Background: an optimization exercise with open tools, aiming at small area. Do not read the settings as production practice.
Where RTL was checked, it was by simulation tests only, not by an equivalence proof against the original.
Some runs may be left out. An edit can pass the tests and still lose a function that they never use.
For runs 2, 3, 7 and 8, only the layout was checked, not whether the RTL still works.
The flow treats the clock pin as an ideal source, which a real chip does not have.
Power and IR drop assume default switching activity.

**Run 1: supply network**

Scale: 4 px per µm. Pins as bars on the die edge.
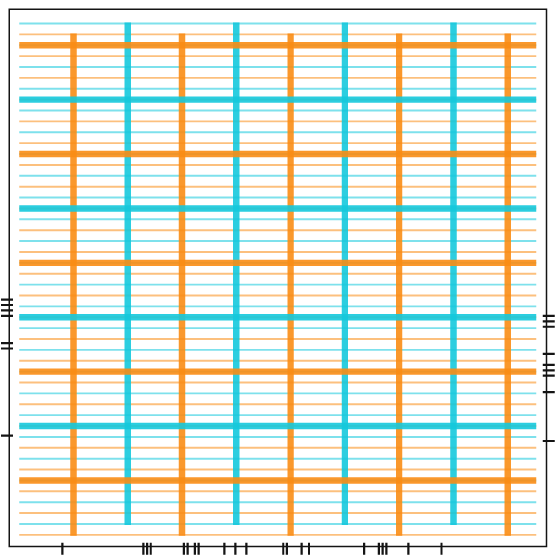
**Run 1: placement by cell class**

Scale: 4 px per µm. Fill, decap, tap and diode cells in gray.
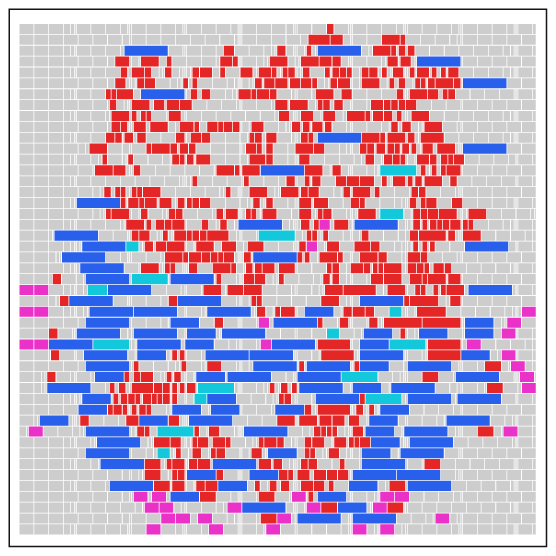
**Run 1: clock wires, drivers and flops**

Scale: 4 px per µm.
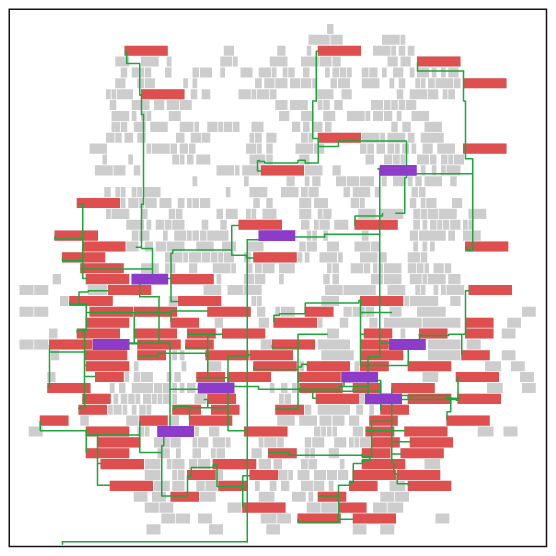
**Run 1: metal layers overlaid**

Scale: 4 px per µm. Only two layers are drawn.
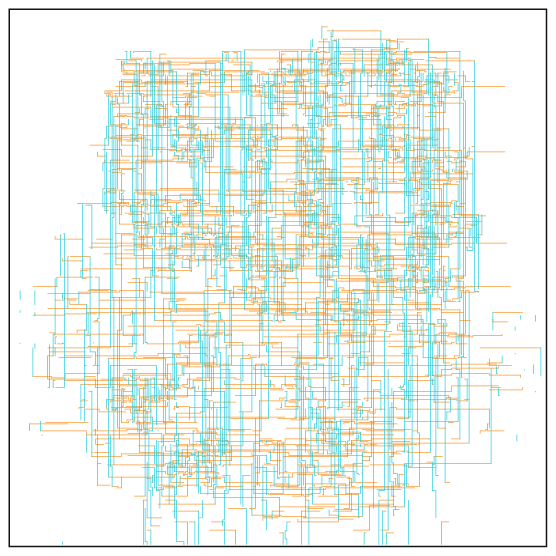
[design/flow/config.mk]
export PLATFORM = sky130hd
export DESIGN_NAME = core
export DESIGN_NICKNAME = core
export VERILOG_FILES = /design/flow/design.v
export SDC_FILE = /design/flow/constraint.sdc
export NUM_CORES = 4
export LEC_CHECK = 0
export CAP_MARGIN = 20
export CORE_MARGIN = 2
export CORE_UTILIZATION = 40
export SLEW_MARGIN = 20
[design/flow/constraint.sdc]
create_clock -name core_clock -period 5.0 [get_ports {clk}]
set_input_delay 1.0000 -clock core_clock [delete_from_list [all_inputs] [get_ports {clk}]]
set_output_delay 1.0000 -clock core_clock [all_outputs]
set_load 0.01 [all_outputs]
[design/flow/design.v]
module core#(
    parameter ADR_MSB = 15,
    parameter DAT_MSB = 15
)(
    input       wire            clk,
    input       wire            rst,
    input       wire            m_wait,
    input       wire[7:0]       m_idata,
    output      wire[7:0]       m_odata,
    output      wire[ADR_MSB:0] m_addr,
    output      wire            m_cs,
    output      wire            m_we
);
localparam CS_HOLD      = 3'b000;
localparam CS_PRE_FETCH = 3'b001;
localparam CS_FETCH     = 3'b010;
localparam CS_DECODE    = 3'b011;
localparam CS_LD_BYTE_L = 3'b100;
localparam CS_LD_BYTE_H = 3'b101;
localparam CS_ST_BYTE_L = 3'b110;
localparam CS_ST_BYTE_H = 3'b111;
localparam OP_LDI = 3'b000;  
localparam OP_LDM = 3'b001;  
localparam OP_STM = 3'b010;  
localparam OP_STL = 3'b011;  
localparam OP_ALU = 3'b100;  
localparam OP_MVX = 3'b101;  
localparam OP_JMP = 3'b110;  
localparam OP_JPC = 3'b111;  
reg [DAT_MSB:0] dr;          
reg [DAT_MSB:0] ac;          
reg [ADR_MSB:0] ix;          
reg [ADR_MSB:0] lr;          
reg [ADR_MSB:0] pc;          
reg [5:0]       ir;          
reg [7:0]       db;          
reg             ac_isz;      
reg             ac_carry;    
reg [2:0]       status;      
reg             ar_sel;      
reg             ar_set_bit;  
reg             mem_req;     
reg             mem_wr;      
assign m_addr = ar_sel ? pc[ADR_MSB:0] : { ix[ADR_MSB:1], ix[0] | ar_set_bit };
assign m_odata = db;
assign m_cs = mem_req;
assign m_we = mem_wr;
reg is_fetch;
reg is_decode;
reg is_ld_byte;
reg is_ld_byte_l;
wire is_ldi = ~ir[5] & ~ir[4] & ~ir[3];
wire is_ldm = ~ir[5] & ~ir[4] & ir[3];
wire is_stm = ~ir[5] & ir[4] & ~ir[3];
wire is_stl = ~ir[5] & ir[4] & ir[3];
wire is_alu = ir[5] & ~ir[4] & ~ir[3];
wire is_mvx = ir[5] & ~ir[4] & ir[3];
wire is_jmp = ir[5] & ir[4] & ~ir[3];
wire is_jpc = ir[5] & ir[4] & ir[3];
wire is_mem_op = ~ir[5];
wire is_full_word = ir[2];
wire[2:0] next_mem_status  = { 1'b1, ir[4], 1'b0 };     
always @(posedge clk) begin
    if (is_ld_byte_l) begin      
        dr[7:0] <= m_idata;
    end
    if (is_ld_byte) begin        
        dr[DAT_MSB:8] <= m_idata & { status[0], status[0], status[0], status[0], status[0], status[0], status[0], status[0] };
    end
end
wire use_alu_sel = is_decode & is_alu;
wire[2:0] alu_sel = ir[2:0] & { use_alu_sel, use_alu_sel, use_alu_sel };
reg[DAT_MSB:0] alu_rs;
reg carry;
always @(*) begin
    case(alu_sel)
        3'b000: { carry, alu_rs } = { ac_carry, ac };
        3'b001: { carry, alu_rs } = { 1'b0, dr };
        3'b010: { carry, alu_rs } = ac + dr;
        3'b011: { carry, alu_rs } = ac + ~dr + 1'b1;
        3'b100: { carry, alu_rs } = { 1'b0, ac & dr };
        3'b101: { carry, alu_rs } = { 1'b0, ac | dr };
        3'b110: { carry, alu_rs } = { 1'b0, ac ^ dr };
        3'b111: { carry, alu_rs } = { ac[0], ac_carry, ac[DAT_MSB:1] };
    endcase
end
always @(posedge clk) begin
    if (is_fetch) begin          
        ir <= m_idata[7:2];
    end
end
reg[2:0] next_status;
wire hold_status = rst | mem_req & m_wait;
wire[2:0] masked_status = status & { ~hold_status, ~hold_status, ~hold_status };
always @(*) begin
    case (masked_status)
        CS_HOLD      : next_status = rst ? CS_PRE_FETCH : status;
        CS_PRE_FETCH : next_status = CS_FETCH;
        CS_FETCH     : next_status = CS_DECODE;
        CS_DECODE    : next_status = is_mem_op ? next_mem_status : CS_PRE_FETCH;
        CS_LD_BYTE_L : next_status = is_full_word ? CS_LD_BYTE_H : CS_PRE_FETCH;
        CS_LD_BYTE_H : next_status = CS_PRE_FETCH;
        CS_ST_BYTE_L : next_status = is_full_word ? CS_ST_BYTE_H : CS_PRE_FETCH;
        CS_ST_BYTE_H : next_status = CS_PRE_FETCH;
        default      : next_status = CS_PRE_FETCH;
    endcase
end
wire will_write_mem = (next_status[2] & next_status[1]);
always @(posedge clk) begin
    mem_wr <= will_write_mem;
    mem_req <= next_status[2] | (next_status == CS_FETCH);
    ar_set_bit <= next_status[2] & next_status[0];    
    ar_sel <= ( ~next_status[2] & ( ~next_status[1] ^ ~next_status[2] ) ) | (next_status[2] & is_ldi) | rst;
    case({ir[3], next_status[0]})
    2'b00: db <= ac[7:0];
    2'b01: db <= ac[DAT_MSB:8];
    2'b10: db <= lr[7:0];
    2'b11: db <= lr[ADR_MSB:8];
    endcase
    status <= next_status;
    is_fetch <= next_status == CS_FETCH;
    is_decode <= next_status == CS_DECODE;
    is_ld_byte <= next_status[2] & ~next_status[1];
    is_ld_byte_l <= next_status == CS_LD_BYTE_L;
end
always @(posedge clk) begin
    if (is_decode & is_mvx) begin
        ix <= dr;
    end
end
always @(posedge clk) begin
    if (is_decode & is_jmp & ir[0]) begin
        lr <= pc;
    end
end
always @(posedge clk) begin
    ac <= alu_rs;
    ac_isz <= (ac == 16'b0);
	ac_carry <= carry;
end
wire do_jpc = ac_isz & ~ir[2] | ac_carry & ir[2];
wire ld_pc = (is_decode & (is_jmp | is_jpc & do_jpc)) | rst;
wire inc_pc = (is_fetch | is_ld_byte) & ar_sel & ~m_wait;
always @(posedge clk) begin
	if (ld_pc) begin
        pc <= rst ? 16'b0 : dr;
    end else begin
        pc <= pc + inc_pc;
    end
end
endmodule
[design/flow/run.sh]
#!/bin/bash
# synth_recipe.tcl (not shown) runs the flow's synth.tcl, then flattens the netlist and writes it again
# the make line also repeats each setting of config.mk as NAME=value (left out here)
make -C /OpenROAD-flow-scripts/flow DESIGN_CONFIG=/design/flow/config.mk WORK_HOME=/design/flow/orfs CLKGATE_MAP_FILE= SYNTH_SCRIPT=/design/flow/synth_recipe.tcl finish
==> impl_metrics.ini, run 1 <==
[outcome]
status = finished clean

[floorplan]
start_util = 0.4086
coreArea_mm2 = 0.01652
rows = 47
die_area_mm2 = 0.01794
num_io_pins = 37
die_y_um = 133.9

[setup_path]
r2r.worst_path.cells = 6
critPathArrivalTime_ns = 3.49
cp_max_fo = 4
rrSetupSlack_ns = 1.89
worstReg2RegEnd = ac[12]$_DFFE_PP_

[synthesis]
synthTopCellsByArea = edfxtp_1 32%, dfxtp_1 11%, ha_1 9.3%
yosys_warnings = 1
ys.flop_type = edfxtp_1
synth_seq_cells = 107
synth_nets = 736
synth_top_area_cell = edfxtp_1
yosysMostFrequentCell = edfxtp_1

[timing]
setup_viol = 0
whs_ns = 0.5303
timing.fmax_ghz = 0.3087

[pwr]
finalPower_uw = 2795
power_leakage_uw = 0.002816
power_density_mw_per_mm2 = 370.5

[global_route]
grt_pass1_wl_um = 31330

[clocking]
cts_buffer_depth = 2
clk_latency_ns = 0.36
htreeDepth = 3
cts_tree = done
postCtsSetupBuffers = 0
cts_resized = 0
numClockSinks = 107

[layout]
final_cell_mix = 71 x edfxtp_1, 63 x nor2_1, 50 x ha_1
diodes = 0

[min_path]
min_path_type = reg2reg

[place]
dp.cells = 900
port_buffers = 36
dp_hpwl_um = 14490

[route]
wirelength_um = 20010
firstDrtPassIters = 5
wl_met2_um = 9260

[flow_run]
maxCapViolations = 0
Back to the opening pictures, 'supply network':
VSS -> orange
VDD -> cyan
rows = 47
signal pins = 37
met1 rails = 48
met5 straps = 9

Back to the opening pictures, 'placement by cell class':
registers -> blue  # cells 107
remaining buffers and delay cells -> magenta  # cells 40
remaining logic cells -> red  # cells 533
clock drivers and dummy loads -> cyan  # cells 16

Back to the opening pictures, 'clock wires, drivers and flops':
clock-net drivers -> purple  # count 9
flip-flops -> red  # count 107
clock wires -> green  # length 1400 µm
routed clock nets = 10

Back to the opening pictures, 'metal layers overlaid':
M1 -> orange  # wire length 8900 µm
M2 -> cyan  # wire length 9260 µm

[run 1: how the worst max path moves through the flow]
stage,startpoint,depth (start not counted),end
floorplan,m_wait,8,pc[15]$_DFF_P_
global placement,m_wait,11,pc[14]$_DFF_P_
detailed placement,m_wait,11,pc[14]$_DFF_P_
CTS,m_wait,11,pc[14]$_DFF_P_
global route,m_wait,11,pc[14]$_DFF_P_
finish,m_wait,11,pc[14]$_DFF_P_
[run 1: layout make-up]
| cell class | instances | area (µm²) |
|---|---|---|
| clock buffers | 10 | 239.0 |
| clock inverters | 6 | 60.06 |
| fillers | 1575 | 8982 |
| inverters | 50 | 187.7 |
| multi-input cells | 483 | 3537 |
| flip-flops and latches | 107 | 2853 |
| well taps | 220 | 275.3 |
| repair buffers | 40 | 390.4 |
[run 1: power by group]
| part | total (µW) | leakage [µW] | internal [µW] | switching (µW) |
|---|---|---|---|---|
| clock | 721 | 0.000146 | 363 | 358 |
| sequential | 1270 | 0.000943 | 1080 | 187 |
| combinational | 808 | 0.00173 | 379 | 429 |
| total | 2790 | 0.00282 | 1820 | 973 |
## Run 2: what changed since run 1
==> design/flow/design.v (replaced) <==
module core#(
    parameter ADR_MSB = 15,
    parameter DAT_MSB = 15
)(
    input       wire            clk,
    input       wire            rst,
    input       wire            m_wait,
    input       wire[7:0]       m_idata,
    output      wire[7:0]       m_odata,
    output      wire[ADR_MSB:0] m_addr,
    output      wire            m_cs,
    output      wire            m_we
);
reg [15:0] dr;       
reg [15:0] ac;       
reg [15:0] ix;       
reg [15:0] lr;       
reg [15:0] pc;       
reg [5:0]  ir;       
reg        cf;       
reg st_m;            
reg st_a;            
reg st_b;            
wire s_fetch  = st_b;
wire s_decode = ~st_m & st_a;
wire s_mem    = st_m;
wire s_hi     = st_a;
wire is_ldi  = ~ir[4] & ~ir[3];      
wire is_st   = ir[4];                
wire w       = ir[2];
wire sel_pc  = st_b | is_ldi;
assign m_cs   = st_m | st_b;
assign m_we   = st_m & is_st;
assign m_addr = sel_pc ? pc : { ix[15:1], ix[0] | s_hi };
wire [15:0] st_src = ir[3] ? lr : ac;
assign m_odata = s_hi ? st_src[15:8] : st_src[7:0];
always @(posedge clk) begin
    st_b <= ~rst & ~st_m & ~st_a & (~st_b | m_wait);
    st_a <= ~rst & ((st_b & ~m_wait) | (st_m & (st_a ? m_wait : (~m_wait & w))));
    st_m <= ~rst & ((s_decode & ~ir[5]) | (st_m & (m_wait | (~st_a & w))));
end
always @(posedge clk) begin
    if (s_fetch)
        ir <= m_idata[7:2];
end
wire ld_mem = s_mem & ~is_st;
always @(posedge clk) begin
    if (ld_mem & ~s_hi)
        dr[7:0] <= m_idata;
    if (ld_mem)
        dr[15:8] <= s_hi ? m_idata : 8'h00;
end
wire op_alu = ir[5] & ~ir[4] & ~ir[3];
wire op_mvx = ir[5] & ~ir[4] &  ir[3];
wire op_jmp = ir[5] &  ir[4] & ~ir[3];
wire op_jpc = ir[5] &  ir[4] &  ir[3];
always @(posedge clk) begin
    if (s_decode & op_mvx)
        ix <= dr;
    if (s_decode & op_jmp & ir[0])
        lr <= pc;
end
wire zf = ~|ac;
wire take = op_jmp | (op_jpc & (ir[2] ? cf : zf));
wire ld_pc = s_decode & take;
wire inc = m_cs & sel_pc & ~m_wait;
wire [16:0] pcc;
wire [15:0] pci;
assign pcc[0] = inc;
genvar i;
generate
    for (i = 0; i < 16; i = i + 1) begin : g_pc
        assign pci[i] = pc[i] ^ pcc[i];
        assign pcc[i+1] = pc[i] & pcc[i];
    end
endgenerate
always @(posedge clk) begin
    if (rst)
        pc <= 16'h0000;
    else if (ld_pc)
        pc <= dr;
    else
        pc <= pci;
end
wire [2:0] s = ir[2:0];
wire sub = s[0];                     
wire [15:0] bo = dr ^ {16{sub}};
wire [16:0] c;
wire [15:0] sum;
assign c[0] = sub;
generate
    for (i = 0; i < 16; i = i + 1) begin : g_add
        assign sum[i] = ac[i] ^ bo[i] ^ c[i];
        assign c[i+1] = (ac[i] & bo[i]) | (c[i] & (ac[i] ^ bo[i]));
    end
endgenerate
reg [15:0] res;
reg        cres;
always @(*) begin
    case (s)
        3'd0: begin res = ac;            cres = cf;           end
        3'd1: begin res = dr;            cres = 1'b0;         end
        3'd2: begin res = sum;           cres = c[16];        end
        3'd3: begin res = sum;           cres = ~c[16];       end
        3'd4: begin res = ac & dr;       cres = 1'b0;         end
        3'd5: begin res = ac | dr;       cres = 1'b0;         end
        3'd6: begin res = ac ^ dr;       cres = 1'b0;         end
        3'd7: begin res = {cf, ac[15:1]}; cres = ac[0];       end
    endcase
end
always @(posedge clk) begin
    if (s_decode & op_alu) begin
        ac <= res;
        cf <= cres;
    end
end
endmodule
--- a/design/flow/config.mk
+++ b/design/flow/config.mk
@@ -7,5 +7,7 @@
 export LEC_CHECK = 0
+export ABC_AREA = 1
 export CAP_MARGIN = 20
 export CORE_MARGIN = 2
-export CORE_UTILIZATION = 40
+export CORE_UTILIZATION = 70
+export CTS_BUF_LIST = sky130_fd_sc_hd__clkbuf_4 sky130_fd_sc_hd__clkbuf_8
 export SLEW_MARGIN = 20
==> run 2 against run 1 <==
  * Global-route usage is 12 points higher
  * Largest power group unchanged
  * First-iteration DRC count is 27% lower
  * Critical endpoint is now ac[15]$_DFFE_PP_
  * Power is 45% lower
  * Sequential cell count is 17 lower
  * Clock power is 35% lower
  * The layout now fails its checks (negative setup slack)
==> impl_metrics.ini, run 2 <==
[outcome]
status = complete, but fails checks
violations = negative setup slack

[setup_path]
worstReg2RegEnd = ac[15]$_DFFE_PP_
r2r.worst_path.cells = 24
worstSetupEndpoint = ac[15]$_DFFE_PP_
cp_max_fo = 2
critPathArrivalTime_ns = 6.18

[min_path]
min_path_type = reg2reg

[layout]
buffers = 55
multi_input_area_mm2 = 0.002547
final_cell_mix = 87 x nand2_1, 71 x inv_1, 71 x edfxtp_1
clkbuf_count = 10
largestClassByArea = multi-input gates
multi_input_area_share = 0.4119
clock_cell_area_share = 0.02893
diodes = 0
fillers = 510
multi_input_cells = 366

[floorplan]
coreArea_mm2 = 0.007647
tap_cells = 102
start_util = 0.7119
die_area_mm2 = 0.008498
die_y_um = 92.19

[pwr]
p_int_uw = 1105
p_clk_frac = 0.305
power_switching_uw = 427.0
maxPowerGroup = registers
power_leakage_uw = 0.002576
clock_power_uw = 467
swShare = 0.2787
power_frac_comb = 0.151
power_frac_seq = 0.545

[timing]
whs_ns = 0.4767
setup_ws_ns = -0.9797
setup_viol = 4
timing.fmax_ghz = 0.1672

[clocking]
cts_tree = done
htreeDepth = 3
postCtsSetupBuffers = 0

[global_route]
grt_pass1_wl_um = 22850

[route]
firstDrtPassIters = 5
wl_met2_um = 7007

[synthesis]
synth_seq_cells = 90
synth_top_area_cell = edfxtp_1

[place]
dp_hpwl_um = 10350
run 2: cell types whose count changed in the layout (fill, tap and decap cells not counted), sizes merged, moves of 14 or more:
cell	before	now
a211oi	22	0
buf	4	19
dfxtp	36	19
inv	52	87
mux2	16	0
nand2	40	91
nand2b	14	0
nor3	16	2
run 2: stage by stage:
step	power (µW)	setup TNS [ns]
final	1532	-2.912
after global routing	1586	-3.756
after detailed placement	1073	-2.735
after global placement	1065	-2.543
after floorplan	995.1	-2.832
after CTS	1532	-2.861
run 2: cell families after synthesis:
group / count (synthesis)
xor gates and xnor gates: 16
DFF: 90
buffers and inverters: 107
AOI/OAI and AO/OA: 104
and+or+nand+nor: 184
adders and majority gates: 62
run 2: critical path, delay by kind of cell (launching register included):
kind	cells	cell delay [ns]
buffers and inverters	7	0.39
AOI/OAI and AO/OA	1	0.15
xor gates and xnor gates	1	0.21
adders and majority gates	15	4.61
DFF	1	0.44
run 2: what timing repair did:
action / CTS / global route
gates resized for setup: 2 / 5
pin swaps: 1 / 1
endpoints found under the setup margin: 4 / 5
**Run 2: metal layers overlaid**

Scale: 4 px per µm. Only two layers are drawn.
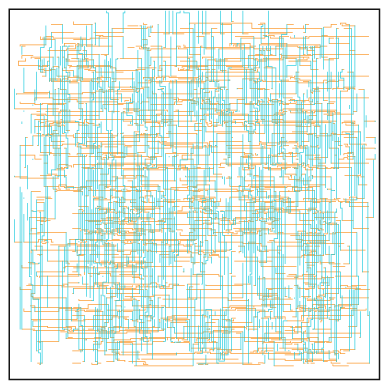
M1 -> orange  # wire length 5400 µm
M2 -> cyan  # wire length 7010 µm

**Run 2: the clock network**

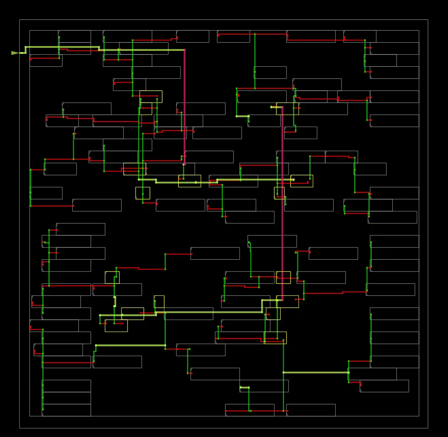
worst skew pair latency: 0.36 ns
FFs & Latches: 90
TritonCTS buffer count: 9

**Run 2: placement by cell class**

Scale: 4 px per µm. Fill, decap, tap and diode cells in gray.
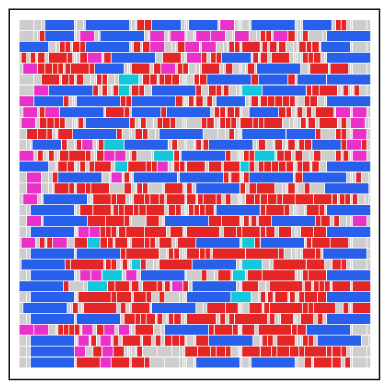
remaining buffers and delay cells -> magenta  # cells 55
remaining logic cells -> red  # cells 450
registers -> blue  # cells 90
clock drivers and dummy loads -> cyan  # cells 16

**Run 2: clock wires, drivers and flops**

Scale: 4 px per µm.
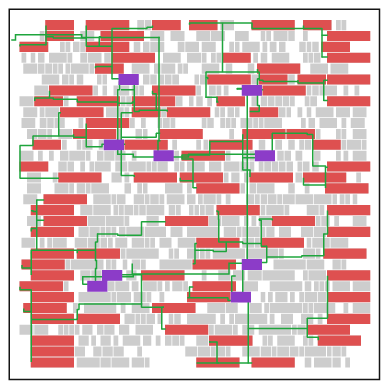
clock wires -> green  # length 1020 µm
clock-net drivers -> purple  # count 9
flip-flops -> red  # count 90
routed clock nets = 10

## Run 3: what changed since run 2
==> design/flow/config.mk (replaced) <==
export PLATFORM = sky130hd
export DESIGN_NAME = core
export DESIGN_NICKNAME = core
export VERILOG_FILES = /design/flow/design.v
export SDC_FILE = /design/flow/constraint.sdc
export NUM_CORES = 4
export LEC_CHECK = 0
export CAP_MARGIN = 20
export CORE_MARGIN = 2
export CORE_UTILIZATION = 40
export SLEW_MARGIN = 20
==> run 3 against run 2 <==
  * The layout still fails its checks (negative setup slack)
  * Utilization down 32 points
  * Clock skew down 0.0013 ns
  * Combinational power about the same
  * Critical path depth up 2
==> impl_metrics.ini, run 3 <==
[clocking]
cts_made_buffers = 9
cts_tree = done
htreeDepth = 3

[layout]
nNonClkInverters = 51
sh_seq_area = 0.3844
final-nonclk-buf-share = 0.08538
buffers = 63

[timing]
setup_ws_ns = -0.9200
whs_ns = 0.4658
setup_viol = 5

[setup_path]
worstReg2RegEnd = ac[15]$_DFFE_PP_
r2r.worst_path.cells = 26
crit_cells = 26

[floorplan]
die_area_mm2 = 0.01477
tap_cells = 176

[outcome]
violations = negative setup slack
status = complete, but fails checks

[pwr]
power_leakage_uw = 0.002619
maxPowerGroup = registers

[synthesis]
yosysMostFrequentCell = edfxtp_1
synth_top_area_cell = edfxtp_1
synth_seq_cells = 90
synthTopCellsByArea = edfxtp_1 39%, ha_1 11%, mux4_2 9.0%

[place]
port_buffers = 36
dp_hpwl_um = 9518

[min_path]
min_path_type = reg2reg

[route]
firstDrtPassIters = 4
wl_met2_um = 6315

[flow_run]
maxCapViolations = 0
-- run 3: cell count changes in the layout (fill, tap and decap cells not counted), moves of 9 or more --
| cell | delta |
|---|---|
| mux2i_1 | +18 |
| o2bb2ai_1 | -9 |
| mux4_2 | +22 |
| and2_1 | +9 |
| a21oi_1 | -24 |
| o21ai_0 | -11 |
| mux2_2 | +22 |
| nand2b_1 | +31 |
| o22ai_1 | -16 |
| clkbuf_16 | +9 |
| nand2_1 | -67 |
| inv_1 | -27 |
| nor2_1 | -45 |
| nand3_1 | -18 |
-- run 3: stage by stage --
stage / power, µW / std cells
CTS: 1776 / 663
floorplan: 1002 / 430
global placement: 1073 / 645
global route: 1826 / 663
detailed placement: 1080 / 645
finish: 1764 / 663
-- run 3: cells by family (layout without fill, tap and decap cells) --
logic type,after synthesis,after routing,share of synthesized area
AO/OA/AOI/OAI,32,32,0.03306
XOR/XNOR,17,17,0.02695
adder cells (fa/ha/maj),62,62,0.1608
buffers and inverters,73,130,0.05638
flip-flops,90,90,0.4547
multiplexers,65,65,0.1787
AND/OR/NAND/NOR,91,91,0.08945
**Run 3: clock wires, drivers and flops**

Scale: 4 px per µm.
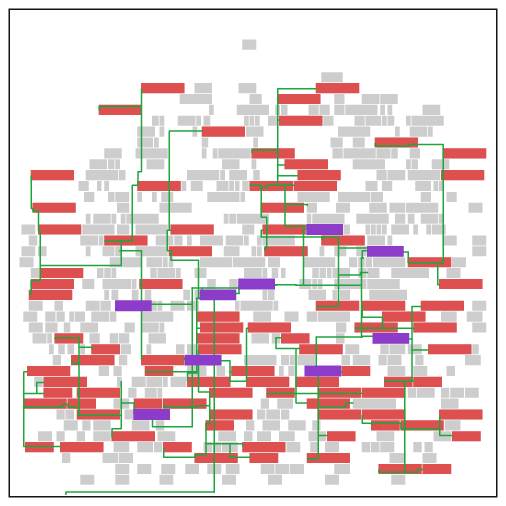
clock wires -> green  # length 1220 µm
clock-net drivers -> purple  # count 9
flip-flops -> red  # count 90
routed clock nets = 10

**Run 3: metal layers overlaid**

Scale: 4 px per µm. Only two layers are drawn.
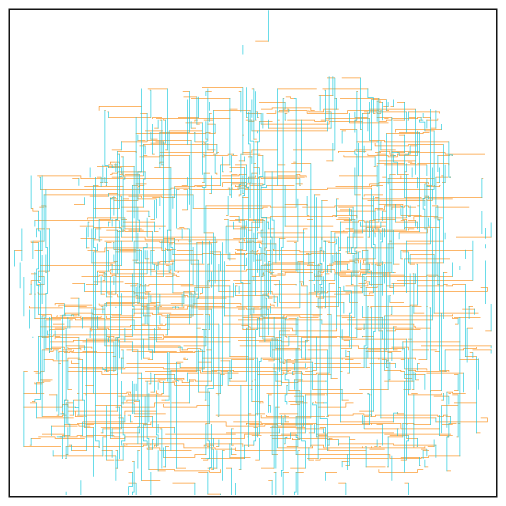
M1 -> orange  # wire length 5860 µm
M2 -> cyan  # wire length 6320 µm

**Run 3: the clock network**

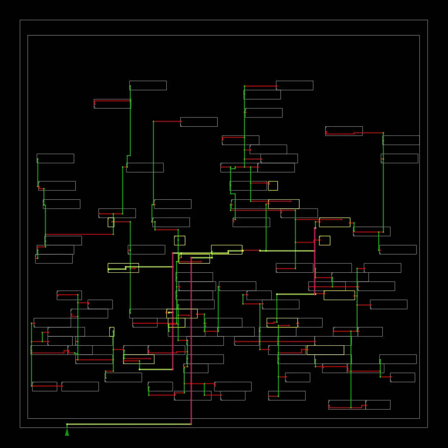
Layout clock buffers: 11
clock sinks: 90
worst skew pair latency: 0.34 ns
Power Clock: 701 µW

**Run 3: the whole layout, all layers**

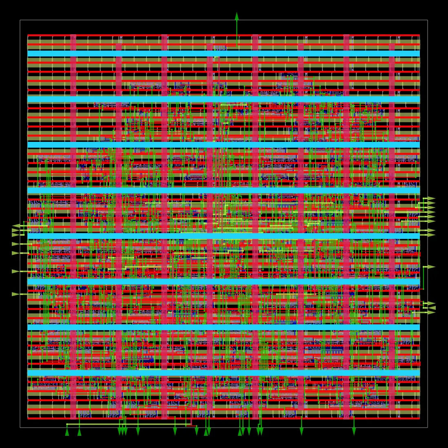
io pins: 37
Core Rows: 42
Non-Filler Instances: 663
total wire length: 12860 µm
Die Width: 121.5 µm

## Run 4: what changed since run 3
==> design/flow/design.v (replaced) <==
module core#(
    parameter ADR_MSB = 15,
    parameter DAT_MSB = 15
)(
    input       wire            clk,
    input       wire            rst,
    input       wire            m_wait,
    input       wire[7:0]       m_idata,
    output      wire[7:0]       m_odata,
    output      wire[ADR_MSB:0] m_addr,
    output      wire            m_cs,
    output      wire            m_we
);
reg [15:0] dr;       
reg [15:0] ac;       
reg [15:0] ix;       
reg [15:0] lr;       
reg [15:0] pc;       
reg [5:0]  ir;       
reg        cf;       
reg        t;        
reg st_m, st_a, st_b;
wire s_fetch  = st_b & ~st_m;
wire s_decode = st_a & ~st_b;
wire s_post   = st_m & ~st_b;
wire s_mem    = st_m & st_b;
wire s_hi     = st_a;
wire is_ldi  = ~ir[4] & ~ir[3];      
wire is_st   = ir[4];                
wire w       = ir[2];
wire sel_pc  = ~st_m | is_ldi;
assign m_cs   = st_b;
assign m_we   = st_m & is_st;
assign m_addr = sel_pc ? pc : { ix[15:1], ix[0] | s_hi };
wire [15:0] st_src = ir[3] ? lr : ac;
assign m_odata = s_hi ? st_src[15:8] : st_src[7:0];
wire mem_op = ~ir[5];
always @(posedge clk) begin
    if (rst) begin
        st_m <= s_decode;
        st_a <= 1'b0;
        st_b <= 1'b0;
    end else if (s_mem) begin
        st_m <= m_wait | (~st_a & w);
        st_a <= st_a ? m_wait : (~m_wait & w);
        st_b <= m_wait | (~st_a & w);
    end else if (s_fetch) begin
        st_m <= 1'b0;
        st_a <= ~m_wait;
        st_b <= m_wait;
    end else if (s_decode) begin
        st_m <= 1'b1;
        st_a <= 1'b0;
        st_b <= mem_op;
    end else begin                   
        st_m <= 1'b0;
        st_a <= 1'b0;
        st_b <= 1'b1;
    end
end
always @(posedge clk) begin
    if (s_fetch)
        ir <= m_idata[7:2];
end
wire ld_mem = s_mem & ~is_st;
always @(posedge clk) begin
    if (ld_mem & ~s_hi)
        dr[7:0] <= m_idata;
    if (ld_mem)
        dr[15:8] <= s_hi ? m_idata : 8'h00;
end
wire op_alu = ir[5] & ~ir[4] & ~ir[3];
wire op_mvx = ir[5] & ~ir[4] &  ir[3];
wire op_jmp = ir[5] &  ir[4] & ~ir[3];
wire op_jpc = ir[5] &  ir[4] &  ir[3];
always @(posedge clk) begin
    if (s_decode & op_mvx)
        ix <= dr;
    if (s_decode & op_jmp & ir[0])
        lr <= pc;
end
wire zf = ~|ac;
wire take = op_jmp | (op_jpc & (ir[2] ? cf : zf));
wire ld_pc = s_decode & take;
wire inc = st_b & sel_pc & ~m_wait;
wire [16:0] pcc;
wire [15:0] pci;
assign pcc[0] = inc;
genvar i;
generate
    for (i = 0; i < 16; i = i + 1) begin : g_pc
        assign pci[i] = pc[i] ^ pcc[i];
        assign pcc[i+1] = pc[i] & pcc[i];
    end
endgenerate
always @(posedge clk) begin
    if (rst)
        pc <= 16'h0000;
    else if (ld_pc)
        pc <= dr;
    else
        pc <= pci;
end
wire [2:0] s = ir[2:0];
reg  [3:0] k;
always @(*) begin
    case (s)
        3'd0: k = 4'b1100;           
        3'd1: k = 4'b1010;           
        3'd2: k = 4'b0110;           
        3'd3: k = 4'b1001;           
        3'd4: k = 4'b1000;           
        3'd5: k = 4'b1110;           
        3'd6: k = 4'b0110;           
        3'd7: k = 4'b0000;           
    endcase
end
wire arith = ~s[2] & s[1];
wire sub   = arith & s[0];
wire ror   = &s;
wire ph1 = s_decode & op_alu;
wire ph2 = s_post & op_alu;
wire [7:0] a = ac[7:0];
wire [7:0] d = ph2 ? dr[15:8] : dr[7:0];
wire [8:0] nb = { 1'b0, ph2 ? cf : ac[8], a[7:1] };
wire [8:0] c;
wire [7:0] f, res;
assign c[0] = ph2 ? (arith & t) : sub;
generate
    for (i = 0; i < 8; i = i + 1) begin : g_alu
        assign f[i] = k[{a[i], d[i]}];
        assign c[i+1] = f[i] ? c[i] : (a[i] & arith);
        assign res[i] = f[i] ^ (c[i] | (ror & nb[i]));
    end
endgenerate
always @(posedge clk) begin
    t <= ror ? a[0] : c[8];
    if (ph1 | ph2) begin
        ac[7:0]  <= ac[15:8];
        ac[15:8] <= res;
    end
    if (ph2) begin
        case (s)
            3'd0:    cf <= cf;
            3'd2:    cf <= c[8];
            3'd3:    cf <= ~c[8];
            3'd7:    cf <= t;
            default: cf <= 1'b0;
        endcase
    end
end
endmodule
--- a/design/flow/config.mk
+++ b/design/flow/config.mk
@@ -7,5 +7,7 @@
 export LEC_CHECK = 0
+export ABC_AREA = 1
 export CAP_MARGIN = 20
 export CORE_MARGIN = 2
-export CORE_UTILIZATION = 40
+export CORE_UTILIZATION = 70
+export CTS_BUF_LIST = sky130_fd_sc_hd__clkbuf_4 sky130_fd_sc_hd__clkbuf_8
 export SLEW_MARGIN = 20
==> run 4 against run 3 <==
  * The run now finishes clean
  * Sequential cell count up 5
  * Sequential power increased by 6.6%
  * Synthesized cell count up 13%
  * Cell area shrank 20%
  * Critical path type is now in2reg
  * Critical endpoint is now pc[15]$_SDFF_PP0_
==> impl_metrics.ini, run 4 <==
[synthesis]
synthSimpleGateAreaFrac = 0.1857
synth_nets = 512
synth_xor_area_frac = 0.01711
yosysMostFrequentCell = nand2_1
synth_fa_ha_area_frac = 0.04344
synthMuxAreaShare = 0

[global_route]
grt_pass1_wl_um = 17060

[pwr]
power_frac_comb = 0.108
power_density_mw_per_mm2 = 299.0
p_int_uw = 1137
maxPowerGroup = registers
power_leakage_uw = 0.002247
pg_comb_uw = 168

[layout]
design.seq.count = 95
final_cell_mix = 103 x nand2_1, 71 x edfxtp_1, 58 x inv_1
nNonClkInverters = 62
sh_seq_area = 0.5016
multi_input_cells = 313

[setup_path]
critPathArrivalTime_ns = 4.69

[timing]
setup_viol = 0

[route]
wirelength_um = 10580

[floorplan]
tap_cells = 77
rows = 29
coreArea_mm2 = 0.006350

[outcome]
status = finished clean

[min_path]
min_path_type = reg2reg
run 4: cell types whose count changed after synthesis, moves of 8 or more:
cell and change:
nand2_2 +8, mux2i_1 -18, mux4_2 -22, o21ai_0 +30, nand2_1 +83, and2_1 -9
fa_1 -15, nand3_1 +19, ha_1 -31, mux2_2 -23, nor2_1 +25, o211ai_1 +15
nand2b_1 -31
run 4: worst max-delay path, cell delays in order:
cell and delay, ns:
clkdlybuf4s50_1 0.52, nor3_1 0.08, ha_1 0.19, ha_1 0.18, ha_1 0.18, ha_1 0.18, ha_1 0.18, ha_1 0.18
ha_1 0.19, ha_1 0.18, ha_1 0.18, ha_1 0.18, ha_1 0.17, ha_1 0.18, ha_1 0.18, ha_1 0.18
ha_1 0.19, xor2_1 0.17, o21ai_0 0.16, a21oi_1 0.05
run 4: through the flow:
stage / hold WS, ns / worst slack (ns)
after CTS: 0.4650 / 0.5501
final: 0.4644 / 0.5566
after global routing: 0.4732 / 0.4117
after detailed placement: 0.4414 / 0.1565
after floorplan: 0.4264 / 0.7477
after global placement: 0.4349 / 0.2647
**Run 4: placement by cell class**

Scale: 6 px per µm. Fill, decap, tap and diode cells in gray.
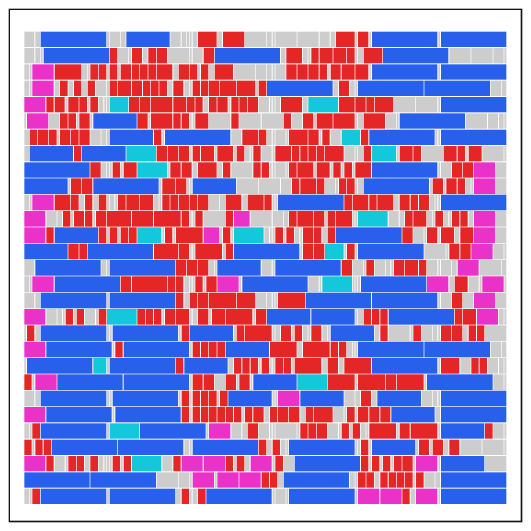
remaining logic cells -> red  # cells 375
remaining buffers and delay cells -> magenta  # cells 38
registers -> blue  # cells 95
clock drivers and dummy loads -> cyan  # cells 16

**Run 4: supply network**

Scale: 6 px per µm. Pins as bars on the die edge.
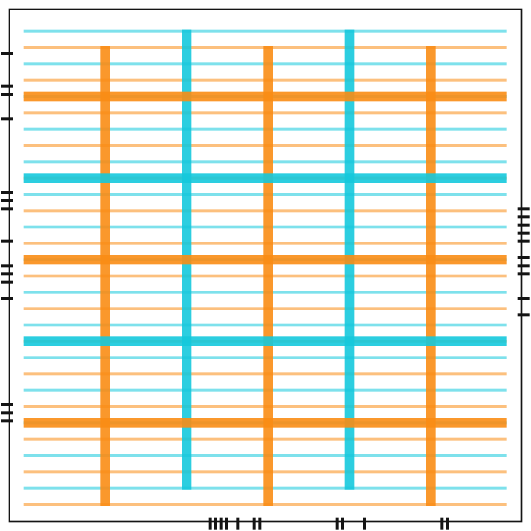
VDD -> cyan
VSS -> orange
met1 rails = 30
signal pins = 37
met5 straps = 5

**Run 4: metal layers overlaid**

Scale: 6 px per µm. Only two layers are drawn.
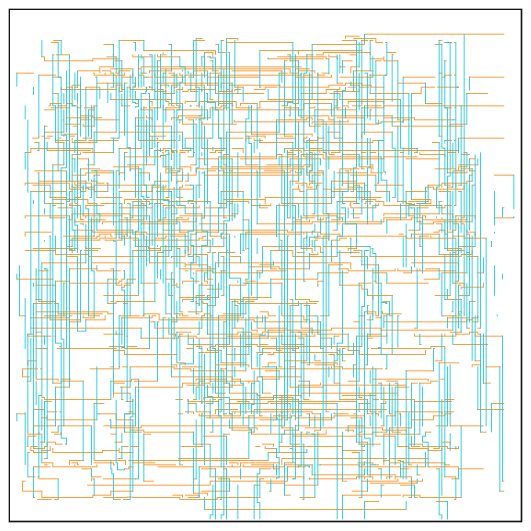
M2 -> cyan  # wire length 5120 µm
M1 -> orange  # wire length 4340 µm

**Run 4: clock wires, drivers and flops**

Scale: 6 px per µm.
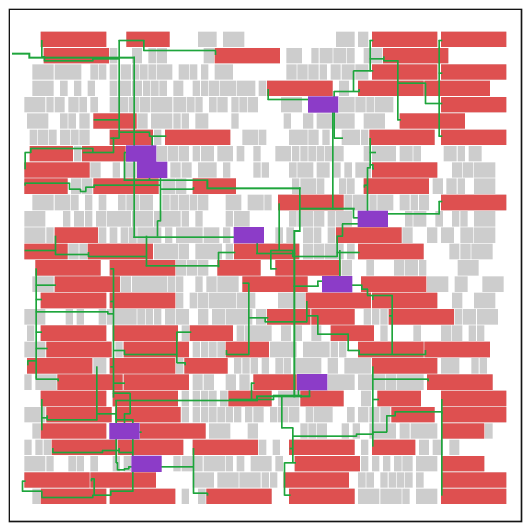
clock wires -> green  # length 980 µm
clock-net drivers -> purple  # count 9
flip-flops -> red  # count 95
routed clock nets = 10

## Run 5: what changed since run 4
==> design/flow/flow/run.sh (new file) <==
#!/bin/bash
# Own layout flow: the standard ORFS flow, with
#  - an area-oriented ABC script for the combinational logic (registers are
#    mapped exactly as in the standard synthesis; abc does not touch them),
#  - minimum-size buffers on the ports.
set -euo pipefail
HERE=$(pwd)
cat > "$HERE/flow/own_synth.tcl" <<EOT
proc abc {args} {
  set i [lsearch \$args -script]
  set args [lreplace \$args [expr {\$i+1}] [expr {\$i+1}] $HERE/flow/area.abc]
  yosys abc {*}\$args
}
source $HERE/synth_recipe.tcl
EOT
bash standard.sh SYNTH_SCRIPT="$HERE/flow/own_synth.tcl" \
  BUFFER_PORTS_ARGS="-buffer_cell sky130_fd_sc_hd__buf_1" finish > "$HERE/flow_make.log" 2>&1
==> design/flow/flow/area.abc (new file) <==
strash
dch
amap
topo
==> design/flow/flow/own_synth.tcl (new file) <==
proc abc {args} {
  set i [lsearch $args -script]
  set args [lreplace $args [expr {$i+1}] [expr {$i+1}] /design/flow/flow/area.abc]
  yosys abc {*}$args
}
source /design/flow/synth_recipe.tcl
==> design/flow/standard.sh (new file) <==
#!/bin/bash
# synth_recipe.tcl (not shown) runs the flow's synth.tcl, then flattens the netlist and writes it again
# the make line also repeats each setting of config.mk as NAME=value (left out here)
make -C /OpenROAD-flow-scripts/flow DESIGN_CONFIG=/design/flow/config.mk WORK_HOME=/design/flow/orfs CLKGATE_MAP_FILE= SYNTH_SCRIPT=/design/flow/synth_recipe.tcl "${@:-finish}"
removed: design/flow/run.sh
==> run 5 against run 4 <==
  * Register-to-register slack worse by 0.10 ns
  * Sequential power about the same
  * Maximum frequency down 0.91%
  * Setup slack worse by 0.041 ns
  * Clock skew down 0.0011 ns
  * Synthesized area down 9.1%
  * Combinational power down 18%
  * Largest cell class unchanged
  * Power down 4.2%
==> impl_metrics.ini, run 5 <==
[global_route]
grt_pass1_wl_um = 15950

[setup_path]
path_class = reg2reg
r2r.worst_path.cells = 23
worstSetupEndpoint = cf$_DFFE_PP_
cp_max_fo = 20
rrSetupSlack_ns = 0.52
startpoint = ir[3]$_DFFE_PP_
critPathArrivalTime_ns = 4.60
worstReg2RegEnd = cf$_DFFE_PP_

[synthesis]
synth_seq_cells = 95
synth_nets = 363
synth_top_area_cell = edfxtp_1
ys.flop_type = edfxtp_1
synth_compound_area_frac = 0.2324
synthSimpleGateAreaFrac = 0.05944
synthMuxAreaShare = 0
synth_fa_ha_area_frac = 0.04779
synth_xor_area_frac = 0
synth_top_family_by_area = compound AO/OA/AOI/OAI gates
synthTopCellsByArea = edfxtp_1 51%, dfxtp_1 11%, ha_1 4.8%
yosys_warnings = 1
yosysMostFrequentCell = edfxtp_1

[place]
port_buffers = 36
dpl_worst_slack_ns = 0.5314
dp_hpwl_um = 7497
dp.cells = 456

[outcome]
status = finished clean

[pwr]
finalPower_uw = 1492
power_leakage_uw = 0.001578
power_density_mw_per_mm2 = 317.8

[clocking]
cts_resized = 0
numClockSinks = 95
htreeDepth = 3
cts_buffer_depth = 2
postCtsSetupBuffers = 0
cts_made_buffers = 9
cts_tree = done

[layout]
stdcell_count = 472
final-nonclk-buf-share = 0.04319
sh_seq_area = 0.5567
diodes = 0
multi_input_cells = 200
multi_input_area_mm2 = 0.001449
clkbuf_count = 10
multi_input_area_share = 0.3087
clock_cell_area_share = 0.03866
final_cell_mix = 71 x edfxtp_1, 41 x clkinv_1, 36 x buf_1
fillers = 347
area.sequential_mm2 = 0.002613

[floorplan]
num_io_pins = 37
coreArea_mm2 = 0.005851
start_util = 0.7160
tap_cells = 75

[timing]
tns_ns = 0
whs_ns = 0.4520
setup_viol = 0
timing.fmax_ghz = 0.2230

[min_path]
min_path_type = reg2reg

[flow_run]
maxCapViolations = 0
run 5: cell count changes after synthesis, sizes merged, moves of 26 or more:
cell and delta:
nand2 -102, inv -59, o21ai -35, clkinv +38
nand3 -26
run 5: layer usage:
layer | up-vias | GRT usage | wire length (µm) | share of wire
met5 | - | 0 | 0 | 0
li1 | 1464 | - | - | -
met1 | 1532 | 0.4705 | 4175 | 0.41
met4 | 0 | 0.1475 | 285 | 0.028
met3 | 30 | 0.05000 | 813 | 0.079
met2 | 193 | 0.5328 | 4956 | 0.48
run 5: worst max-delay path: stages, from the launching register on:
cell,delay (ns)
edfxtp_1,0.38
buf_4,0.23
clkinv_1,0.09
nand3_1,0.12
nor3_1,0.16
buf_4,0.23
clkinv_1,0.20
o22ai_1,0.35
clkinv_1,0.16
a22oi_1,0.21
o22ai_1,0.15
nor2_1,0.13
a31oi_1,0.07
o22a_1,0.25
nor2_1,0.09
a21oi_1,0.06
nor2_1,0.13
a31oi_1,0.07
a21oi_1,0.23
a32oi_1,0.10
o32ai_1,0.26
a22oi_1,0.23
a22oi_1,0.24
o41ai_1,0.11
run 5: where the power goes:
part	switching [µW]	internal, µW
clock	270	196
combinational	86.8	51.0
sequential	27.3	861
total	384	1110
**Run 5: the whole layout, all layers**

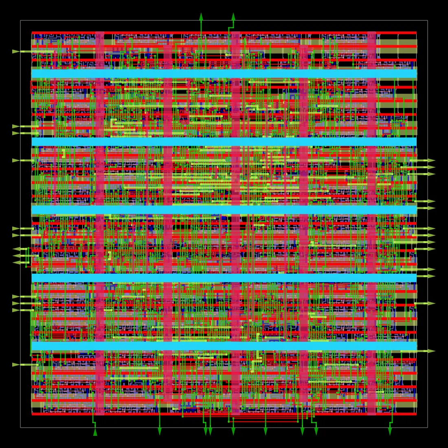
Core Rows: 28
finished layout cell area: 0.004693 mm²
Die Width: 81.36 µm
total wire length: 10230 µm
Die Footprint: 0.006619 mm²

**Run 5: metal layers overlaid**

Scale: 6 px per µm. Only two layers are drawn.
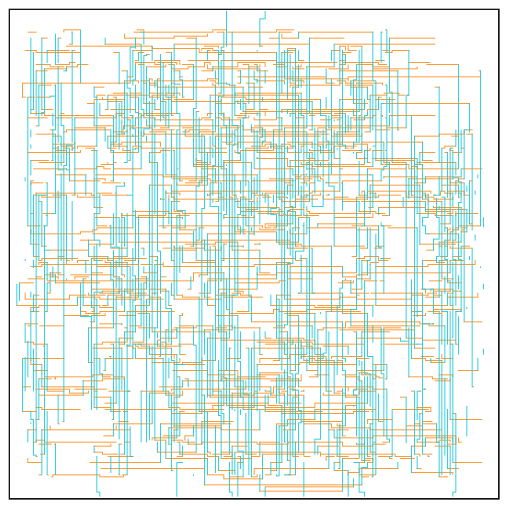
M2 -> cyan  # wire length 4960 µm
M1 -> orange  # wire length 4180 µm

**Run 5: the clock network**

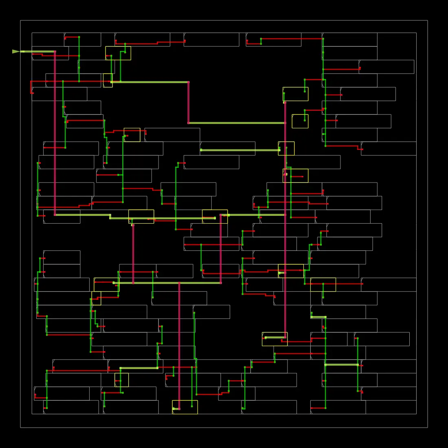
worst skew pair latency: 0.37 ns
FFs & Latches: 95
Power Clock: 465 µW

**Run 5: clock wires, drivers and flops**

Scale: 6 px per µm.
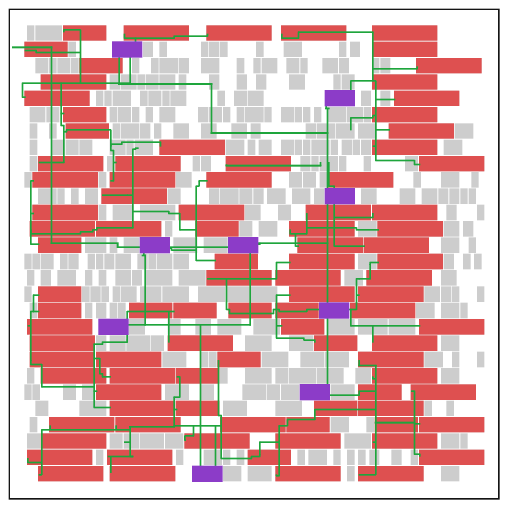
clock wires -> green  # length 966 µm
flip-flops -> red  # count 95
clock-net drivers -> purple  # count 9
flops lie = all over the die

## Run 6: what changed since run 5
--- a/design/flow/config.mk
+++ b/design/flow/config.mk
@@ -10,4 +10,5 @@
 export CORE_MARGIN = 2
-export CORE_UTILIZATION = 70
-export CTS_BUF_LIST = sky130_fd_sc_hd__clkbuf_4 sky130_fd_sc_hd__clkbuf_8
+export CORE_UTILIZATION = 85
+export CTS_BUF_LIST = sky130_fd_sc_hd__clkbuf_1 sky130_fd_sc_hd__clkbuf_2
+export CTS_CLUSTER_SIZE = 25
 export SLEW_MARGIN = 20
==> run 6 against run 5 <==
  * Synthesized area unchanged
  * Synthesized cell count is the same
  * The run now fails in 4_1_cts
==> impl_metrics.ini, run 6 <==
[synthesis]
yosysTopAreaCellShare = 0.5090
synthArstFlopShare = 0
synth_seq_cells = 95
yosys_warnings = 1
avgSynthCellArea_um2 = 12.47
synth.cell_area_mm2 = 0.004189
synthTopCellsByArea = edfxtp_1 51%, dfxtp_1 11%, ha_1 4.8%
seq_area_frac_synth = 0.6237
synth_top_area_cell = edfxtp_1
synth_cell_type_count = 32
synth_common_cells = 71 x edfxtp_1, 41 x clkinv_1, 24 x dfxtp_1
yosysMostFrequentCell = edfxtp_1
synth_edf_count = 71
syn_inst = 336
ys.flop_type = edfxtp_1
synth_nets = 363

[outcome]
stop_stage = 4_1_cts
error = [ERROR DPL-0033] detailed placement checks failed during check placement.
status = aborted with a tool error

[clocking]
cts_root_buf = clkbuf_2
ctsHoldBuffers = 0
cts_resized = 2
numClockSinks = 95
cts_made_buffers = 9
postCtsSetupBuffers = 0
cts_buffer_depth = 2
htreeDepth = 3

[place]
dp.cells = 447
dp_hpwl_um = 9164
port_buffers = 36
place_congestion = 1.002
place_area_mm2 = 0.004483

[floorplan]
rows = 25
num_io_pins = 37
die_y_um = 74.20
fp.dieW_um = 74.20
start_util = 0.8869
==> run 6: cell counts after synthesis <==
Identical to the previous run, type by type.
==> run 6: worst max path at each step <==
stage / from / to
global placement: ir[3]$_DFFE_PP_ / cf$_DFFE_PP_
floorplan: ir[3]$_DFFE_PP_ / pc[14]$_SDFF_PP0_
detailed placement: ir[3]$_DFFE_PP_ / cf$_DFFE_PP_
==> run 6: metrics by stage <==
step	total power (µW)	worst slack [ns]
after detailed placement	1053	0.06201
after global placement	1027	0.7239
after floorplan	989.9	0.09828
==> run 6: cell families after synthesis <==
kind of cell / after synthesis / synth area share
AOI/OAI and AO/OA: 130 / 0.2324
DFF: 95 / 0.6237
and+or+nand+nor: 54 / 0.05944
buffers and inverters: 41 / 0.03674
adders and majority gates: 16 / 0.04779
==> run 6: power groups by stage <==
| stage | clock network [µW] | registers, µW | logic [µW] |
|---|---|---|---|
| after floorplan | 0 | 897 | 92.5 |
| after global placement | 0 | 903 | 124 |
| after detailed placement | 0 | 906 | 147 |
--- run 7 (changed files replaced; the others as in run 6) ---
==> design/flow/design.v <==
module core#(
    parameter ADR_MSB = 15,
    parameter DAT_MSB = 15
)(
    input       wire            clk,
    input       wire            rst,
    input       wire            m_wait,
    input       wire[7:0]       m_idata,
    output      wire[7:0]       m_odata,
    output      wire[ADR_MSB:0] m_addr,
    output      wire            m_cs,
    output      wire            m_we
);
reg [15:0] dr;       
reg [15:0] ac;       
reg [15:0] ix;       
reg [15:0] lr;       
reg [15:0] pc;       
reg [5:0]  ir;       
reg        cf;       
reg st_m, st_a, st_b;
wire s_fetch  = st_b & ~st_m;
wire s_decode = st_a & ~st_b & ~st_m;
wire s_post   = st_m & ~st_b;
wire s_mem    = st_m & st_b;
wire s_hi     = st_a;
wire t        = st_a;                
wire is_ldi  = ~ir[4] & ~ir[3];      
wire is_st   = ir[4];                
wire w       = ir[2];
wire op_ld   = ~ir[5] & ~ir[4];      
wire op_alu  = ir[5] & ~ir[4] & ~ir[3];
wire op_mvx  = ir[5] & ~ir[4] &  ir[3];
wire op_jmp  = ir[5] &  ir[4] & ~ir[3];
wire op_jpc  = ir[5] &  ir[4] &  ir[3];
wire mem_op  = ~ir[5];
wire sel_pc  = ~st_m | is_ldi;
assign m_cs   = st_b;
assign m_we   = st_m & is_st;
assign m_addr = sel_pc ? pc : { ix[15:1], ix[0] | s_hi };
wire [15:0] st_src = ir[3] ? lr : ac;
assign m_odata = s_hi ? st_src[15:8] : st_src[7:0];
wire [2:0] s = ir[2:0];
reg  [3:0] k;
always @(*) begin
    case (s)
        3'd0: k = 4'b1100;           
        3'd1: k = 4'b1010;           
        3'd2: k = 4'b0110;           
        3'd3: k = 4'b1001;           
        3'd4: k = 4'b1000;           
        3'd5: k = 4'b1110;           
        3'd6: k = 4'b0110;           
        3'd7: k = 4'b0000;           
    endcase
end
wire arith = ~s[2] & s[1];
wire sub   = arith & s[0];
wire ror   = &s;
wire ph1 = s_decode & op_alu;
wire ph2 = s_post & op_alu;
wire [7:0] a = ac[7:0];
wire [7:0] d = dr[7:0];
wire [8:0] nb = { 1'b0, ph2 ? cf : ac[8], a[7:1] };
wire [8:0] c;
wire [7:0] f, res;
assign c[0] = ph2 ? (arith & t) : sub;
genvar i;
generate
    for (i = 0; i < 8; i = i + 1) begin : g_alu
        assign f[i] = k[{a[i], d[i]}];
        assign c[i+1] = f[i] ? c[i] : (a[i] & arith);
        assign res[i] = f[i] ^ (c[i] | (ror & nb[i]));
    end
endgenerate
wire t_next = ror ? a[0] : c[8];
always @(posedge clk) begin
    if (rst) begin
        st_m <= (s_decode & ~mem_op) | (s_mem & ~st_a);
        st_a <= 1'b0;
        st_b <= 1'b0;
    end else if (s_mem) begin
        st_m <= m_wait | ~st_a;
        st_a <= st_a ? m_wait : (~m_wait & w);
        st_b <= m_wait | (~st_a & w);
    end else if (s_fetch) begin
        st_m <= 1'b0;
        st_a <= ~m_wait;
        st_b <= m_wait;
    end else if (s_decode) begin
        st_m <= 1'b1;
        st_a <= ~mem_op & t_next;
        st_b <= mem_op;
    end else begin                   
        st_m <= 1'b0;
        st_a <= 1'b0;
        st_b <= 1'b1;
    end
end
always @(posedge clk) begin
    if (s_fetch)
        ir <= m_idata[7:2];
end
wire ld_step = s_mem & op_ld & ~m_wait;
wire ld_last = s_post & op_ld;
wire alu_ph  = ph1 | ph2;
always @(posedge clk) begin
    if (ld_step | ld_last | alu_ph) begin
        dr[7:0]  <= dr[15:8];
        dr[15:8] <= alu_ph ? dr[7:0] : (ld_step ? m_idata : 8'h00);
    end
end
always @(posedge clk) begin
    if (s_decode & op_mvx)
        ix <= dr;
    if (s_decode & op_jmp & ir[0])
        lr <= pc;
end
wire zf = ~|ac;
wire take = op_jmp | (op_jpc & (ir[2] ? cf : zf));
wire ld_pc = s_decode & take;
wire inc = st_b & sel_pc & ~m_wait;
wire [16:0] pcc;
wire [15:0] pci;
assign pcc[0] = inc;
generate
    for (i = 0; i < 16; i = i + 1) begin : g_pc
        assign pci[i] = pc[i] ^ pcc[i];
        assign pcc[i+1] = pc[i] & pcc[i];
    end
endgenerate
always @(posedge clk) begin
    if (rst)
        pc <= 16'h0000;
    else if (ld_pc)
        pc <= dr;
    else
        pc <= pci;
end
always @(posedge clk) begin
    if (alu_ph) begin
        ac[7:0]  <= ac[15:8];
        ac[15:8] <= res;
    end
    if (ph2) begin
        case (s)
            3'd0:    cf <= cf;
            3'd2:    cf <= c[8];
            3'd3:    cf <= ~c[8];
            3'd7:    cf <= t;
            default: cf <= 1'b0;
        endcase
    end
end
endmodule
==> design/flow/config.mk <==
export PLATFORM = sky130hd
export DESIGN_NAME = core
export DESIGN_NICKNAME = core
export VERILOG_FILES = /design/flow/design.v
export SDC_FILE = /design/flow/constraint.sdc
export NUM_CORES = 4
export LEC_CHECK = 0
export ABC_AREA = 1
export CAP_MARGIN = 20
export CORE_MARGIN = 2
export CORE_UTILIZATION = 70
export CTS_BUF_LIST = sky130_fd_sc_hd__clkbuf_4 sky130_fd_sc_hd__clkbuf_8
export SLEW_MARGIN = 20
==> run 7 against run 6 <==
  * The run now finishes clean
  * Synthesized cell count grew 6.0%
  * Synthesized area shrank 0.81%
==> impl_metrics.ini, run 7 <==
[pwr]
clock_power_uw = 561
power_switching_uw = 550.3
pg_comb_uw = 305
power_density_mw_per_mm2 = 388.3
seq_power_uw = 958
p_int_uw = 1273
power_frac_comb = 0.167

[synthesis]
synth.cell_area_mm2 = 0.004155
ys.flop_type = edfxtp_1
yosysMostFrequentCell = edfxtp_1
synth_common_cells = 71 x edfxtp_1, 42 x clkinv_1, 42 x o21ai_0
synth_edf_count = 71
synth_nets = 383
syn_inst = 356
synthTopCellsByArea = edfxtp_1 51%, dfxtp_1 11%, o21ai_0 5.1%

[timing]
setup_viol = 0
setup_ws_ns = 0.7770
timing.fmax_ghz = 0.2368
whs_ns = 0.4828

[min_path]
min_path_type = reg2reg

[floorplan]
die_area_mm2 = 0.006568
rows = 28
num_io_pins = 37

[outcome]
status = finished clean

[place]
place_congestion = 0.9742
dp.cells = 476
place_area_mm2 = 0.004476

[clocking]
cts_buffer_depth = 2
numClockSinks = 94
ctsHoldBuffers = 0
clk_latency_ns = 0.37

[global_route]
met1_usage = 0.4878

[layout]
diodes = 0
final_cell_area_mm2 = 0.004696
final_cell_mix = 71 x edfxtp_1, 42 x clkinv_1, 40 x o21ai_0

[setup_path]
path_class = reg2reg
crit_chain = buf_4 -> clkinv_1 -> nand3_1 -> nor3_1 -> clkinv_1 -> a21oi_1 -> o21ai_0 -> nand2_1 -> o21ai_0 -> nand2_1 -> o21ai_0 -> nand2_1 -> o21ai_0 -> nand2_1 -> o21ai_0 -> nand2_1 -> o21ai_0 -> nand2_1 -> o21ai_0 -> nand2_1 -> o21ai_0 -> o32ai_1 -> nor3_1 -> a221o_1
crit_buf_inv = 3
worst_path_max_delay_cell = edfxtp_1
slowest_delay_ns = 0.39
critPathTopFamily = compound AO/OA/AOI/OAI gates

[route]
m1WireLength_um = 4131
## run 7: cell types whose count changed after synthesis, moves of 7 or more
cell / change
o221a_1: -7
nor2b_1: -7
o21ai_0: +24
nand2_1: +16
a21oi_1: +12
## run 7: area by class of cell
type | count | area, µm² | area share
Sequential cell | 94 | 2592 | 0.5521
Tap cell | 75 | 93.84 | 0.01998
Timing Repair Buffer | 45 | 202.7 | 0.04317
Clock inverter | 7 | 96.34 | 0.02052
Multi-Input combinational cell | 220 | 1429 | 0.3043
Clock buffer | 9 | 123.9 | 0.02638
Inverter | 42 | 157.7 | 0.03357
## run 7: final timing paths
kind                           from               end  slack (ns)  cells after the start
setup / recovery    ir[3]$_DFFE_PP_      cf$_DFFE_PP_        0.78                     24
hold / removal    pc[10]$_SDFF_PP0_  lr[10]$_DFFE_PP_        0.48                      0
setup reg to reg    ir[3]$_DFFE_PP_      cf$_DFFE_PP_        0.78                     24
hold reg to reg   pc[10]$_SDFF_PP0_  lr[10]$_DFFE_PP_        0.48                      0
## run 7: cell families after synthesis
kind of cell / synth area share
AO/OA/AOI/OAI: 0.2282
flip-flops: 0.6239
AND/OR/NAND/NOR: 0.06173
adder cells (fa/ha/maj): 0.04818
buffers and inverters: 0.03794
**Run 7: the whole layout, all layers**

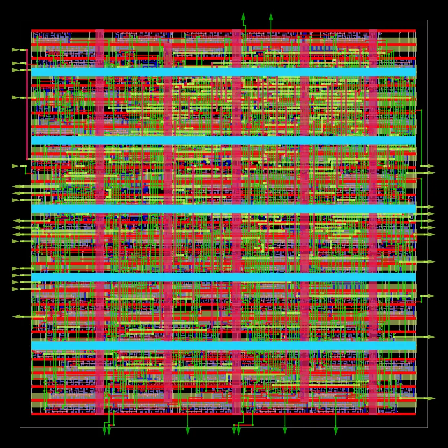
Die Width: 81.05 µm
Finished Core Util: 0.8074
total wire length: 11540 µm

**Run 7: supply network**

Scale: 6 px per µm. Pins as bars on the die edge.
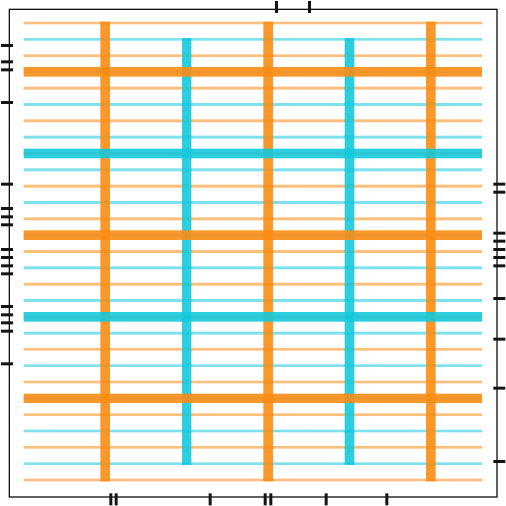
VDD -> cyan
VSS -> orange
met5 straps = 5
met4 straps = 5
met1 rails = 29
signal pins = 37
rows = 28

**Run 7: placement by cell class**

Scale: 6 px per µm. Fill, decap, tap and diode cells in gray.
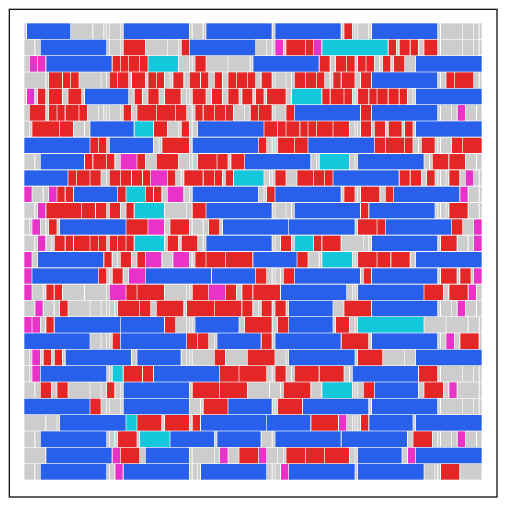
clock drivers and dummy loads -> cyan  # cells 16
remaining logic cells -> red  # cells 262
registers -> blue  # cells 94
remaining buffers and delay cells -> magenta  # cells 45

**Run 7: clock wires, drivers and flops**

Scale: 6 px per µm.
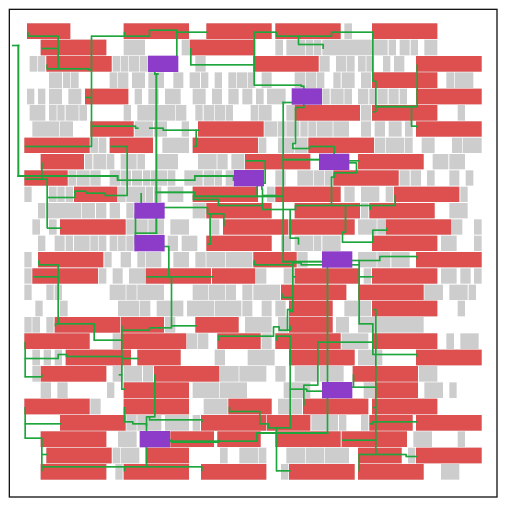
clock-net drivers -> purple  # count 9
clock wires -> green  # length 1030 µm
flip-flops -> red  # count 94
flops lie = all over the die

## Run 8: what changed since run 7
--- a/design/flow/design.v
+++ b/design/flow/design.v
@@ -43,15 +43,7 @@
 wire [2:0] s = ir[2:0];
-reg  [3:0] k;
-always @(*) begin
-    case (s)
-        3'd0: k = 4'b1100;           
-        3'd1: k = 4'b1010;           
-        3'd2: k = 4'b0110;           
-        3'd3: k = 4'b1001;           
-        3'd4: k = 4'b1000;           
-        3'd5: k = 4'b1110;           
-        3'd6: k = 4'b0110;           
-        3'd7: k = 4'b0000;           
-    endcase
-end
+wire [3:0] k;                        
+assign k[0] = (s == 3'd3);                                   
+assign k[1] = (s == 3'd1) | (s[1:0] == 2'd2) | (s == 3'd5);  
+assign k[2] = (s == 3'd0) | (s[1:0] == 2'd2) | (s == 3'd5);  
+assign k[3] = ~s[2] & ~(s[1] & ~s[0]) | (s[2] & ~s[1]);      
 wire arith = ~s[2] & s[1];
@@ -106,7 +98,7 @@
 wire alu_ph  = ph1 | ph2;
+wire dr_hold = ~(ld_step | ld_last | alu_ph);
 always @(posedge clk) begin
-    if (ld_step | ld_last | alu_ph) begin
-        dr[7:0]  <= dr[15:8];
-        dr[15:8] <= alu_ph ? dr[7:0] : (ld_step ? m_idata : 8'h00);
-    end
+    if (~dr_hold)
+        dr[7:0] <= dr[15:8];
+    dr[15:8] <= ({8{alu_ph}} & dr[7:0]) | ({8{ld_step}} & m_idata) | ({8{dr_hold}} & dr[15:8]);
 end
--- a/design/flow/config.mk
+++ b/design/flow/config.mk
@@ -11,3 +11,5 @@
 export CORE_UTILIZATION = 70
-export CTS_BUF_LIST = sky130_fd_sc_hd__clkbuf_4 sky130_fd_sc_hd__clkbuf_8
+export CTS_BUF_LIST = sky130_fd_sc_hd__clkbuf_16
+export CTS_CLUSTER_DIAMETER = 500
+export CTS_CLUSTER_SIZE = 100
 export SLEW_MARGIN = 20
==> run 8 against run 7 <==
  * Still clean
  * Critical path depth rose by 4
  * Global-route usage fell by 1.4 points
  * Hold slack got worse by 0.014 ns
  * Power rose by 2.2%
  * Die area fell by 3.7%
  * First-iteration DRC count rose by 3.5%
  * Synthesized area fell by 3.9%
  * Sequential power fell by 5.1%
  * Register-to-register slack got worse by 0.48 ns
  * Setup slack got worse by 0.48 ns
  * Clock skew fell by 0.0056 ns
  * Critical endpoint unchanged
  * Largest power group unchanged
==> impl_metrics.ini, run 8 <==
[outcome]
status = finished clean

[timing]
setup_ws_ns = 0.2927
setup_viol = 0

[route]
wirelength_um = 11380

[floorplan]
tap_cells = 72
coreArea_mm2 = 0.005507
rows = 27

[place]
port_buffers = 36
place_area_mm2 = 0.004353
dp_hpwl_um = 7042
dp.cells = 469

[synthesis]
synth_common_cells = 63 x edfxtp_1, 42 x clkinv_1, 41 x o21ai_0
yosysTopAreaCellShare = 0.4735
ys.flop_type = edfxtp_1
avgSynthCellArea_um2 = 11.55
synth_nets = 372
seq_area_frac_synth = 0.6088
synth_edf_count = 63
synth.cell_area_mm2 = 0.003995

[clocking]
ctsHoldBuffers = 0
htreeDepth = 3
numClockSinks = 90
cts_root_buf = clkbuf_16

[setup_path]
worst_path_max_delay_cell = edfxtp_1
crit_buf_inv = 4
critPathTopFamily = compound AO/OA/AOI/OAI gates
crit_top_cell = nand2_1
path_class = reg2reg

[layout]
multi_input_area_mm2 = 0.001464
clock_cell_area_share = 0.06826
final_cell_area_mm2 = 0.004766
final_cell_mix = 63 x edfxtp_1, 41 x clkinv_1, 39 x o21ai_0
diodes = 0
buffers = 57
fin_util = 0.8655

[min_path]
min_path_type = reg2reg
min_path_cells = 0

[pwr]
power_density_mw_per_mm2 = 391.2
finalPower_uw = 1864
run 8: per-layer routing:
| layer | vias to the layer above | part of all wire | track usage | wire [µm] |
|---|---|---|---|---|
| li1 | 1506 | - | - | - |
| met1 | 1629 | 0.36 | 0.4945 | 4113 |
| met2 | 305 | 0.48 | 0.6008 | 5465 |
| met3 | 56 | 0.12 | 0.06335 | 1353 |
| met4 | 0 | 0.040 | 0.1569 | 450 |
| met5 | - | 0 | 0 | 0 |
run 8: worst paths after layout:
path                   start               to  slack (ns)
max reg2reg  ir[2]$_DFFE_PP_     cf$_DFFE_PP_        0.29
max          ir[2]$_DFFE_PP_     cf$_DFFE_PP_        0.29
min            dr[9]$_DFF_P_  dr[1]$_DFFE_PP_        0.47
min reg2reg    dr[9]$_DFF_P_  dr[1]$_DFFE_PP_        0.47
run 8: logic make-up (layout without fill, tap and decap cells):
logic type / Yosys count / in the layout / share of synthesized area
compound gates: 147 / 147 / 0.2471
flops: 90 / 90 / 0.6088
simple gates: 52 / 52 / 0.05763
buf+inv: 42 / 115 / 0.03946
fa+ha+maj: 15 / 15 / 0.04698
run 8: where the power goes:
group	switching, µW	total, µW	internal, µW
clock	288	731	442
combinational	143	225	81.5
sequential	45.4	909	863
**Run 8: placement by cell class**

Scale: 6 px per µm. Fill, decap, tap and diode cells in gray.
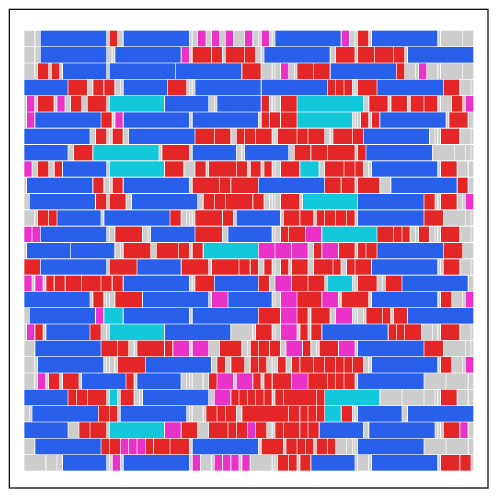
clock drivers and dummy loads -> cyan  # cells 16
remaining logic cells -> red  # cells 256
registers -> blue  # cells 90
remaining buffers and delay cells -> magenta  # cells 57

**Run 8: the clock network**

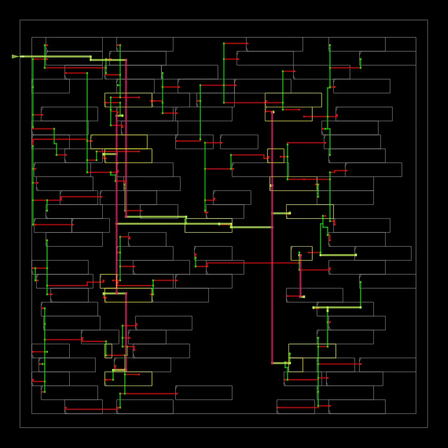
worst skew pair latency: 0.34 ns
Power Clock: 731 µW
Layout clock buffers: 9
FFs & Latches: 90

**Run 8: the whole layout, all layers**

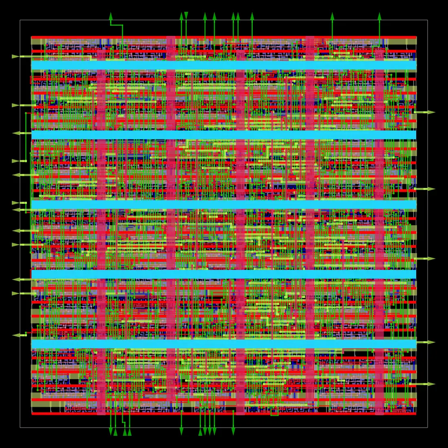
Non-Filler Instances: 491
Die Footprint: 0.006327 mm²

**Run 8: metal layers overlaid**

Scale: 6 px per µm. Only two layers are drawn.
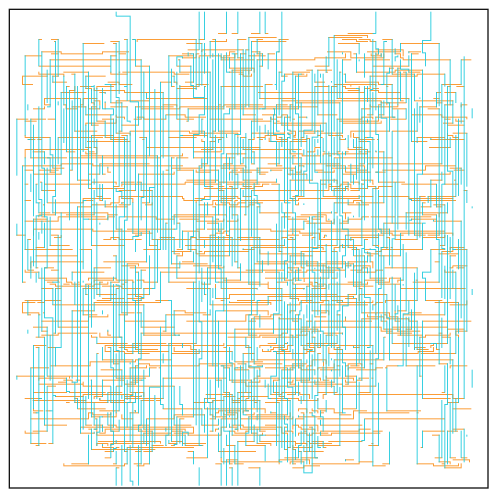
M2 -> cyan  # wire length 5470 µm
M1 -> orange  # wire length 4110 µm

## Run 9: what changed since run 8
--- a/design/flow/design.v
+++ b/design/flow/design.v
@@ -55,6 +55,6 @@
 wire [7:0] d = dr[7:0];
-wire [8:0] nb = { 1'b0, ph2 ? cf : ac[8], a[7:1] };
+wire [8:0] nb = { 1'b0, st_m ? cf : ac[8], a[7:1] };    
 wire [8:0] c;
 wire [7:0] f, res;
-assign c[0] = ph2 ? (arith & t) : sub;
+assign c[0] = arith & (st_m ? t : s[0]);
 genvar i;
@@ -136,12 +136,6 @@
     end
-    if (ph2) begin
-        case (s)
-            3'd0:    cf <= cf;
-            3'd2:    cf <= c[8];
-            3'd3:    cf <= ~c[8];
-            3'd7:    cf <= t;
-            default: cf <= 1'b0;
-        endcase
-    end
 end
+wire cf_keep = ~ph2 | (s == 3'd0);
+always @(posedge clk)
+    cf <= (cf_keep & cf) | (ph2 & arith & (c[8] ^ s[0])) | (ph2 & ror & t);
 endmodule
==> design/flow/flow/run.sh (replaced) <==
#!/bin/bash
# Own layout flow: the standard ORFS flow (standard.sh), with
#  - an area-oriented ABC script for the combinational logic (the registers
#    are mapped exactly as in the standard synthesis; abc does not touch them),
#  - minimum-size buffers on the ports,
#  - a clock tree without dummy loads.
set -euo pipefail
HERE=$(pwd)
cat > "$HERE/flow/own_synth.tcl" <<EOT
proc abc {args} {
  set i [lsearch \$args -script]
  set args [lreplace \$args [expr {\$i+1}] [expr {\$i+1}] $HERE/flow/area.abc]
  yosys abc {*}\$args
}
source $HERE/synth_recipe.tcl
EOT
bash standard.sh SYNTH_SCRIPT="$HERE/flow/own_synth.tcl" \
  BUFFER_PORTS_ARGS="-buffer_cell sky130_fd_sc_hd__buf_1" \
  CTS_ARGS="-sink_clustering_enable -repair_clock_nets -buf_list sky130_fd_sc_hd__clkbuf_8 -dont_use_dummy_load" \
  finish > "$HERE/flow_make.log" 2>&1
--- a/design/flow/config.mk
+++ b/design/flow/config.mk
@@ -11,5 +11,3 @@
 export CORE_UTILIZATION = 70
-export CTS_BUF_LIST = sky130_fd_sc_hd__clkbuf_16
-export CTS_CLUSTER_DIAMETER = 500
-export CTS_CLUSTER_SIZE = 100
+export GPL_TIMING_DRIVEN = 0
 export SLEW_MARGIN = 20
==> run 9 against run 8 <==
  * Maximum frequency decreased by 11%
  * Cell count shrank 3.3%
  * Sequential share of layout area increased by 1.6 points
  * First-iteration DRC count shrank 9.8%
  * Clock power fell by 48%
  * Utilization is 2.9 points lower
  * Non-clock buffer count decreased by 1
  * Count of clock-buffer cells in the layout unchanged
  * Power is 11% lower
  * Now fails the layout checks on negative setup slack
  * Synthesized area barely moved
==> impl_metrics.ini, run 9 <==
[setup_path]
worstReg2RegEnd = cf$_DFF_P_
cp_max_fo = 8
worst_path_max_delay_cell = edfxtp_1
crit_buf_inv = 2
startpoint = ir[1]$_DFFE_PP_
critPathArrivalTime_ns = 5.56
crit_cells = 29
critPathTopFamily = compound AO/OA/AOI/OAI gates

[floorplan]
tap_cells = 72
start_util = 0.7248

[synthesis]
yosysTopAreaCellShare = 0.4665
syn_inst = 338
synth_edf_count = 62
synthTopCellsByArea = edfxtp_1 47%, dfxtp_1 14%, a22oi_1 5.8%
synthArstFlopShare = 0
ys.flop_type = edfxtp_1
yosysMostFrequentCell = edfxtp_1
synth_nets = 364

[global_route]
grt_pass1_wl_um = 15900
use_met3 = 0.07466
met2_usage = 0.5513
met1_usage = 0.4588
busiest_layer = met2

[layout]
multi_input_area_mm2 = 0.001521
largestClassByArea = flip-flops and latches
nNonClkInverters = 40
design.seq.count = 90
multi_input_area_share = 0.3304
stdcell_count = 475
buffers = 56
fillers = 299

[min_path]
hold_start = ac[9]$_DFFE_PN_
min_path_type = reg2reg

[outcome]
status = complete, but fails checks
violations = negative setup slack

[route]
firstDrtPassIters = 5
topRoutingLayerUsed = met4
dr_wl_met3_um = 1300

[clocking]
ctsHoldBuffers = 0
cts_made_buffers = 9

[timing]
whs_ns = 0.4625
setup_ws_ns = -0.2643
setup_viol = 2

[pwr]
finalPower_uw = 1663
power_density_mw_per_mm2 = 361.2

[place]
place_congestion = 0.9455
dp.cells = 449
==> run 9: cell count changes in the layout (fill, tap and decap cells not counted), sizes merged, moves of 5 or more <==
cell   before  now
a21oi      23   12
nand2      14   20
o21ai      41   36
o221a       0    5
==> run 9: report_power, final <==
part	switching (µW)	internal, µW	total (µW)
registers	71.8	875	947
clock network	221	161	382
logic	199	134	334
total	492	1170	1660
==> run 9: timing repair <==
item / 4_1_cts / 5_1_grt
resized for setup: 10 / 14
setup endpoints to repair: 19 / 8
buffers inserted: 1 / 16
pin swaps: 0 / 5
endpoints found under the hold margin: 0 / 0
==> run 9: cell families after synthesis <==
kind of cell,Yosys count,synth area share
flops,90,0.6069
compound gates,144,0.2564
buf+inv,40,0.03762
fa+ha+maj,15,0.04702
simple gates,49,0.05204
==> run 9: worst register-to-register path, delay by kind of cell (launching register included) <==
kind / cells / cell delay [ns]
AOI/OAI and AO/OA: 19 / 3.28
buffers and inverters: 2 / 0.33
DFF: 1 / 0.49
and+or+nand+nor: 8 / 1.15
**Run 9: the clock network**

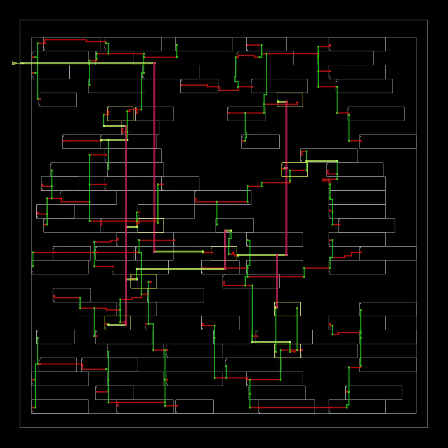
worst skew pair latency: 0.35 ns
Post-Route Skew: 0.02028 ns

**Run 9: metal layers overlaid**

Scale: 6 px per µm. Only two layers are drawn.
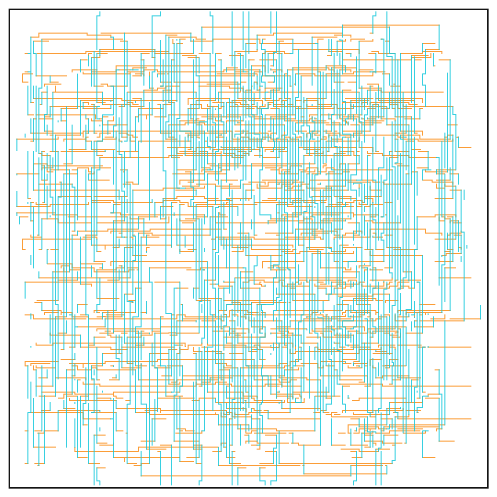
M1 -> orange  # wire length 4100 µm
M2 -> cyan  # wire length 5240 µm

**Run 9: the whole layout, all layers**

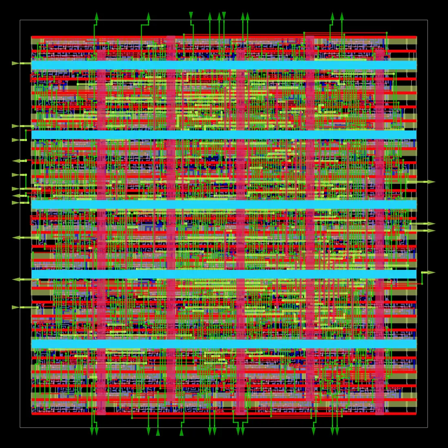
Core Rows: 27
Finished Core Util: 0.8362
die height: 79.51 µm
Die Footprint: 0.006322 mm²
finished layout cell area: 0.004604 mm²

**Run 9: placement by cell class**

Scale: 6 px per µm. Fill, decap, tap and diode cells in gray.
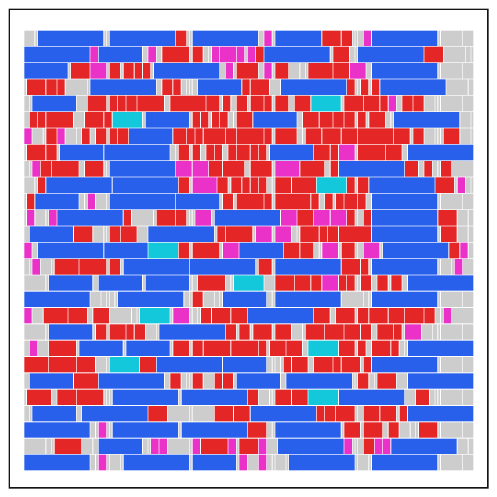
remaining logic cells -> red  # cells 248
clock-net drivers -> cyan  # cells 9
registers -> blue  # cells 90
remaining buffers and delay cells -> magenta  # cells 56

## Run 10: what changed since run 9
==> design/flow/flow/area.abc (replaced) <==
strash
dc2
dch -f
amap
strash
dc2
dch
amap
strash
dch
amap
topo
--- a/design/flow/config.mk
+++ b/design/flow/config.mk
@@ -11,3 +11,3 @@
 export CORE_UTILIZATION = 70
-export GPL_TIMING_DRIVEN = 0
+export SETUP_SLACK_MARGIN = 0.2
 export SLEW_MARGIN = 20
==> run 10 against run 9 <==
  * Non-clock buffer count up 4
  * Sequential cell count is the same
  * Power is 1.8% lower
  * Cell count increased by 2.7%
  * Clock power is 2% lower
  * Critical path depth down 5
  * The run now finishes clean
  * Setup slack improved by 0.63 ns
  * Synthesized cell count increased by 2.7%
  * Sequential power fell by 2.3%
==> impl_metrics.ini, run 10 <==
[synthesis]
seq_area_frac_synth = 0.6158
synth_edf_count = 62
yosysMostFrequentCell = edfxtp_1
synth_seq_cells = 90
synth_compound_area_frac = 0.2287
synthTopCellsByArea = edfxtp_1 47%, dfxtp_1 14%, o22ai_1 5.1%
ys.flop_type = edfxtp_1
synthMuxAreaShare = 0

[setup_path]
cp_max_fo = 8
r2r.worst_path.cells = 24
crit_top_cell = nor2_1
r2r_start = ir[2]$_DFFE_PP_
worstReg2RegEnd = cf$_DFF_P_

[layout]
buffers = 60
multi_input_area_mm2 = 0.001493
area.sequential_mm2 = 0.002422
sh_seq_area = 0.5290
clock_cell_area_share = 0.02705

[clocking]
htreeDepth = 3
cts_buffer_depth = 2

[place]
dpl_worst_slack_ns = 0.1609
dp_hpwl_um = 7030

[floorplan]
coreArea_mm2 = 0.005473
num_io_pins = 37
rows = 27

[route]
dr_wl_met3_um = 876

[min_path]
min_path_cells = 0

[outcome]
status = finished clean
## run 10: cell types whose count changed after synthesis, moves of 9 or more
cell,before,now
a21oi_1,12,24
a22oi_1,31,10
o22ai_1,3,32
o22a_1,6,15
nor2_1,14,34
a22o_1,14,0
## run 10: critical path: cells and delay by family, from the launching register on
family	cells	cell delay, ns
and+or+nand+nor	8	1.45
buffers and inverters	4	0.80
DFF	1	0.52
AOI/OAI and AO/OA	12	1.78
## run 10: what timing repair did
action,CTS,global route
buffers inserted,1,11
resized for setup,2,22
pin swaps,1,15
setup endpoints to repair,2,3
## run 10: worst max-delay path by stage
stage	from	end	slack, ns	cells after the start
floorplan	ir[3]$_DFFE_PP_	pc[15]$_SDFF_PP0_	0.45	21
detailed placement	ir[0]$_DFFE_PP_	cf$_DFF_P_	0.16	26
CTS	ir[0]$_DFFE_PP_	cf$_DFF_P_	0.22	26
global route	ir[2]$_DFFE_PP_	cf$_DFF_P_	0.07	24
global placement	ir[0]$_DFFE_PP_	cf$_DFF_P_	0.25	26
finish	ir[2]$_DFFE_PP_	cf$_DFF_P_	0.36	24
**Run 10: metal layers overlaid**

Scale: 6 px per µm. Only two layers are drawn.
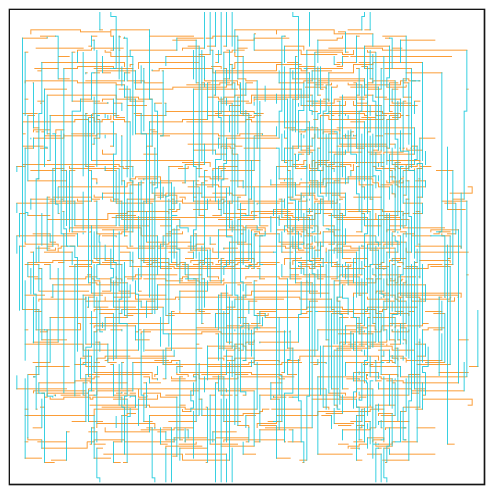
M1 -> orange  # wire length 4040 µm
M2 -> cyan  # wire length 5050 µm

**Run 10: the whole layout, all layers**

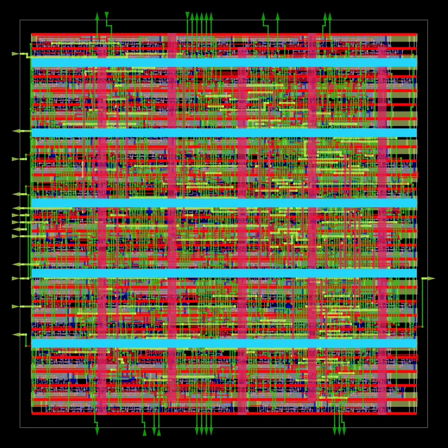
Die Footprint: 0.006235 mm²
Non-Filler Instances: 488
Die Width: 78.97 µm
die height: 78.97 µm

**Run 10: the clock network**

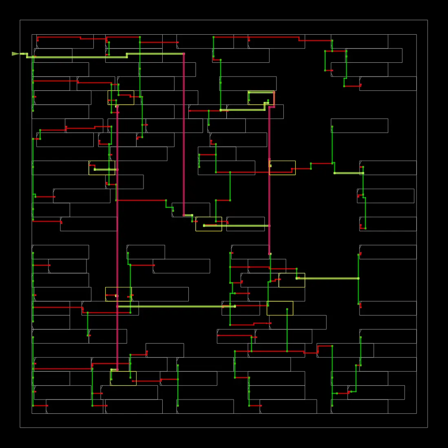
Post-Route Skew: 0.02261 ns
worst skew pair latency: 0.36 ns
Power Clock: 376 µW

**Run 10: supply network**

Scale: 6 px per µm. Pins as bars on the die edge.
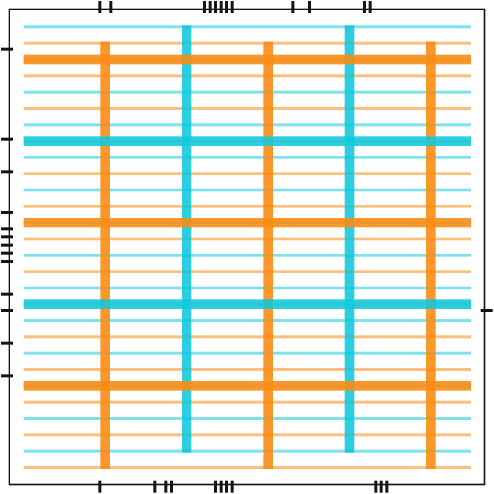
VSS -> orange
VDD -> cyan
signal pins = 37
met1 rails = 28
met4 straps = 5

## Run 11: what changed since run 10
--- a/design/flow/config.mk
+++ b/design/flow/config.mk
@@ -11,3 +11,3 @@
 export CORE_UTILIZATION = 70
-export SETUP_SLACK_MARGIN = 0.2
+export SETUP_SLACK_MARGIN = 0.1
 export SLEW_MARGIN = 20
==> run 11 against run 10 <==
  * Synthesized area stayed put
  * Global-route usage is 0.10 points lower
  * Clock power hardly changed
  * Synthesized cell count stayed put
  * Cell count is 1.0% lower
  * Register-to-register slack better by 0.05 ns
  * Non-clock buffer count is 5 lower
  * Count of clock-buffer cells in the layout stayed put
  * Utilization is 1.9 points lower
  * Hold slack better by 0.0014 ns
  * Sequential power hardly changed
==> impl_metrics.ini, run 11 <==
[outcome]
status = finished clean

[place]
place_congestion = 1.026
dp.cells = 467
place_area_mm2 = 0.004265
port_buffers = 36

[floorplan]
coreArea_mm2 = 0.005473
num_io_pins = 37
rows = 27

[global_route]
met2_usage = 0.5525
use_met3 = 0.04545
met1_usage = 0.4653

[route]
topRoutingLayerUsed = met4
wl_met2_um = 4739

[synthesis]
syn_inst = 347
synth_top_area_cell = edfxtp_1
avgSynthCellArea_um2 = 11.34

[pwr]
power_leakage_uw = 0.001530
power_frac_comb = 0.192
power_frac_seq = 0.575
swShare = 0.2853

[clocking]
clk_latency_ns = 0.36
cts_resized = 0
cts_made_buffers = 9

[layout]
diodes = 0

[timing]
setup_viol = 0
setup_ws_ns = 0.4185

[setup_path]
crit_buf_inv = 2
[run 11: cell counts after synthesis]
Identical to the previous run, type by type.
[run 11: area by class of cell]
type	instances	area, µm²
inverters	36	135.1
fillers	336	997.2
clock buffers	9	123.9
repair buffers	55	277.8
well taps	72	90.09
multi-input cells	221	1426
flip-flops and latches	90	2422
[run 11: power by group through the flow]
stage	Combinational (µW)	Sequential (µW)	Clock, µW
4_1_cts	285	922	373
3_3_place_gp	274	936	0
2_1_floorplan	185	927	0
5_1_grt	340	932	397
6_report	308	924	374
3_5_place_dp	281	938	0
[run 11: worst paths after layout]
path / to / slack, ns / cells past startpoint / start
worst min-delay path: ix[13]$_DFFE_PP_ / 0.46 / 0 / dr[13]$_DFF_P_
worst min register to register: ix[13]$_DFFE_PP_ / 0.46 / 0 / dr[13]$_DFF_P_
worst max register to register: cf$_DFF_P_ / 0.42 / 25 / ir[2]$_DFFE_PP_
worst max-delay path: cf$_DFF_P_ / 0.42 / 25 / ir[2]$_DFFE_PP_
[run 11: logic make-up after synthesis]
kind of cell               share of synthesized area
AOI/OAI and AO/OA                             0.2287
DFF                                           0.6158
and+or+nand+nor                              0.07347
buffers and inverters                        0.03435
adders and majority gates                    0.04771
**Run 11: the clock network**

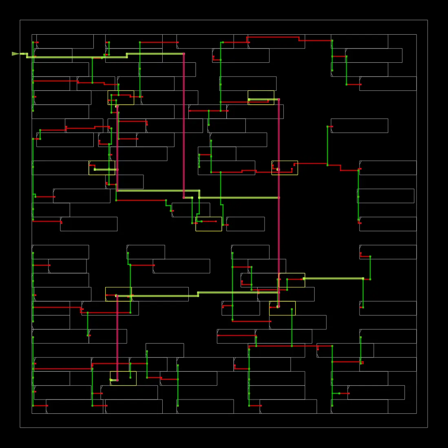
Post-Route Skew: 0.02062 ns
Power Clock: 374 µW

**Run 11: clock wires, drivers and flops**

Scale: 6 px per µm.
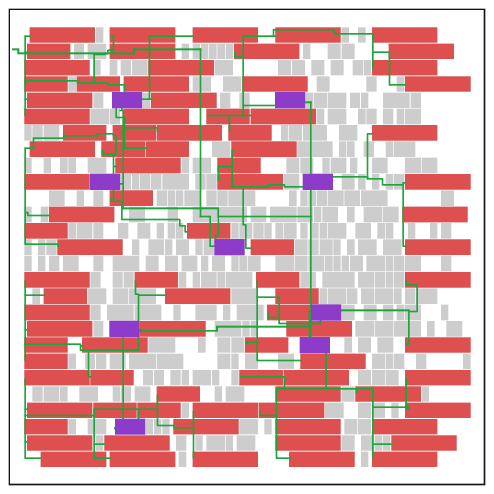
flip-flops -> red  # count 90
clock wires -> green  # length 843 µm
clock-net drivers -> purple  # count 9
routed clock nets = 10
flops lie = all over the die

**Run 11: metal layers overlaid**

Scale: 6 px per µm. Only two layers are drawn.
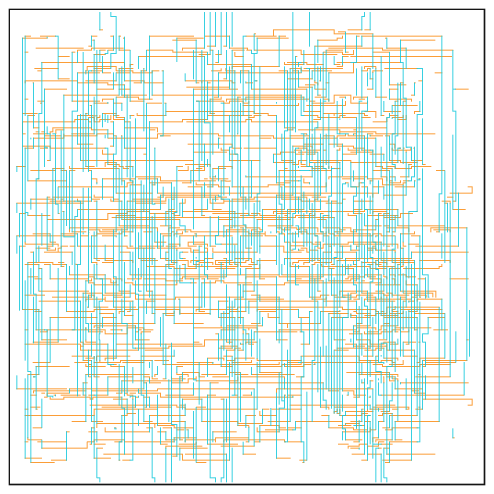
M2 -> cyan  # wire length 4740 µm
M1 -> orange  # wire length 4020 µm

**Run 11: the whole layout, all layers**

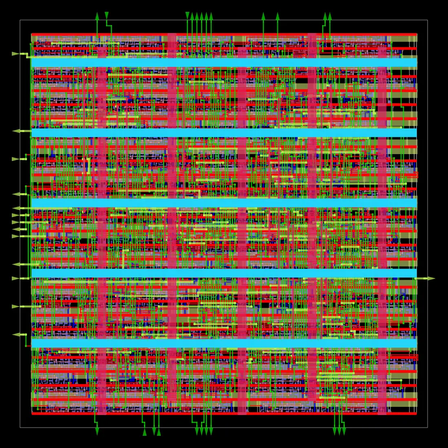
finished layout cell area: 0.004476 mm²
Finished Core Util: 0.8178
Non-Filler Instances: 483
total wire length: 9924 µm

## Run 12: what changed since run 11
removed: design/flow/flow/own_synth.tcl
==> run 12 against run 11 <==
  * Clock power is essentially flat
  * Via count is the same
  * Die area unchanged
  * Maximum frequency unchanged
  * Largest power group unchanged
  * Critical endpoint unchanged
  * Setup slack unchanged
  * First-iteration DRC count stayed put
  * Non-clock buffer count unchanged
  * Sequential power about the same
  * Power is the same
==> impl_metrics.ini, run 12 <==
[setup_path]
crit_top_cell = nor2_1
r2r.worst_path.cells = 25
critPathTopFamily = compound AO/OA/AOI/OAI gates
critPathArrivalTime_ns = 4.85
slowest_delay_ns = 0.53
r2r_start = ir[2]$_DFFE_PP_
worst_path_max_delay_cell = edfxtp_1
rrSetupSlack_ns = 0.42
path_class = reg2reg
startpoint = ir[2]$_DFFE_PP_
worstSetupEndpoint = cf$_DFF_P_

[synthesis]
yosysTopAreaCellShare = 0.4733
synth_nets = 373
avgSynthCellArea_um2 = 11.34
synthTopCellsByArea = edfxtp_1 47%, dfxtp_1 14%, o22ai_1 5.1%
synth_common_cells = 62 x edfxtp_1, 36 x clkinv_1, 34 x nor2_1
synth_edf_count = 62
synth_seq_cells = 90
seq_area_frac_synth = 0.6158
synth_top_area_cell = edfxtp_1

[clocking]
cts_made_buffers = 9
ctsHoldBuffers = 0
numClockSinks = 90
cts_tree = done
cts_buffer_depth = 2

[place]
port_buffers = 36
dp_hpwl_um = 7030
dpl_worst_slack_ns = 0.1609

[route]
wirelength_um = 9924
firstDrtPassIters = 6
topRoutingLayerUsed = met4
m1WireLength_um = 4017
dr_wl_met3_um = 842

[pwr]
power_leakage_uw = 0.001530
finalPower_uw = 1605
power_density_mw_per_mm2 = 358.7

[floorplan]
fp.dieW_um = 78.97
die_y_um = 78.97
num_io_pins = 37
start_util = 0.7188
die_area_mm2 = 0.006235

[layout]
diodes = 0
final_cell_area_mm2 = 0.004476
fin_util = 0.8178

[min_path]
min_path_type = reg2reg
min_path_cells = 0

[flow_run]
maxCapViolations = 0

[timing]
finalClockSkew_ns = 0.02062
setup_viol = 0
setup_ws_ns = 0.4185
timing.fmax_ghz = 0.2183

[outcome]
status = finished clean
run 12: cell counts after synthesis:
No cell type changed its count.
run 12: cell families after synthesis:
group                    after synthesis  share of synthesized area
AO/OA/AOI/OAI                        138                     0.2287
AND/OR/NAND/NOR                       68                    0.07347
buffers and inverters                 36                    0.03435
adder cells (fa/ha/maj)               15                    0.04771
flip-flops                            90                     0.6158
run 12: area by class of cell:
type                    count  area (µm²)
clock buffers               9       123.9
inverters                  36       135.1
flip-flops and latches     90        2422
fillers                   336       997.2
multi-input cells         221        1426
repair buffers             55       277.8
well taps                  72       90.09
run 12: per-layer routing:
metal,vias to the layer above,global-route usage
met5,-,0
met4,0,0.1552
met3,37,0.04545
met2,218,0.5525
met1,1506,0.4653
li1,1488,-
run 12: repair_timing:
action / 4_1_cts / 5_1_grt
resized for setup: 0 / 10
endpoints found under the setup margin: 0 / 3
buffers inserted: 0 / 7
run 12: power breakdown:
group	leakage, µW	switching (µW)	total, µW	internal, µW
Sequential	0.000772	51.8	924	872
Combinational	0.000693	194	308	114
Clock	0.0000647	213	374	161
**Run 12: placement by cell class**

Scale: 6 px per µm. Fill, decap, tap and diode cells in gray.
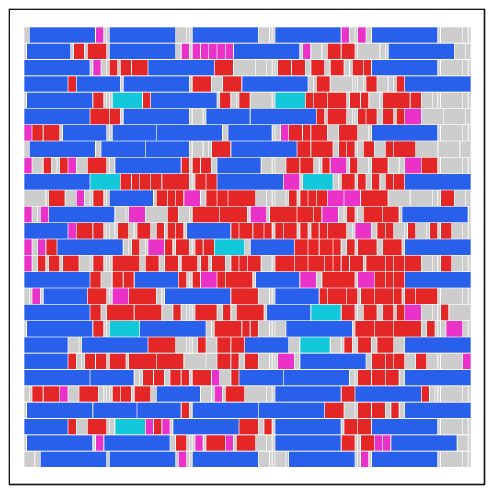
remaining buffers and delay cells -> magenta  # cells 55
clock-net drivers -> cyan  # cells 9
registers -> blue  # cells 90
remaining logic cells -> red  # cells 257

## Run 13: what changed since run 12
--- a/design/flow/config.mk
+++ b/design/flow/config.mk
@@ -11,3 +11,3 @@
 export CORE_UTILIZATION = 70
-export SETUP_SLACK_MARGIN = 0.1
+export SETUP_SLACK_MARGIN = 0.2
 export SLEW_MARGIN = 20
==> run 13 against run 12 <==
  * Cell count rose by 1.0%
  * Still clean
  * Largest power group unchanged
  * Synthesized cell count unchanged
  * Count of clock-buffer cells in the layout unchanged
  * Critical path depth is 1 lower
  * Critical endpoint unchanged
  * Non-clock buffer count rose by 5
  * Die area unchanged
==> impl_metrics.ini, run 13 <==
[outcome]
status = finished clean

[floorplan]
die_y_um = 78.97
fp.dieW_um = 78.97
rows = 27
start_util = 0.7188
num_io_pins = 37

[clocking]
cts_root_buf = clkbuf_8
numClockSinks = 90
cts_buffer_depth = 2
cts_tree = done

[synthesis]
synthMuxAreaShare = 0
yosys_warnings = 1
synth_top_family_by_area = compound AO/OA/AOI/OAI gates
synthSimpleGateAreaFrac = 0.07347
syn_inst = 347
synth.cell_area_mm2 = 0.003934
synth_nets = 373
synth_cell_type_count = 29
synth_fa_ha_area_frac = 0.04771
synth_xor_area_frac = 0

[setup_path]
crit_buf_inv = 4
rrSetupSlack_ns = 0.36
worstReg2RegEnd = cf$_DFF_P_
critPathArrivalTime_ns = 4.90
r2r.worst_path.cells = 24
crit_top_cell = nor2_1

[pwr]
power_frac_comb = 0.204
finalPower_uw = 1633
power_leakage_uw = 0.001567

[place]
dpl_worst_slack_ns = 0.1609
place_area_mm2 = 0.004265
dp_hpwl_um = 7030

[timing]
whs_ns = 0.4593
timing.fmax_ghz = 0.2157

[global_route]
busiest_layer = met2
use_met3 = 0.04545

[layout]
fin_util = 0.8368
diodes = 0
stdcell_count = 488
final_cell_area_mm2 = 0.004579
fillers = 315

[route]
m1WireLength_um = 4044
dr_wl_met3_um = 876
wirelength_um = 10370

[min_path]
min_to = ix[13]$_DFFE_PP_
hold_start = dr[13]$_DFF_P_
## run 13: changes by cell type in the layout (fill, tap and decap cells not counted), moves of 2 or more
cell	before	now
buf_4	19	24
nor2_1	31	27
nor2_2	3	6
o221ai_1	8	6
o221ai_2	0	2
## run 13: how the worst max path moves through the flow
stage                              to  depth (start not counted)  slack (ns)
global placement           cf$_DFF_P_                         26        0.25
CTS                        cf$_DFF_P_                         26        0.22
finish                     cf$_DFF_P_                         24        0.36
detailed placement         cf$_DFF_P_                         26        0.16
global route               cf$_DFF_P_                         24        0.07
floorplan           pc[15]$_SDFF_PP0_                         21        0.45
## run 13: area by class of cell
cell class / count / area [µm²] / share of cell area
Timing Repair Buffer: 60 / 315.3 / 0.06885
Tap cell: 72 / 90.09 / 0.01967
Sequential cell: 90 / 2422 / 0.5290
Clock buffer: 9 / 123.9 / 0.02705
Inverter: 36 / 135.1 / 0.02951
Multi-Input combinational cell: 221 / 1493 / 0.3260
## run 13: power by group through the flow
stage / combinational, µW / sequential, µW / clock [µW]
6_report: 332 / 925 / 376
5_1_grt: 364 / 933 / 398
4_1_cts: 288 / 922 / 373
3_5_place_dp: 281 / 938 / 0
3_3_place_gp: 274 / 936 / 0
2_1_floorplan: 185 / 927 / 0
**Run 13: clock wires, drivers and flops**

Scale: 6 px per µm.
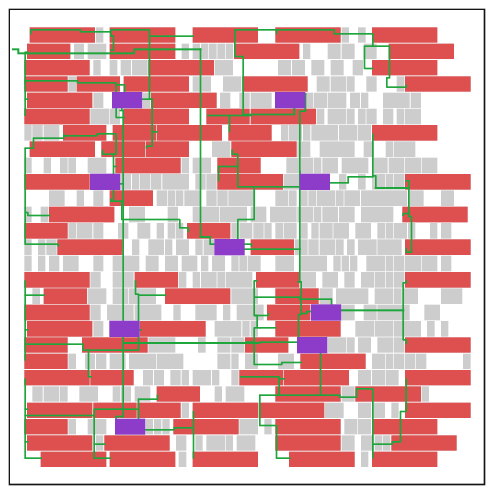
clock wires -> green  # length 858 µm
clock-net drivers -> purple  # count 9
flip-flops -> red  # count 90
routed clock nets = 10

**Run 13: placement by cell class**

Scale: 6 px per µm. Fill, decap, tap and diode cells in gray.
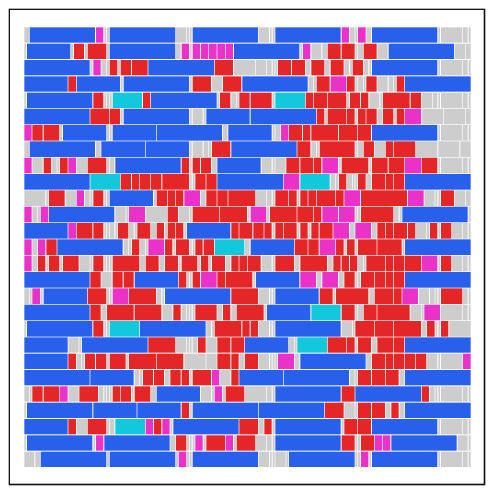
clock-net drivers -> cyan  # cells 9
remaining logic cells -> red  # cells 257
registers -> blue  # cells 90
remaining buffers and delay cells -> magenta  # cells 60

## Run 14: what changed since run 13
--- a/design/flow/flow/run.sh
+++ b/design/flow/flow/run.sh
@@ -18,3 +18,3 @@
   BUFFER_PORTS_ARGS="-buffer_cell sky130_fd_sc_hd__buf_1" \
-  CTS_ARGS="-sink_clustering_enable -repair_clock_nets -buf_list sky130_fd_sc_hd__clkbuf_8 -dont_use_dummy_load" \
+  CTS_ARGS="-buf_list sky130_fd_sc_hd__clkbuf_16 -root_buf sky130_fd_sc_hd__clkbuf_16 -sink_clustering_enable -sink_clustering_size 90 -sink_clustering_max_diameter 1000 -dont_use_dummy_load -repair_clock_nets" \
   finish > "$HERE/flow_make.log" 2>&1
==> design/flow/flow/own_synth.tcl (new file) <==
proc abc {args} {
  set i [lsearch $args -script]
  set args [lreplace $args [expr {$i+1}] [expr {$i+1}] /design/flow/flow/area.abc]
  yosys abc {*}$args
}
source /design/flow/synth_recipe.tcl
--- a/design/flow/config.mk
+++ b/design/flow/config.mk
@@ -11,3 +11,3 @@
 export CORE_UTILIZATION = 70
-export SETUP_SLACK_MARGIN = 0.2
+export SETUP_SLACK_MARGIN = 0.1
 export SLEW_MARGIN = 20
==> run 14 against run 13 <==
  * Still clean
  * Clock power increased by 47%
  * Utilization up 0.48 points
  * Synthesized area did not move
  * Power up 10%
  * Register-to-register slack got worse by 0.04 ns
  * Critical path type unchanged
  * Largest cell class unchanged
  * Highest routed layer unchanged
==> impl_metrics.ini, run 14 <==
[floorplan]
die_y_um = 78.97
coreArea_mm2 = 0.005473
fp.dieW_um = 78.97
tap_cells = 72
num_io_pins = 37
start_util = 0.7188

[place]
place_congestion = 1.026
place_area_mm2 = 0.004265
dp.cells = 467

[pwr]
finalPower_uw = 1796
power_frac_comb = 0.177
power_switching_uw = 488.9
seq_power_uw = 926

[route]
wl_met2_um = 4953
firstDrtPassIters = 5
topRoutingLayerUsed = met4
dr_wl_met3_um = 813

[layout]
final-nonclk-buf-share = 0.06194
clock_cell_area_share = 0.04890
final_cell_mix = 62 x edfxtp_1, 36 x buf_1, 35 x clkinv_1
area.sequential_mm2 = 0.002422
multi_input_area_mm2 = 0.001448
clkbuf_count = 9
multi_input_cells = 221
design.seq.count = 90
fillers = 305
multi_input_area_share = 0.3143
nNonClkInverters = 36

[global_route]
grt_pass1_wl_um = 16190

[synthesis]
yosysTopAreaCellShare = 0.4733
avgSynthCellArea_um2 = 11.34
seq_area_frac_synth = 0.6158
synthTopCellsByArea = edfxtp_1 47%, dfxtp_1 14%, o22ai_1 5.1%
ys.flop_type = edfxtp_1
yosys_warnings = 1
synthArstFlopShare = 0
synth_top_area_cell = edfxtp_1
yosysMostFrequentCell = edfxtp_1

[clocking]
cts_made_buffers = 9
htreeDepth = 3

[setup_path]
worst_path_max_delay_cell = edfxtp_1
critPathArrivalTime_ns = 4.87
critPathTopFamily = compound AO/OA/AOI/OAI gates
slowest_delay_ns = 0.50

[outcome]
status = finished clean
-- run 14: cell families (layout without fill, tap and decap cells) --
group           after synthesis  count (layout)  share of synthesized area
fa+ha+maj                    15              15                    0.04771
compound gates              138             138                     0.2287
simple gates                 68              68                    0.07347
flops                        90              90                     0.6158
buf+inv                      36             101                    0.03435
-- run 14: routing by layer --
| metal | GRT usage | vias up |
|---|---|---|
| li1 | - | 1485 |
| met1 | 0.4775 | 1553 |
| met2 | 0.5653 | 225 |
| met3 | 0.04545 | 38 |
| met4 | 0.1345 | 0 |
| met5 | 0 | - |
-- run 14: worst paths after layout --
path	endpoint	cells after the start	startpoint	slack [ns]
max	cf$_DFF_P_	26	ir[2]$_DFFE_PP_	0.32
min	dr[6]$_DFFE_PP_	0	dr[14]$_DFF_P_	0.46
max reg2reg	cf$_DFF_P_	26	ir[2]$_DFFE_PP_	0.32
min reg2reg	dr[6]$_DFFE_PP_	0	dr[14]$_DFF_P_	0.46
-- run 14: what timing repair did --
action / 4_1_cts / 5_1_grt
setup buffers: 1 / 7
gates resized for setup: 1 / 14
pin swaps: 1 / 14
hold endpoints to repair: 0 / 0
setup endpoints to repair: 1 / 3
**Run 14: clock wires, drivers and flops**

Scale: 6 px per µm.
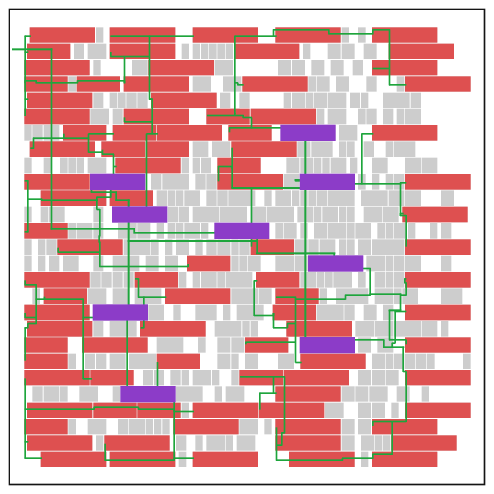
clock-net drivers -> purple  # count 9
flip-flops -> red  # count 90
clock wires -> green  # length 873 µm
flops lie = all over the die

**Run 14: the whole layout, all layers**

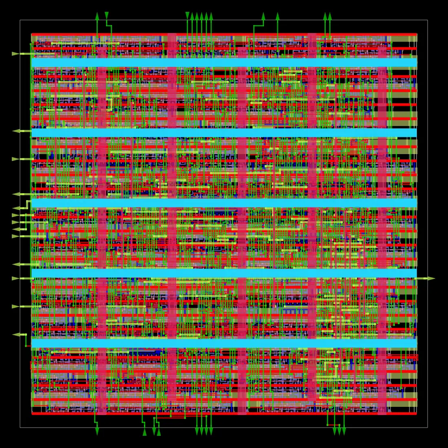
finished layout cell area: 0.004606 mm²
total wire length: 10310 µm
Finished Core Util: 0.8416
Non-Filler Instances: 484

**Run 14: placement by cell class**

Scale: 6 px per µm. Fill, decap, tap and diode cells in gray.
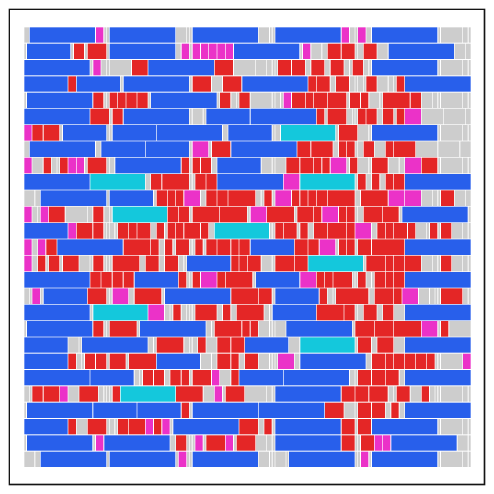
clock-net drivers -> cyan  # cells 9
remaining logic cells -> red  # cells 257
registers -> blue  # cells 90
remaining buffers and delay cells -> magenta  # cells 56

**Run 14: the clock network**

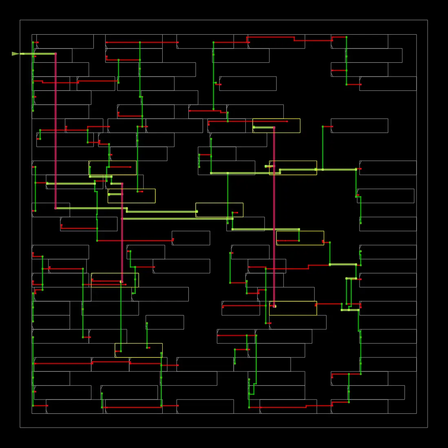
Power Clock: 552 µW
Post-Route Skew: 0.01442 ns

## Run 15: what changed since run 14
--- a/design/flow/flow/run.sh
+++ b/design/flow/flow/run.sh
@@ -5,3 +5,5 @@
 #  - minimum-size buffers on the ports,
-#  - a clock tree without dummy loads.
+#  - a one-level clock tree: the clock port drives a few clock buffers, each
+#    driving the clock pins of one group of nearby registers (own_cts.tcl,
+#    run just before TritonCTS, which then leaves the clock net alone).
 set -euo pipefail
@@ -16,5 +18,8 @@
 EOT
+export OWN_NCLK=3
+export OWN_CLKBUF=sky130_fd_sc_hd__clkbuf_16
 bash standard.sh SYNTH_SCRIPT="$HERE/flow/own_synth.tcl" \
   BUFFER_PORTS_ARGS="-buffer_cell sky130_fd_sc_hd__buf_1" \
-  CTS_ARGS="-buf_list sky130_fd_sc_hd__clkbuf_16 -root_buf sky130_fd_sc_hd__clkbuf_16 -sink_clustering_enable -sink_clustering_size 90 -sink_clustering_max_diameter 1000 -dont_use_dummy_load -repair_clock_nets" \
+  PRE_CTS_TCL="$HERE/flow/own_cts.tcl" \
+  CTS_ARGS="-sink_clustering_enable -repair_clock_nets -buf_list sky130_fd_sc_hd__clkbuf_16 -dont_use_dummy_load" \
   finish > "$HERE/flow_make.log" 2>&1
==> design/flow/flow/own_cts.tcl (new file) <==
# Clock tree: the clock port drives NCLK clock buffers, each driving the
# clock pins of one group of registers (grouped by placement, k-means).
set nclk [expr {[info exists ::env(OWN_NCLK)] ? $::env(OWN_NCLK) : 3}]
set bufcell [expr {[info exists ::env(OWN_CLKBUF)] ? $::env(OWN_CLKBUF) : "sky130_fd_sc_hd__clkbuf_16"}]
set block [ord::get_db_block]
set net [$block findNet clk]
set sinks {}
foreach it [$net getITerms] {
  set inst [$it getInst]
  set bb [$inst getBBox]
  set x [expr {([$bb xMin] + [$bb xMax]) / 2.0}]
  set y [expr {([$bb yMin] + [$bb yMax]) / 2.0}]
  lappend sinks [list [$inst getName] [[$it getMTerm] getName] $x $y]
}
# k-means, seeded along x
set sorted [lsort -real -index 2 $sinks]
set n [llength $sorted]
set cent {}
for {set k 0} {$k < $nclk} {incr k} {
  set s [lindex $sorted [expr {int(($k + 0.5) * $n / $nclk)}]]
  lappend cent [list [lindex $s 2] [lindex $s 3]]
}
for {set iter 0} {$iter < 50} {incr iter} {
  set groups {}
  for {set k 0} {$k < $nclk} {incr k} { lappend groups {} }
  foreach s $sinks {
    set best 0; set bd 1e30
    for {set k 0} {$k < $nclk} {incr k} {
      set c [lindex $cent $k]
      set d [expr {abs([lindex $s 2] - [lindex $c 0]) + abs([lindex $s 3] - [lindex $c 1])}]
      if {$d < $bd} { set bd $d; set best $k }
    }
    lset groups $best [concat [lindex $groups $best] [list $s]]
  }
  set cent {}
  foreach g $groups {
    set sx 0; set sy 0
    foreach s $g { set sx [expr {$sx + [lindex $s 2]}]; set sy [expr {$sy + [lindex $s 3]}] }
    set m [llength $g]
    if {$m == 0} { set m 1 }
    lappend cent [list [expr {$sx / $m}] [expr {$sy / $m}]]
  }
}
set dbu [$block getDbUnitsPerMicron]
for {set k 0} {$k < $nclk} {incr k} {
  set g [lindex $groups $k]
  if {[llength $g] == 0} continue
  set pins {}
  foreach s $g { lappend pins [get_pins "[lindex $s 0]/[lindex $s 1]"] }
  set c [lindex $cent $k]
  set lx [expr {[lindex $c 0] / $dbu}]
  set ly [expr {[lindex $c 1] / $dbu}]
  puts "clock group $k: [llength $g] sinks, buffer at $lx $ly"
  insert_buffer -buffer_cell $bufcell -net clk -load_pins $pins -location [list $lx $ly] -buffer_name clkbuf_g$k -net_name clknet_g$k
}
==> run 15 against run 14 <==
  * Still clean on timing, DRC and antenna
  * Cell count fell by 1.4%
  * First-iteration DRC count fell by 24%
  * Combinational power shrank 3%
  * Synthesized area is the same
  * Cell area decreased by 3.7%
  * Global-route usage is 2.6 points lower
  * Routed wire length fell by 4.9%
  * Via count is 2.5% lower
  * Power down 16%
  * Hold slack got worse by 0.0022 ns
  * Maximum frequency up 2.5%
  * Sequential power is essentially flat
  * Critical path type unchanged
  * Largest cell class unchanged
  * Largest power group unchanged
==> impl_metrics.ini, run 15 <==
[outcome]
status = finished clean

[synthesis]
synthSimpleGateAreaFrac = 0.07347
synthMuxAreaShare = 0
synth_xor_area_frac = 0
synthTopCellsByArea = edfxtp_1 47%, dfxtp_1 14%, o22ai_1 5.1%
syn_inst = 347
synth_common_cells = 62 x edfxtp_1, 36 x clkinv_1, 34 x nor2_1
synth_compound_area_frac = 0.2287
synth_edf_count = 62

[layout]
multi_input_area_mm2 = 0.001433
final_cell_mix = 62 x edfxtp_1, 36 x buf_1, 35 x clkinv_1
fillers = 354
diodes = 0

[timing]
whs_ns = 0.4584
timing.fmax_ghz = 0.2192
setup_ws_ns = 0.4378

[setup_path]
crit_buf_inv = 2
crit_top_cell = nor2_1
critPathArrivalTime_ns = 4.65

[floorplan]
coreArea_mm2 = 0.005473
fp.dieW_um = 78.97
num_io_pins = 37

[route]
dr_wl_met3_um = 666
wirelength_um = 9800

[place]
port_buffers = 36
place_area_mm2 = 0.004265
dp_hpwl_um = 7030
dp.cells = 467

[pwr]
power_frac_comb = 0.203
p_int_uw = 1097
swShare = 0.2727
power_switching_uw = 411.4
p_clk_frac = 0.184

[min_path]
min_path_type = reg2reg

[flow_run]
maxCapViolations = 0

[global_route]
met1_usage = 0.4606
-- run 15: cell counts after synthesis --
Identical to the previous run, type by type.
-- run 15: path summary, 6_finish.rpt --
check        cells past startpoint         startpoint                to  slack (ns)
min                              0  pc[15]$_SDFF_PP0_  lr[15]$_DFFE_PP_        0.46
max                             25    ir[2]$_DFFE_PP_        cf$_DFF_P_        0.44
min reg2reg                      0  pc[15]$_SDFF_PP0_  lr[15]$_DFFE_PP_        0.46
max reg2reg                     25    ir[2]$_DFFE_PP_        cf$_DFF_P_        0.44
-- run 15: power by group through the flow --
| stage | clock network (µW) | registers [µW] | logic (µW) |
|---|---|---|---|
| floorplan | 0 | 927 | 185 |
| global placement | 0 | 936 | 274 |
| detailed placement | 0 | 938 | 281 |
| CTS | 217 | 939 | 284 |
| global route | 297 | 932 | 340 |
| finish | 277 | 924 | 307 |
-- run 15: cell type report, without the clock buffers --
class / count / share of cell area
flip-flops and latches: 90 / 0.5464
multi-input cells: 221 / 0.3232
repair buffers: 55 / 0.06266
inverters: 36 / 0.03048
well taps: 72 / 0.02032
-- run 15: what timing repair did --
action / CTS / global route
resized for setup: 0 / 11
buffers inserted: 0 / 7
setup endpoints to repair: 0 / 3
**Run 15: clock wires, drivers and flops**

Scale: 6 px per µm.
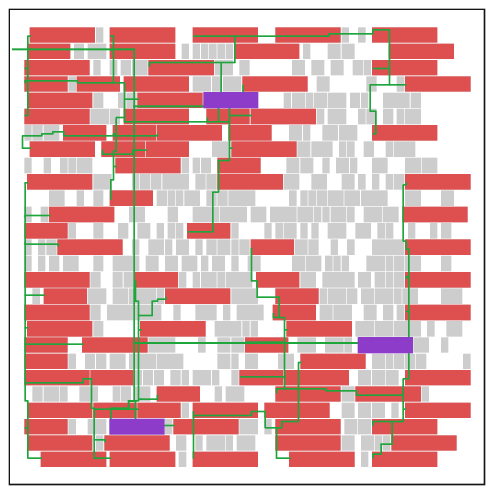
flip-flops -> red  # count 90
clock wires -> green  # length 713 µm
clock-net drivers -> purple  # count 3
routed clock nets = 4

**Run 15: the clock network**

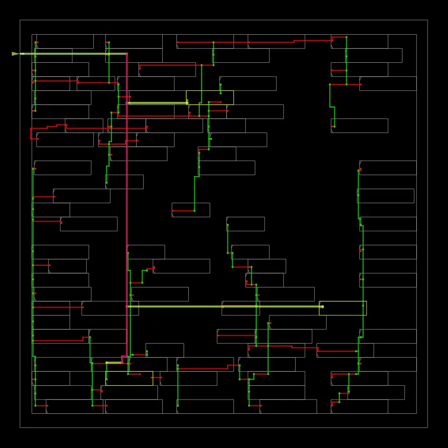
Power Clock: 277 µW
worst skew pair latency: 0.18 ns
Post-Route Skew: 0.02890 ns

**Run 15: the whole layout, all layers**

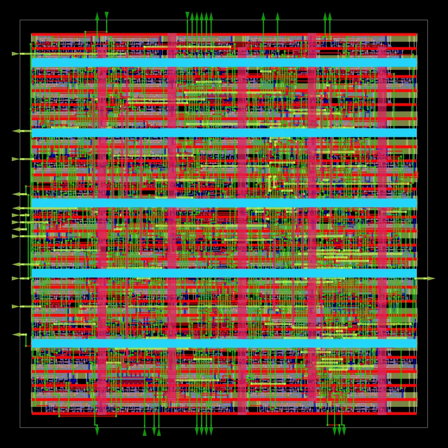
Non-Filler Instances: 477
Finished Core Util: 0.8100
finished layout cell area: 0.004433 mm²

**Run 15: placement by cell class**

Scale: 6 px per µm. Fill, decap, tap and diode cells in gray.
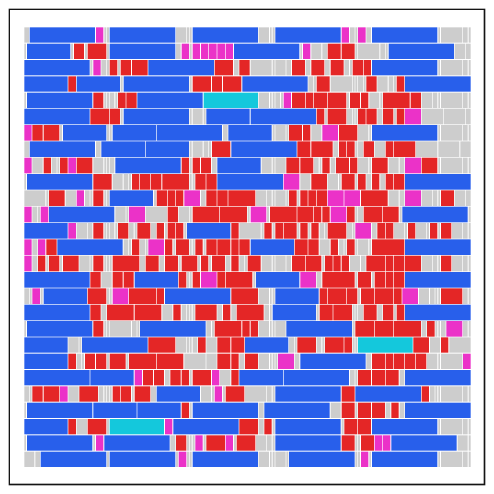
remaining logic cells -> red  # cells 257
registers -> blue  # cells 90
clock-net drivers -> cyan  # cells 3
remaining buffers and delay cells -> magenta  # cells 55


==> notes/layouts.md <==
Pictures saved along the way, in no particular order.

The whole layout, all layers.
picture 1
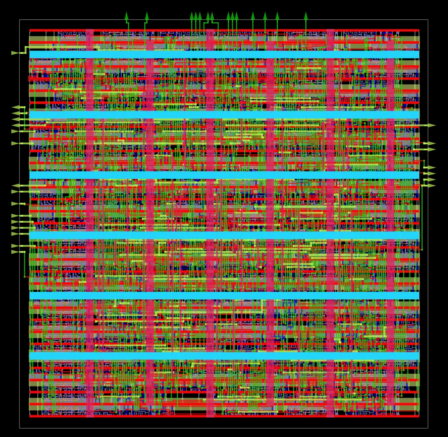
picture 2
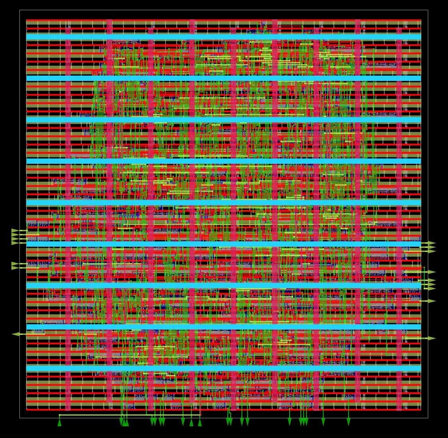
picture 3
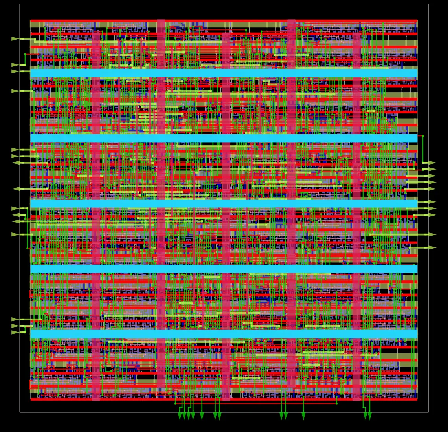
Run 4 is picture 3.
Run 2 is picture 1.
Run 1 is picture 2.
The one with the fewest cells is picture 3.
The one with the most cells is picture 2.


==> layout pictures side by side <==
The clock network.
Plate I
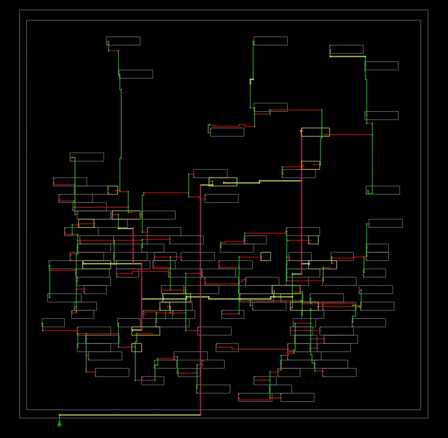
Plate II
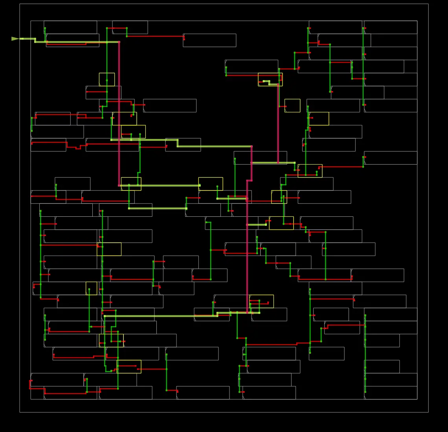
Plate III
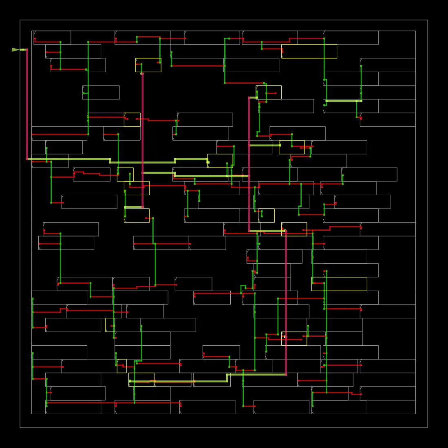
- run 7 = Plate III
- run 1 = Plate I
- run 4 = Plate II

[separate check: timing with driven ports]
In the flow no input, the clock included, has a driving cell. The finished layouts below were timed again as built, in two steps.
Step 1 assumes that a clkbuf_16 drives the clock port and a buf_2 every other input.
Step 2 moves the port delays by t, midway between the first and last clock arrival at a register: inputs arrive t later, outputs are due t later. That takes back most of the time a late clock gives input paths.
Three values: ideal ports, drivers, drivers and shift; two values: the first two.
run | t (ns) | setup slack, ns | latest minus earliest clock arrival (ns) | worst slew at a driven data input, ns | cell pins on the clock port's net
run 1 | 0.395 | 1.761 / 1.783 / 1.388 | 0.014 / 0.013 | 0.03 | 1
run 2 | 0.387 | -0.980 / -0.980 / -0.980 | 0.010 / 0.010 | 0.05 | 1
run 3 | 0.374 | -0.920 / -0.920 / -0.920 | 0.009 / 0.009 | 0.03 | 1
run 4 | 0.394 | 0.557 / 0.564 / 0.170 | 0.011 / 0.012 | 0.03 | 1
run 5 | 0.400 | 0.516 / 0.516 / 0.479 | 0.010 / 0.011 | 0.03 | 1
run 7 | 0.389 | 0.777 / 0.777 / 0.464 | 0.015 / 0.015 | 0.03 | 1
run 8 | 0.371 | 0.293 / 0.293 / 0.257 | 0.008 / 0.008 | 0.03 | 1
run 9 | 0.372 | -0.264 / -0.264 / -0.264 | 0.020 / 0.020 | 0.03 | 1
run 10 | 0.377 | 0.364 / 0.364 / 0.364 | 0.023 / 0.023 | 0.03 | 1
run 11 | 0.379 | 0.418 / 0.418 / 0.418 | 0.021 / 0.021 | 0.03 | 1
run 12 | 0.379 | 0.418 / 0.418 / 0.418 | 0.021 / 0.021 | 0.03 | 1
run 13 | 0.377 | 0.364 / 0.364 / 0.364 | 0.023 / 0.023 | 0.03 | 1
run 14 | 0.359 | 0.324 / 0.324 / 0.324 | 0.014 / 0.015 | 0.03 | 1
run 15 | 0.231 | 0.438 / 0.438 / 0.438 | 0.030 / 0.031 | 0.04 | 3
The setup slack of run 4, which loses most, moves by +0.007 ns with the drivers and by -0.387 ns with both steps.
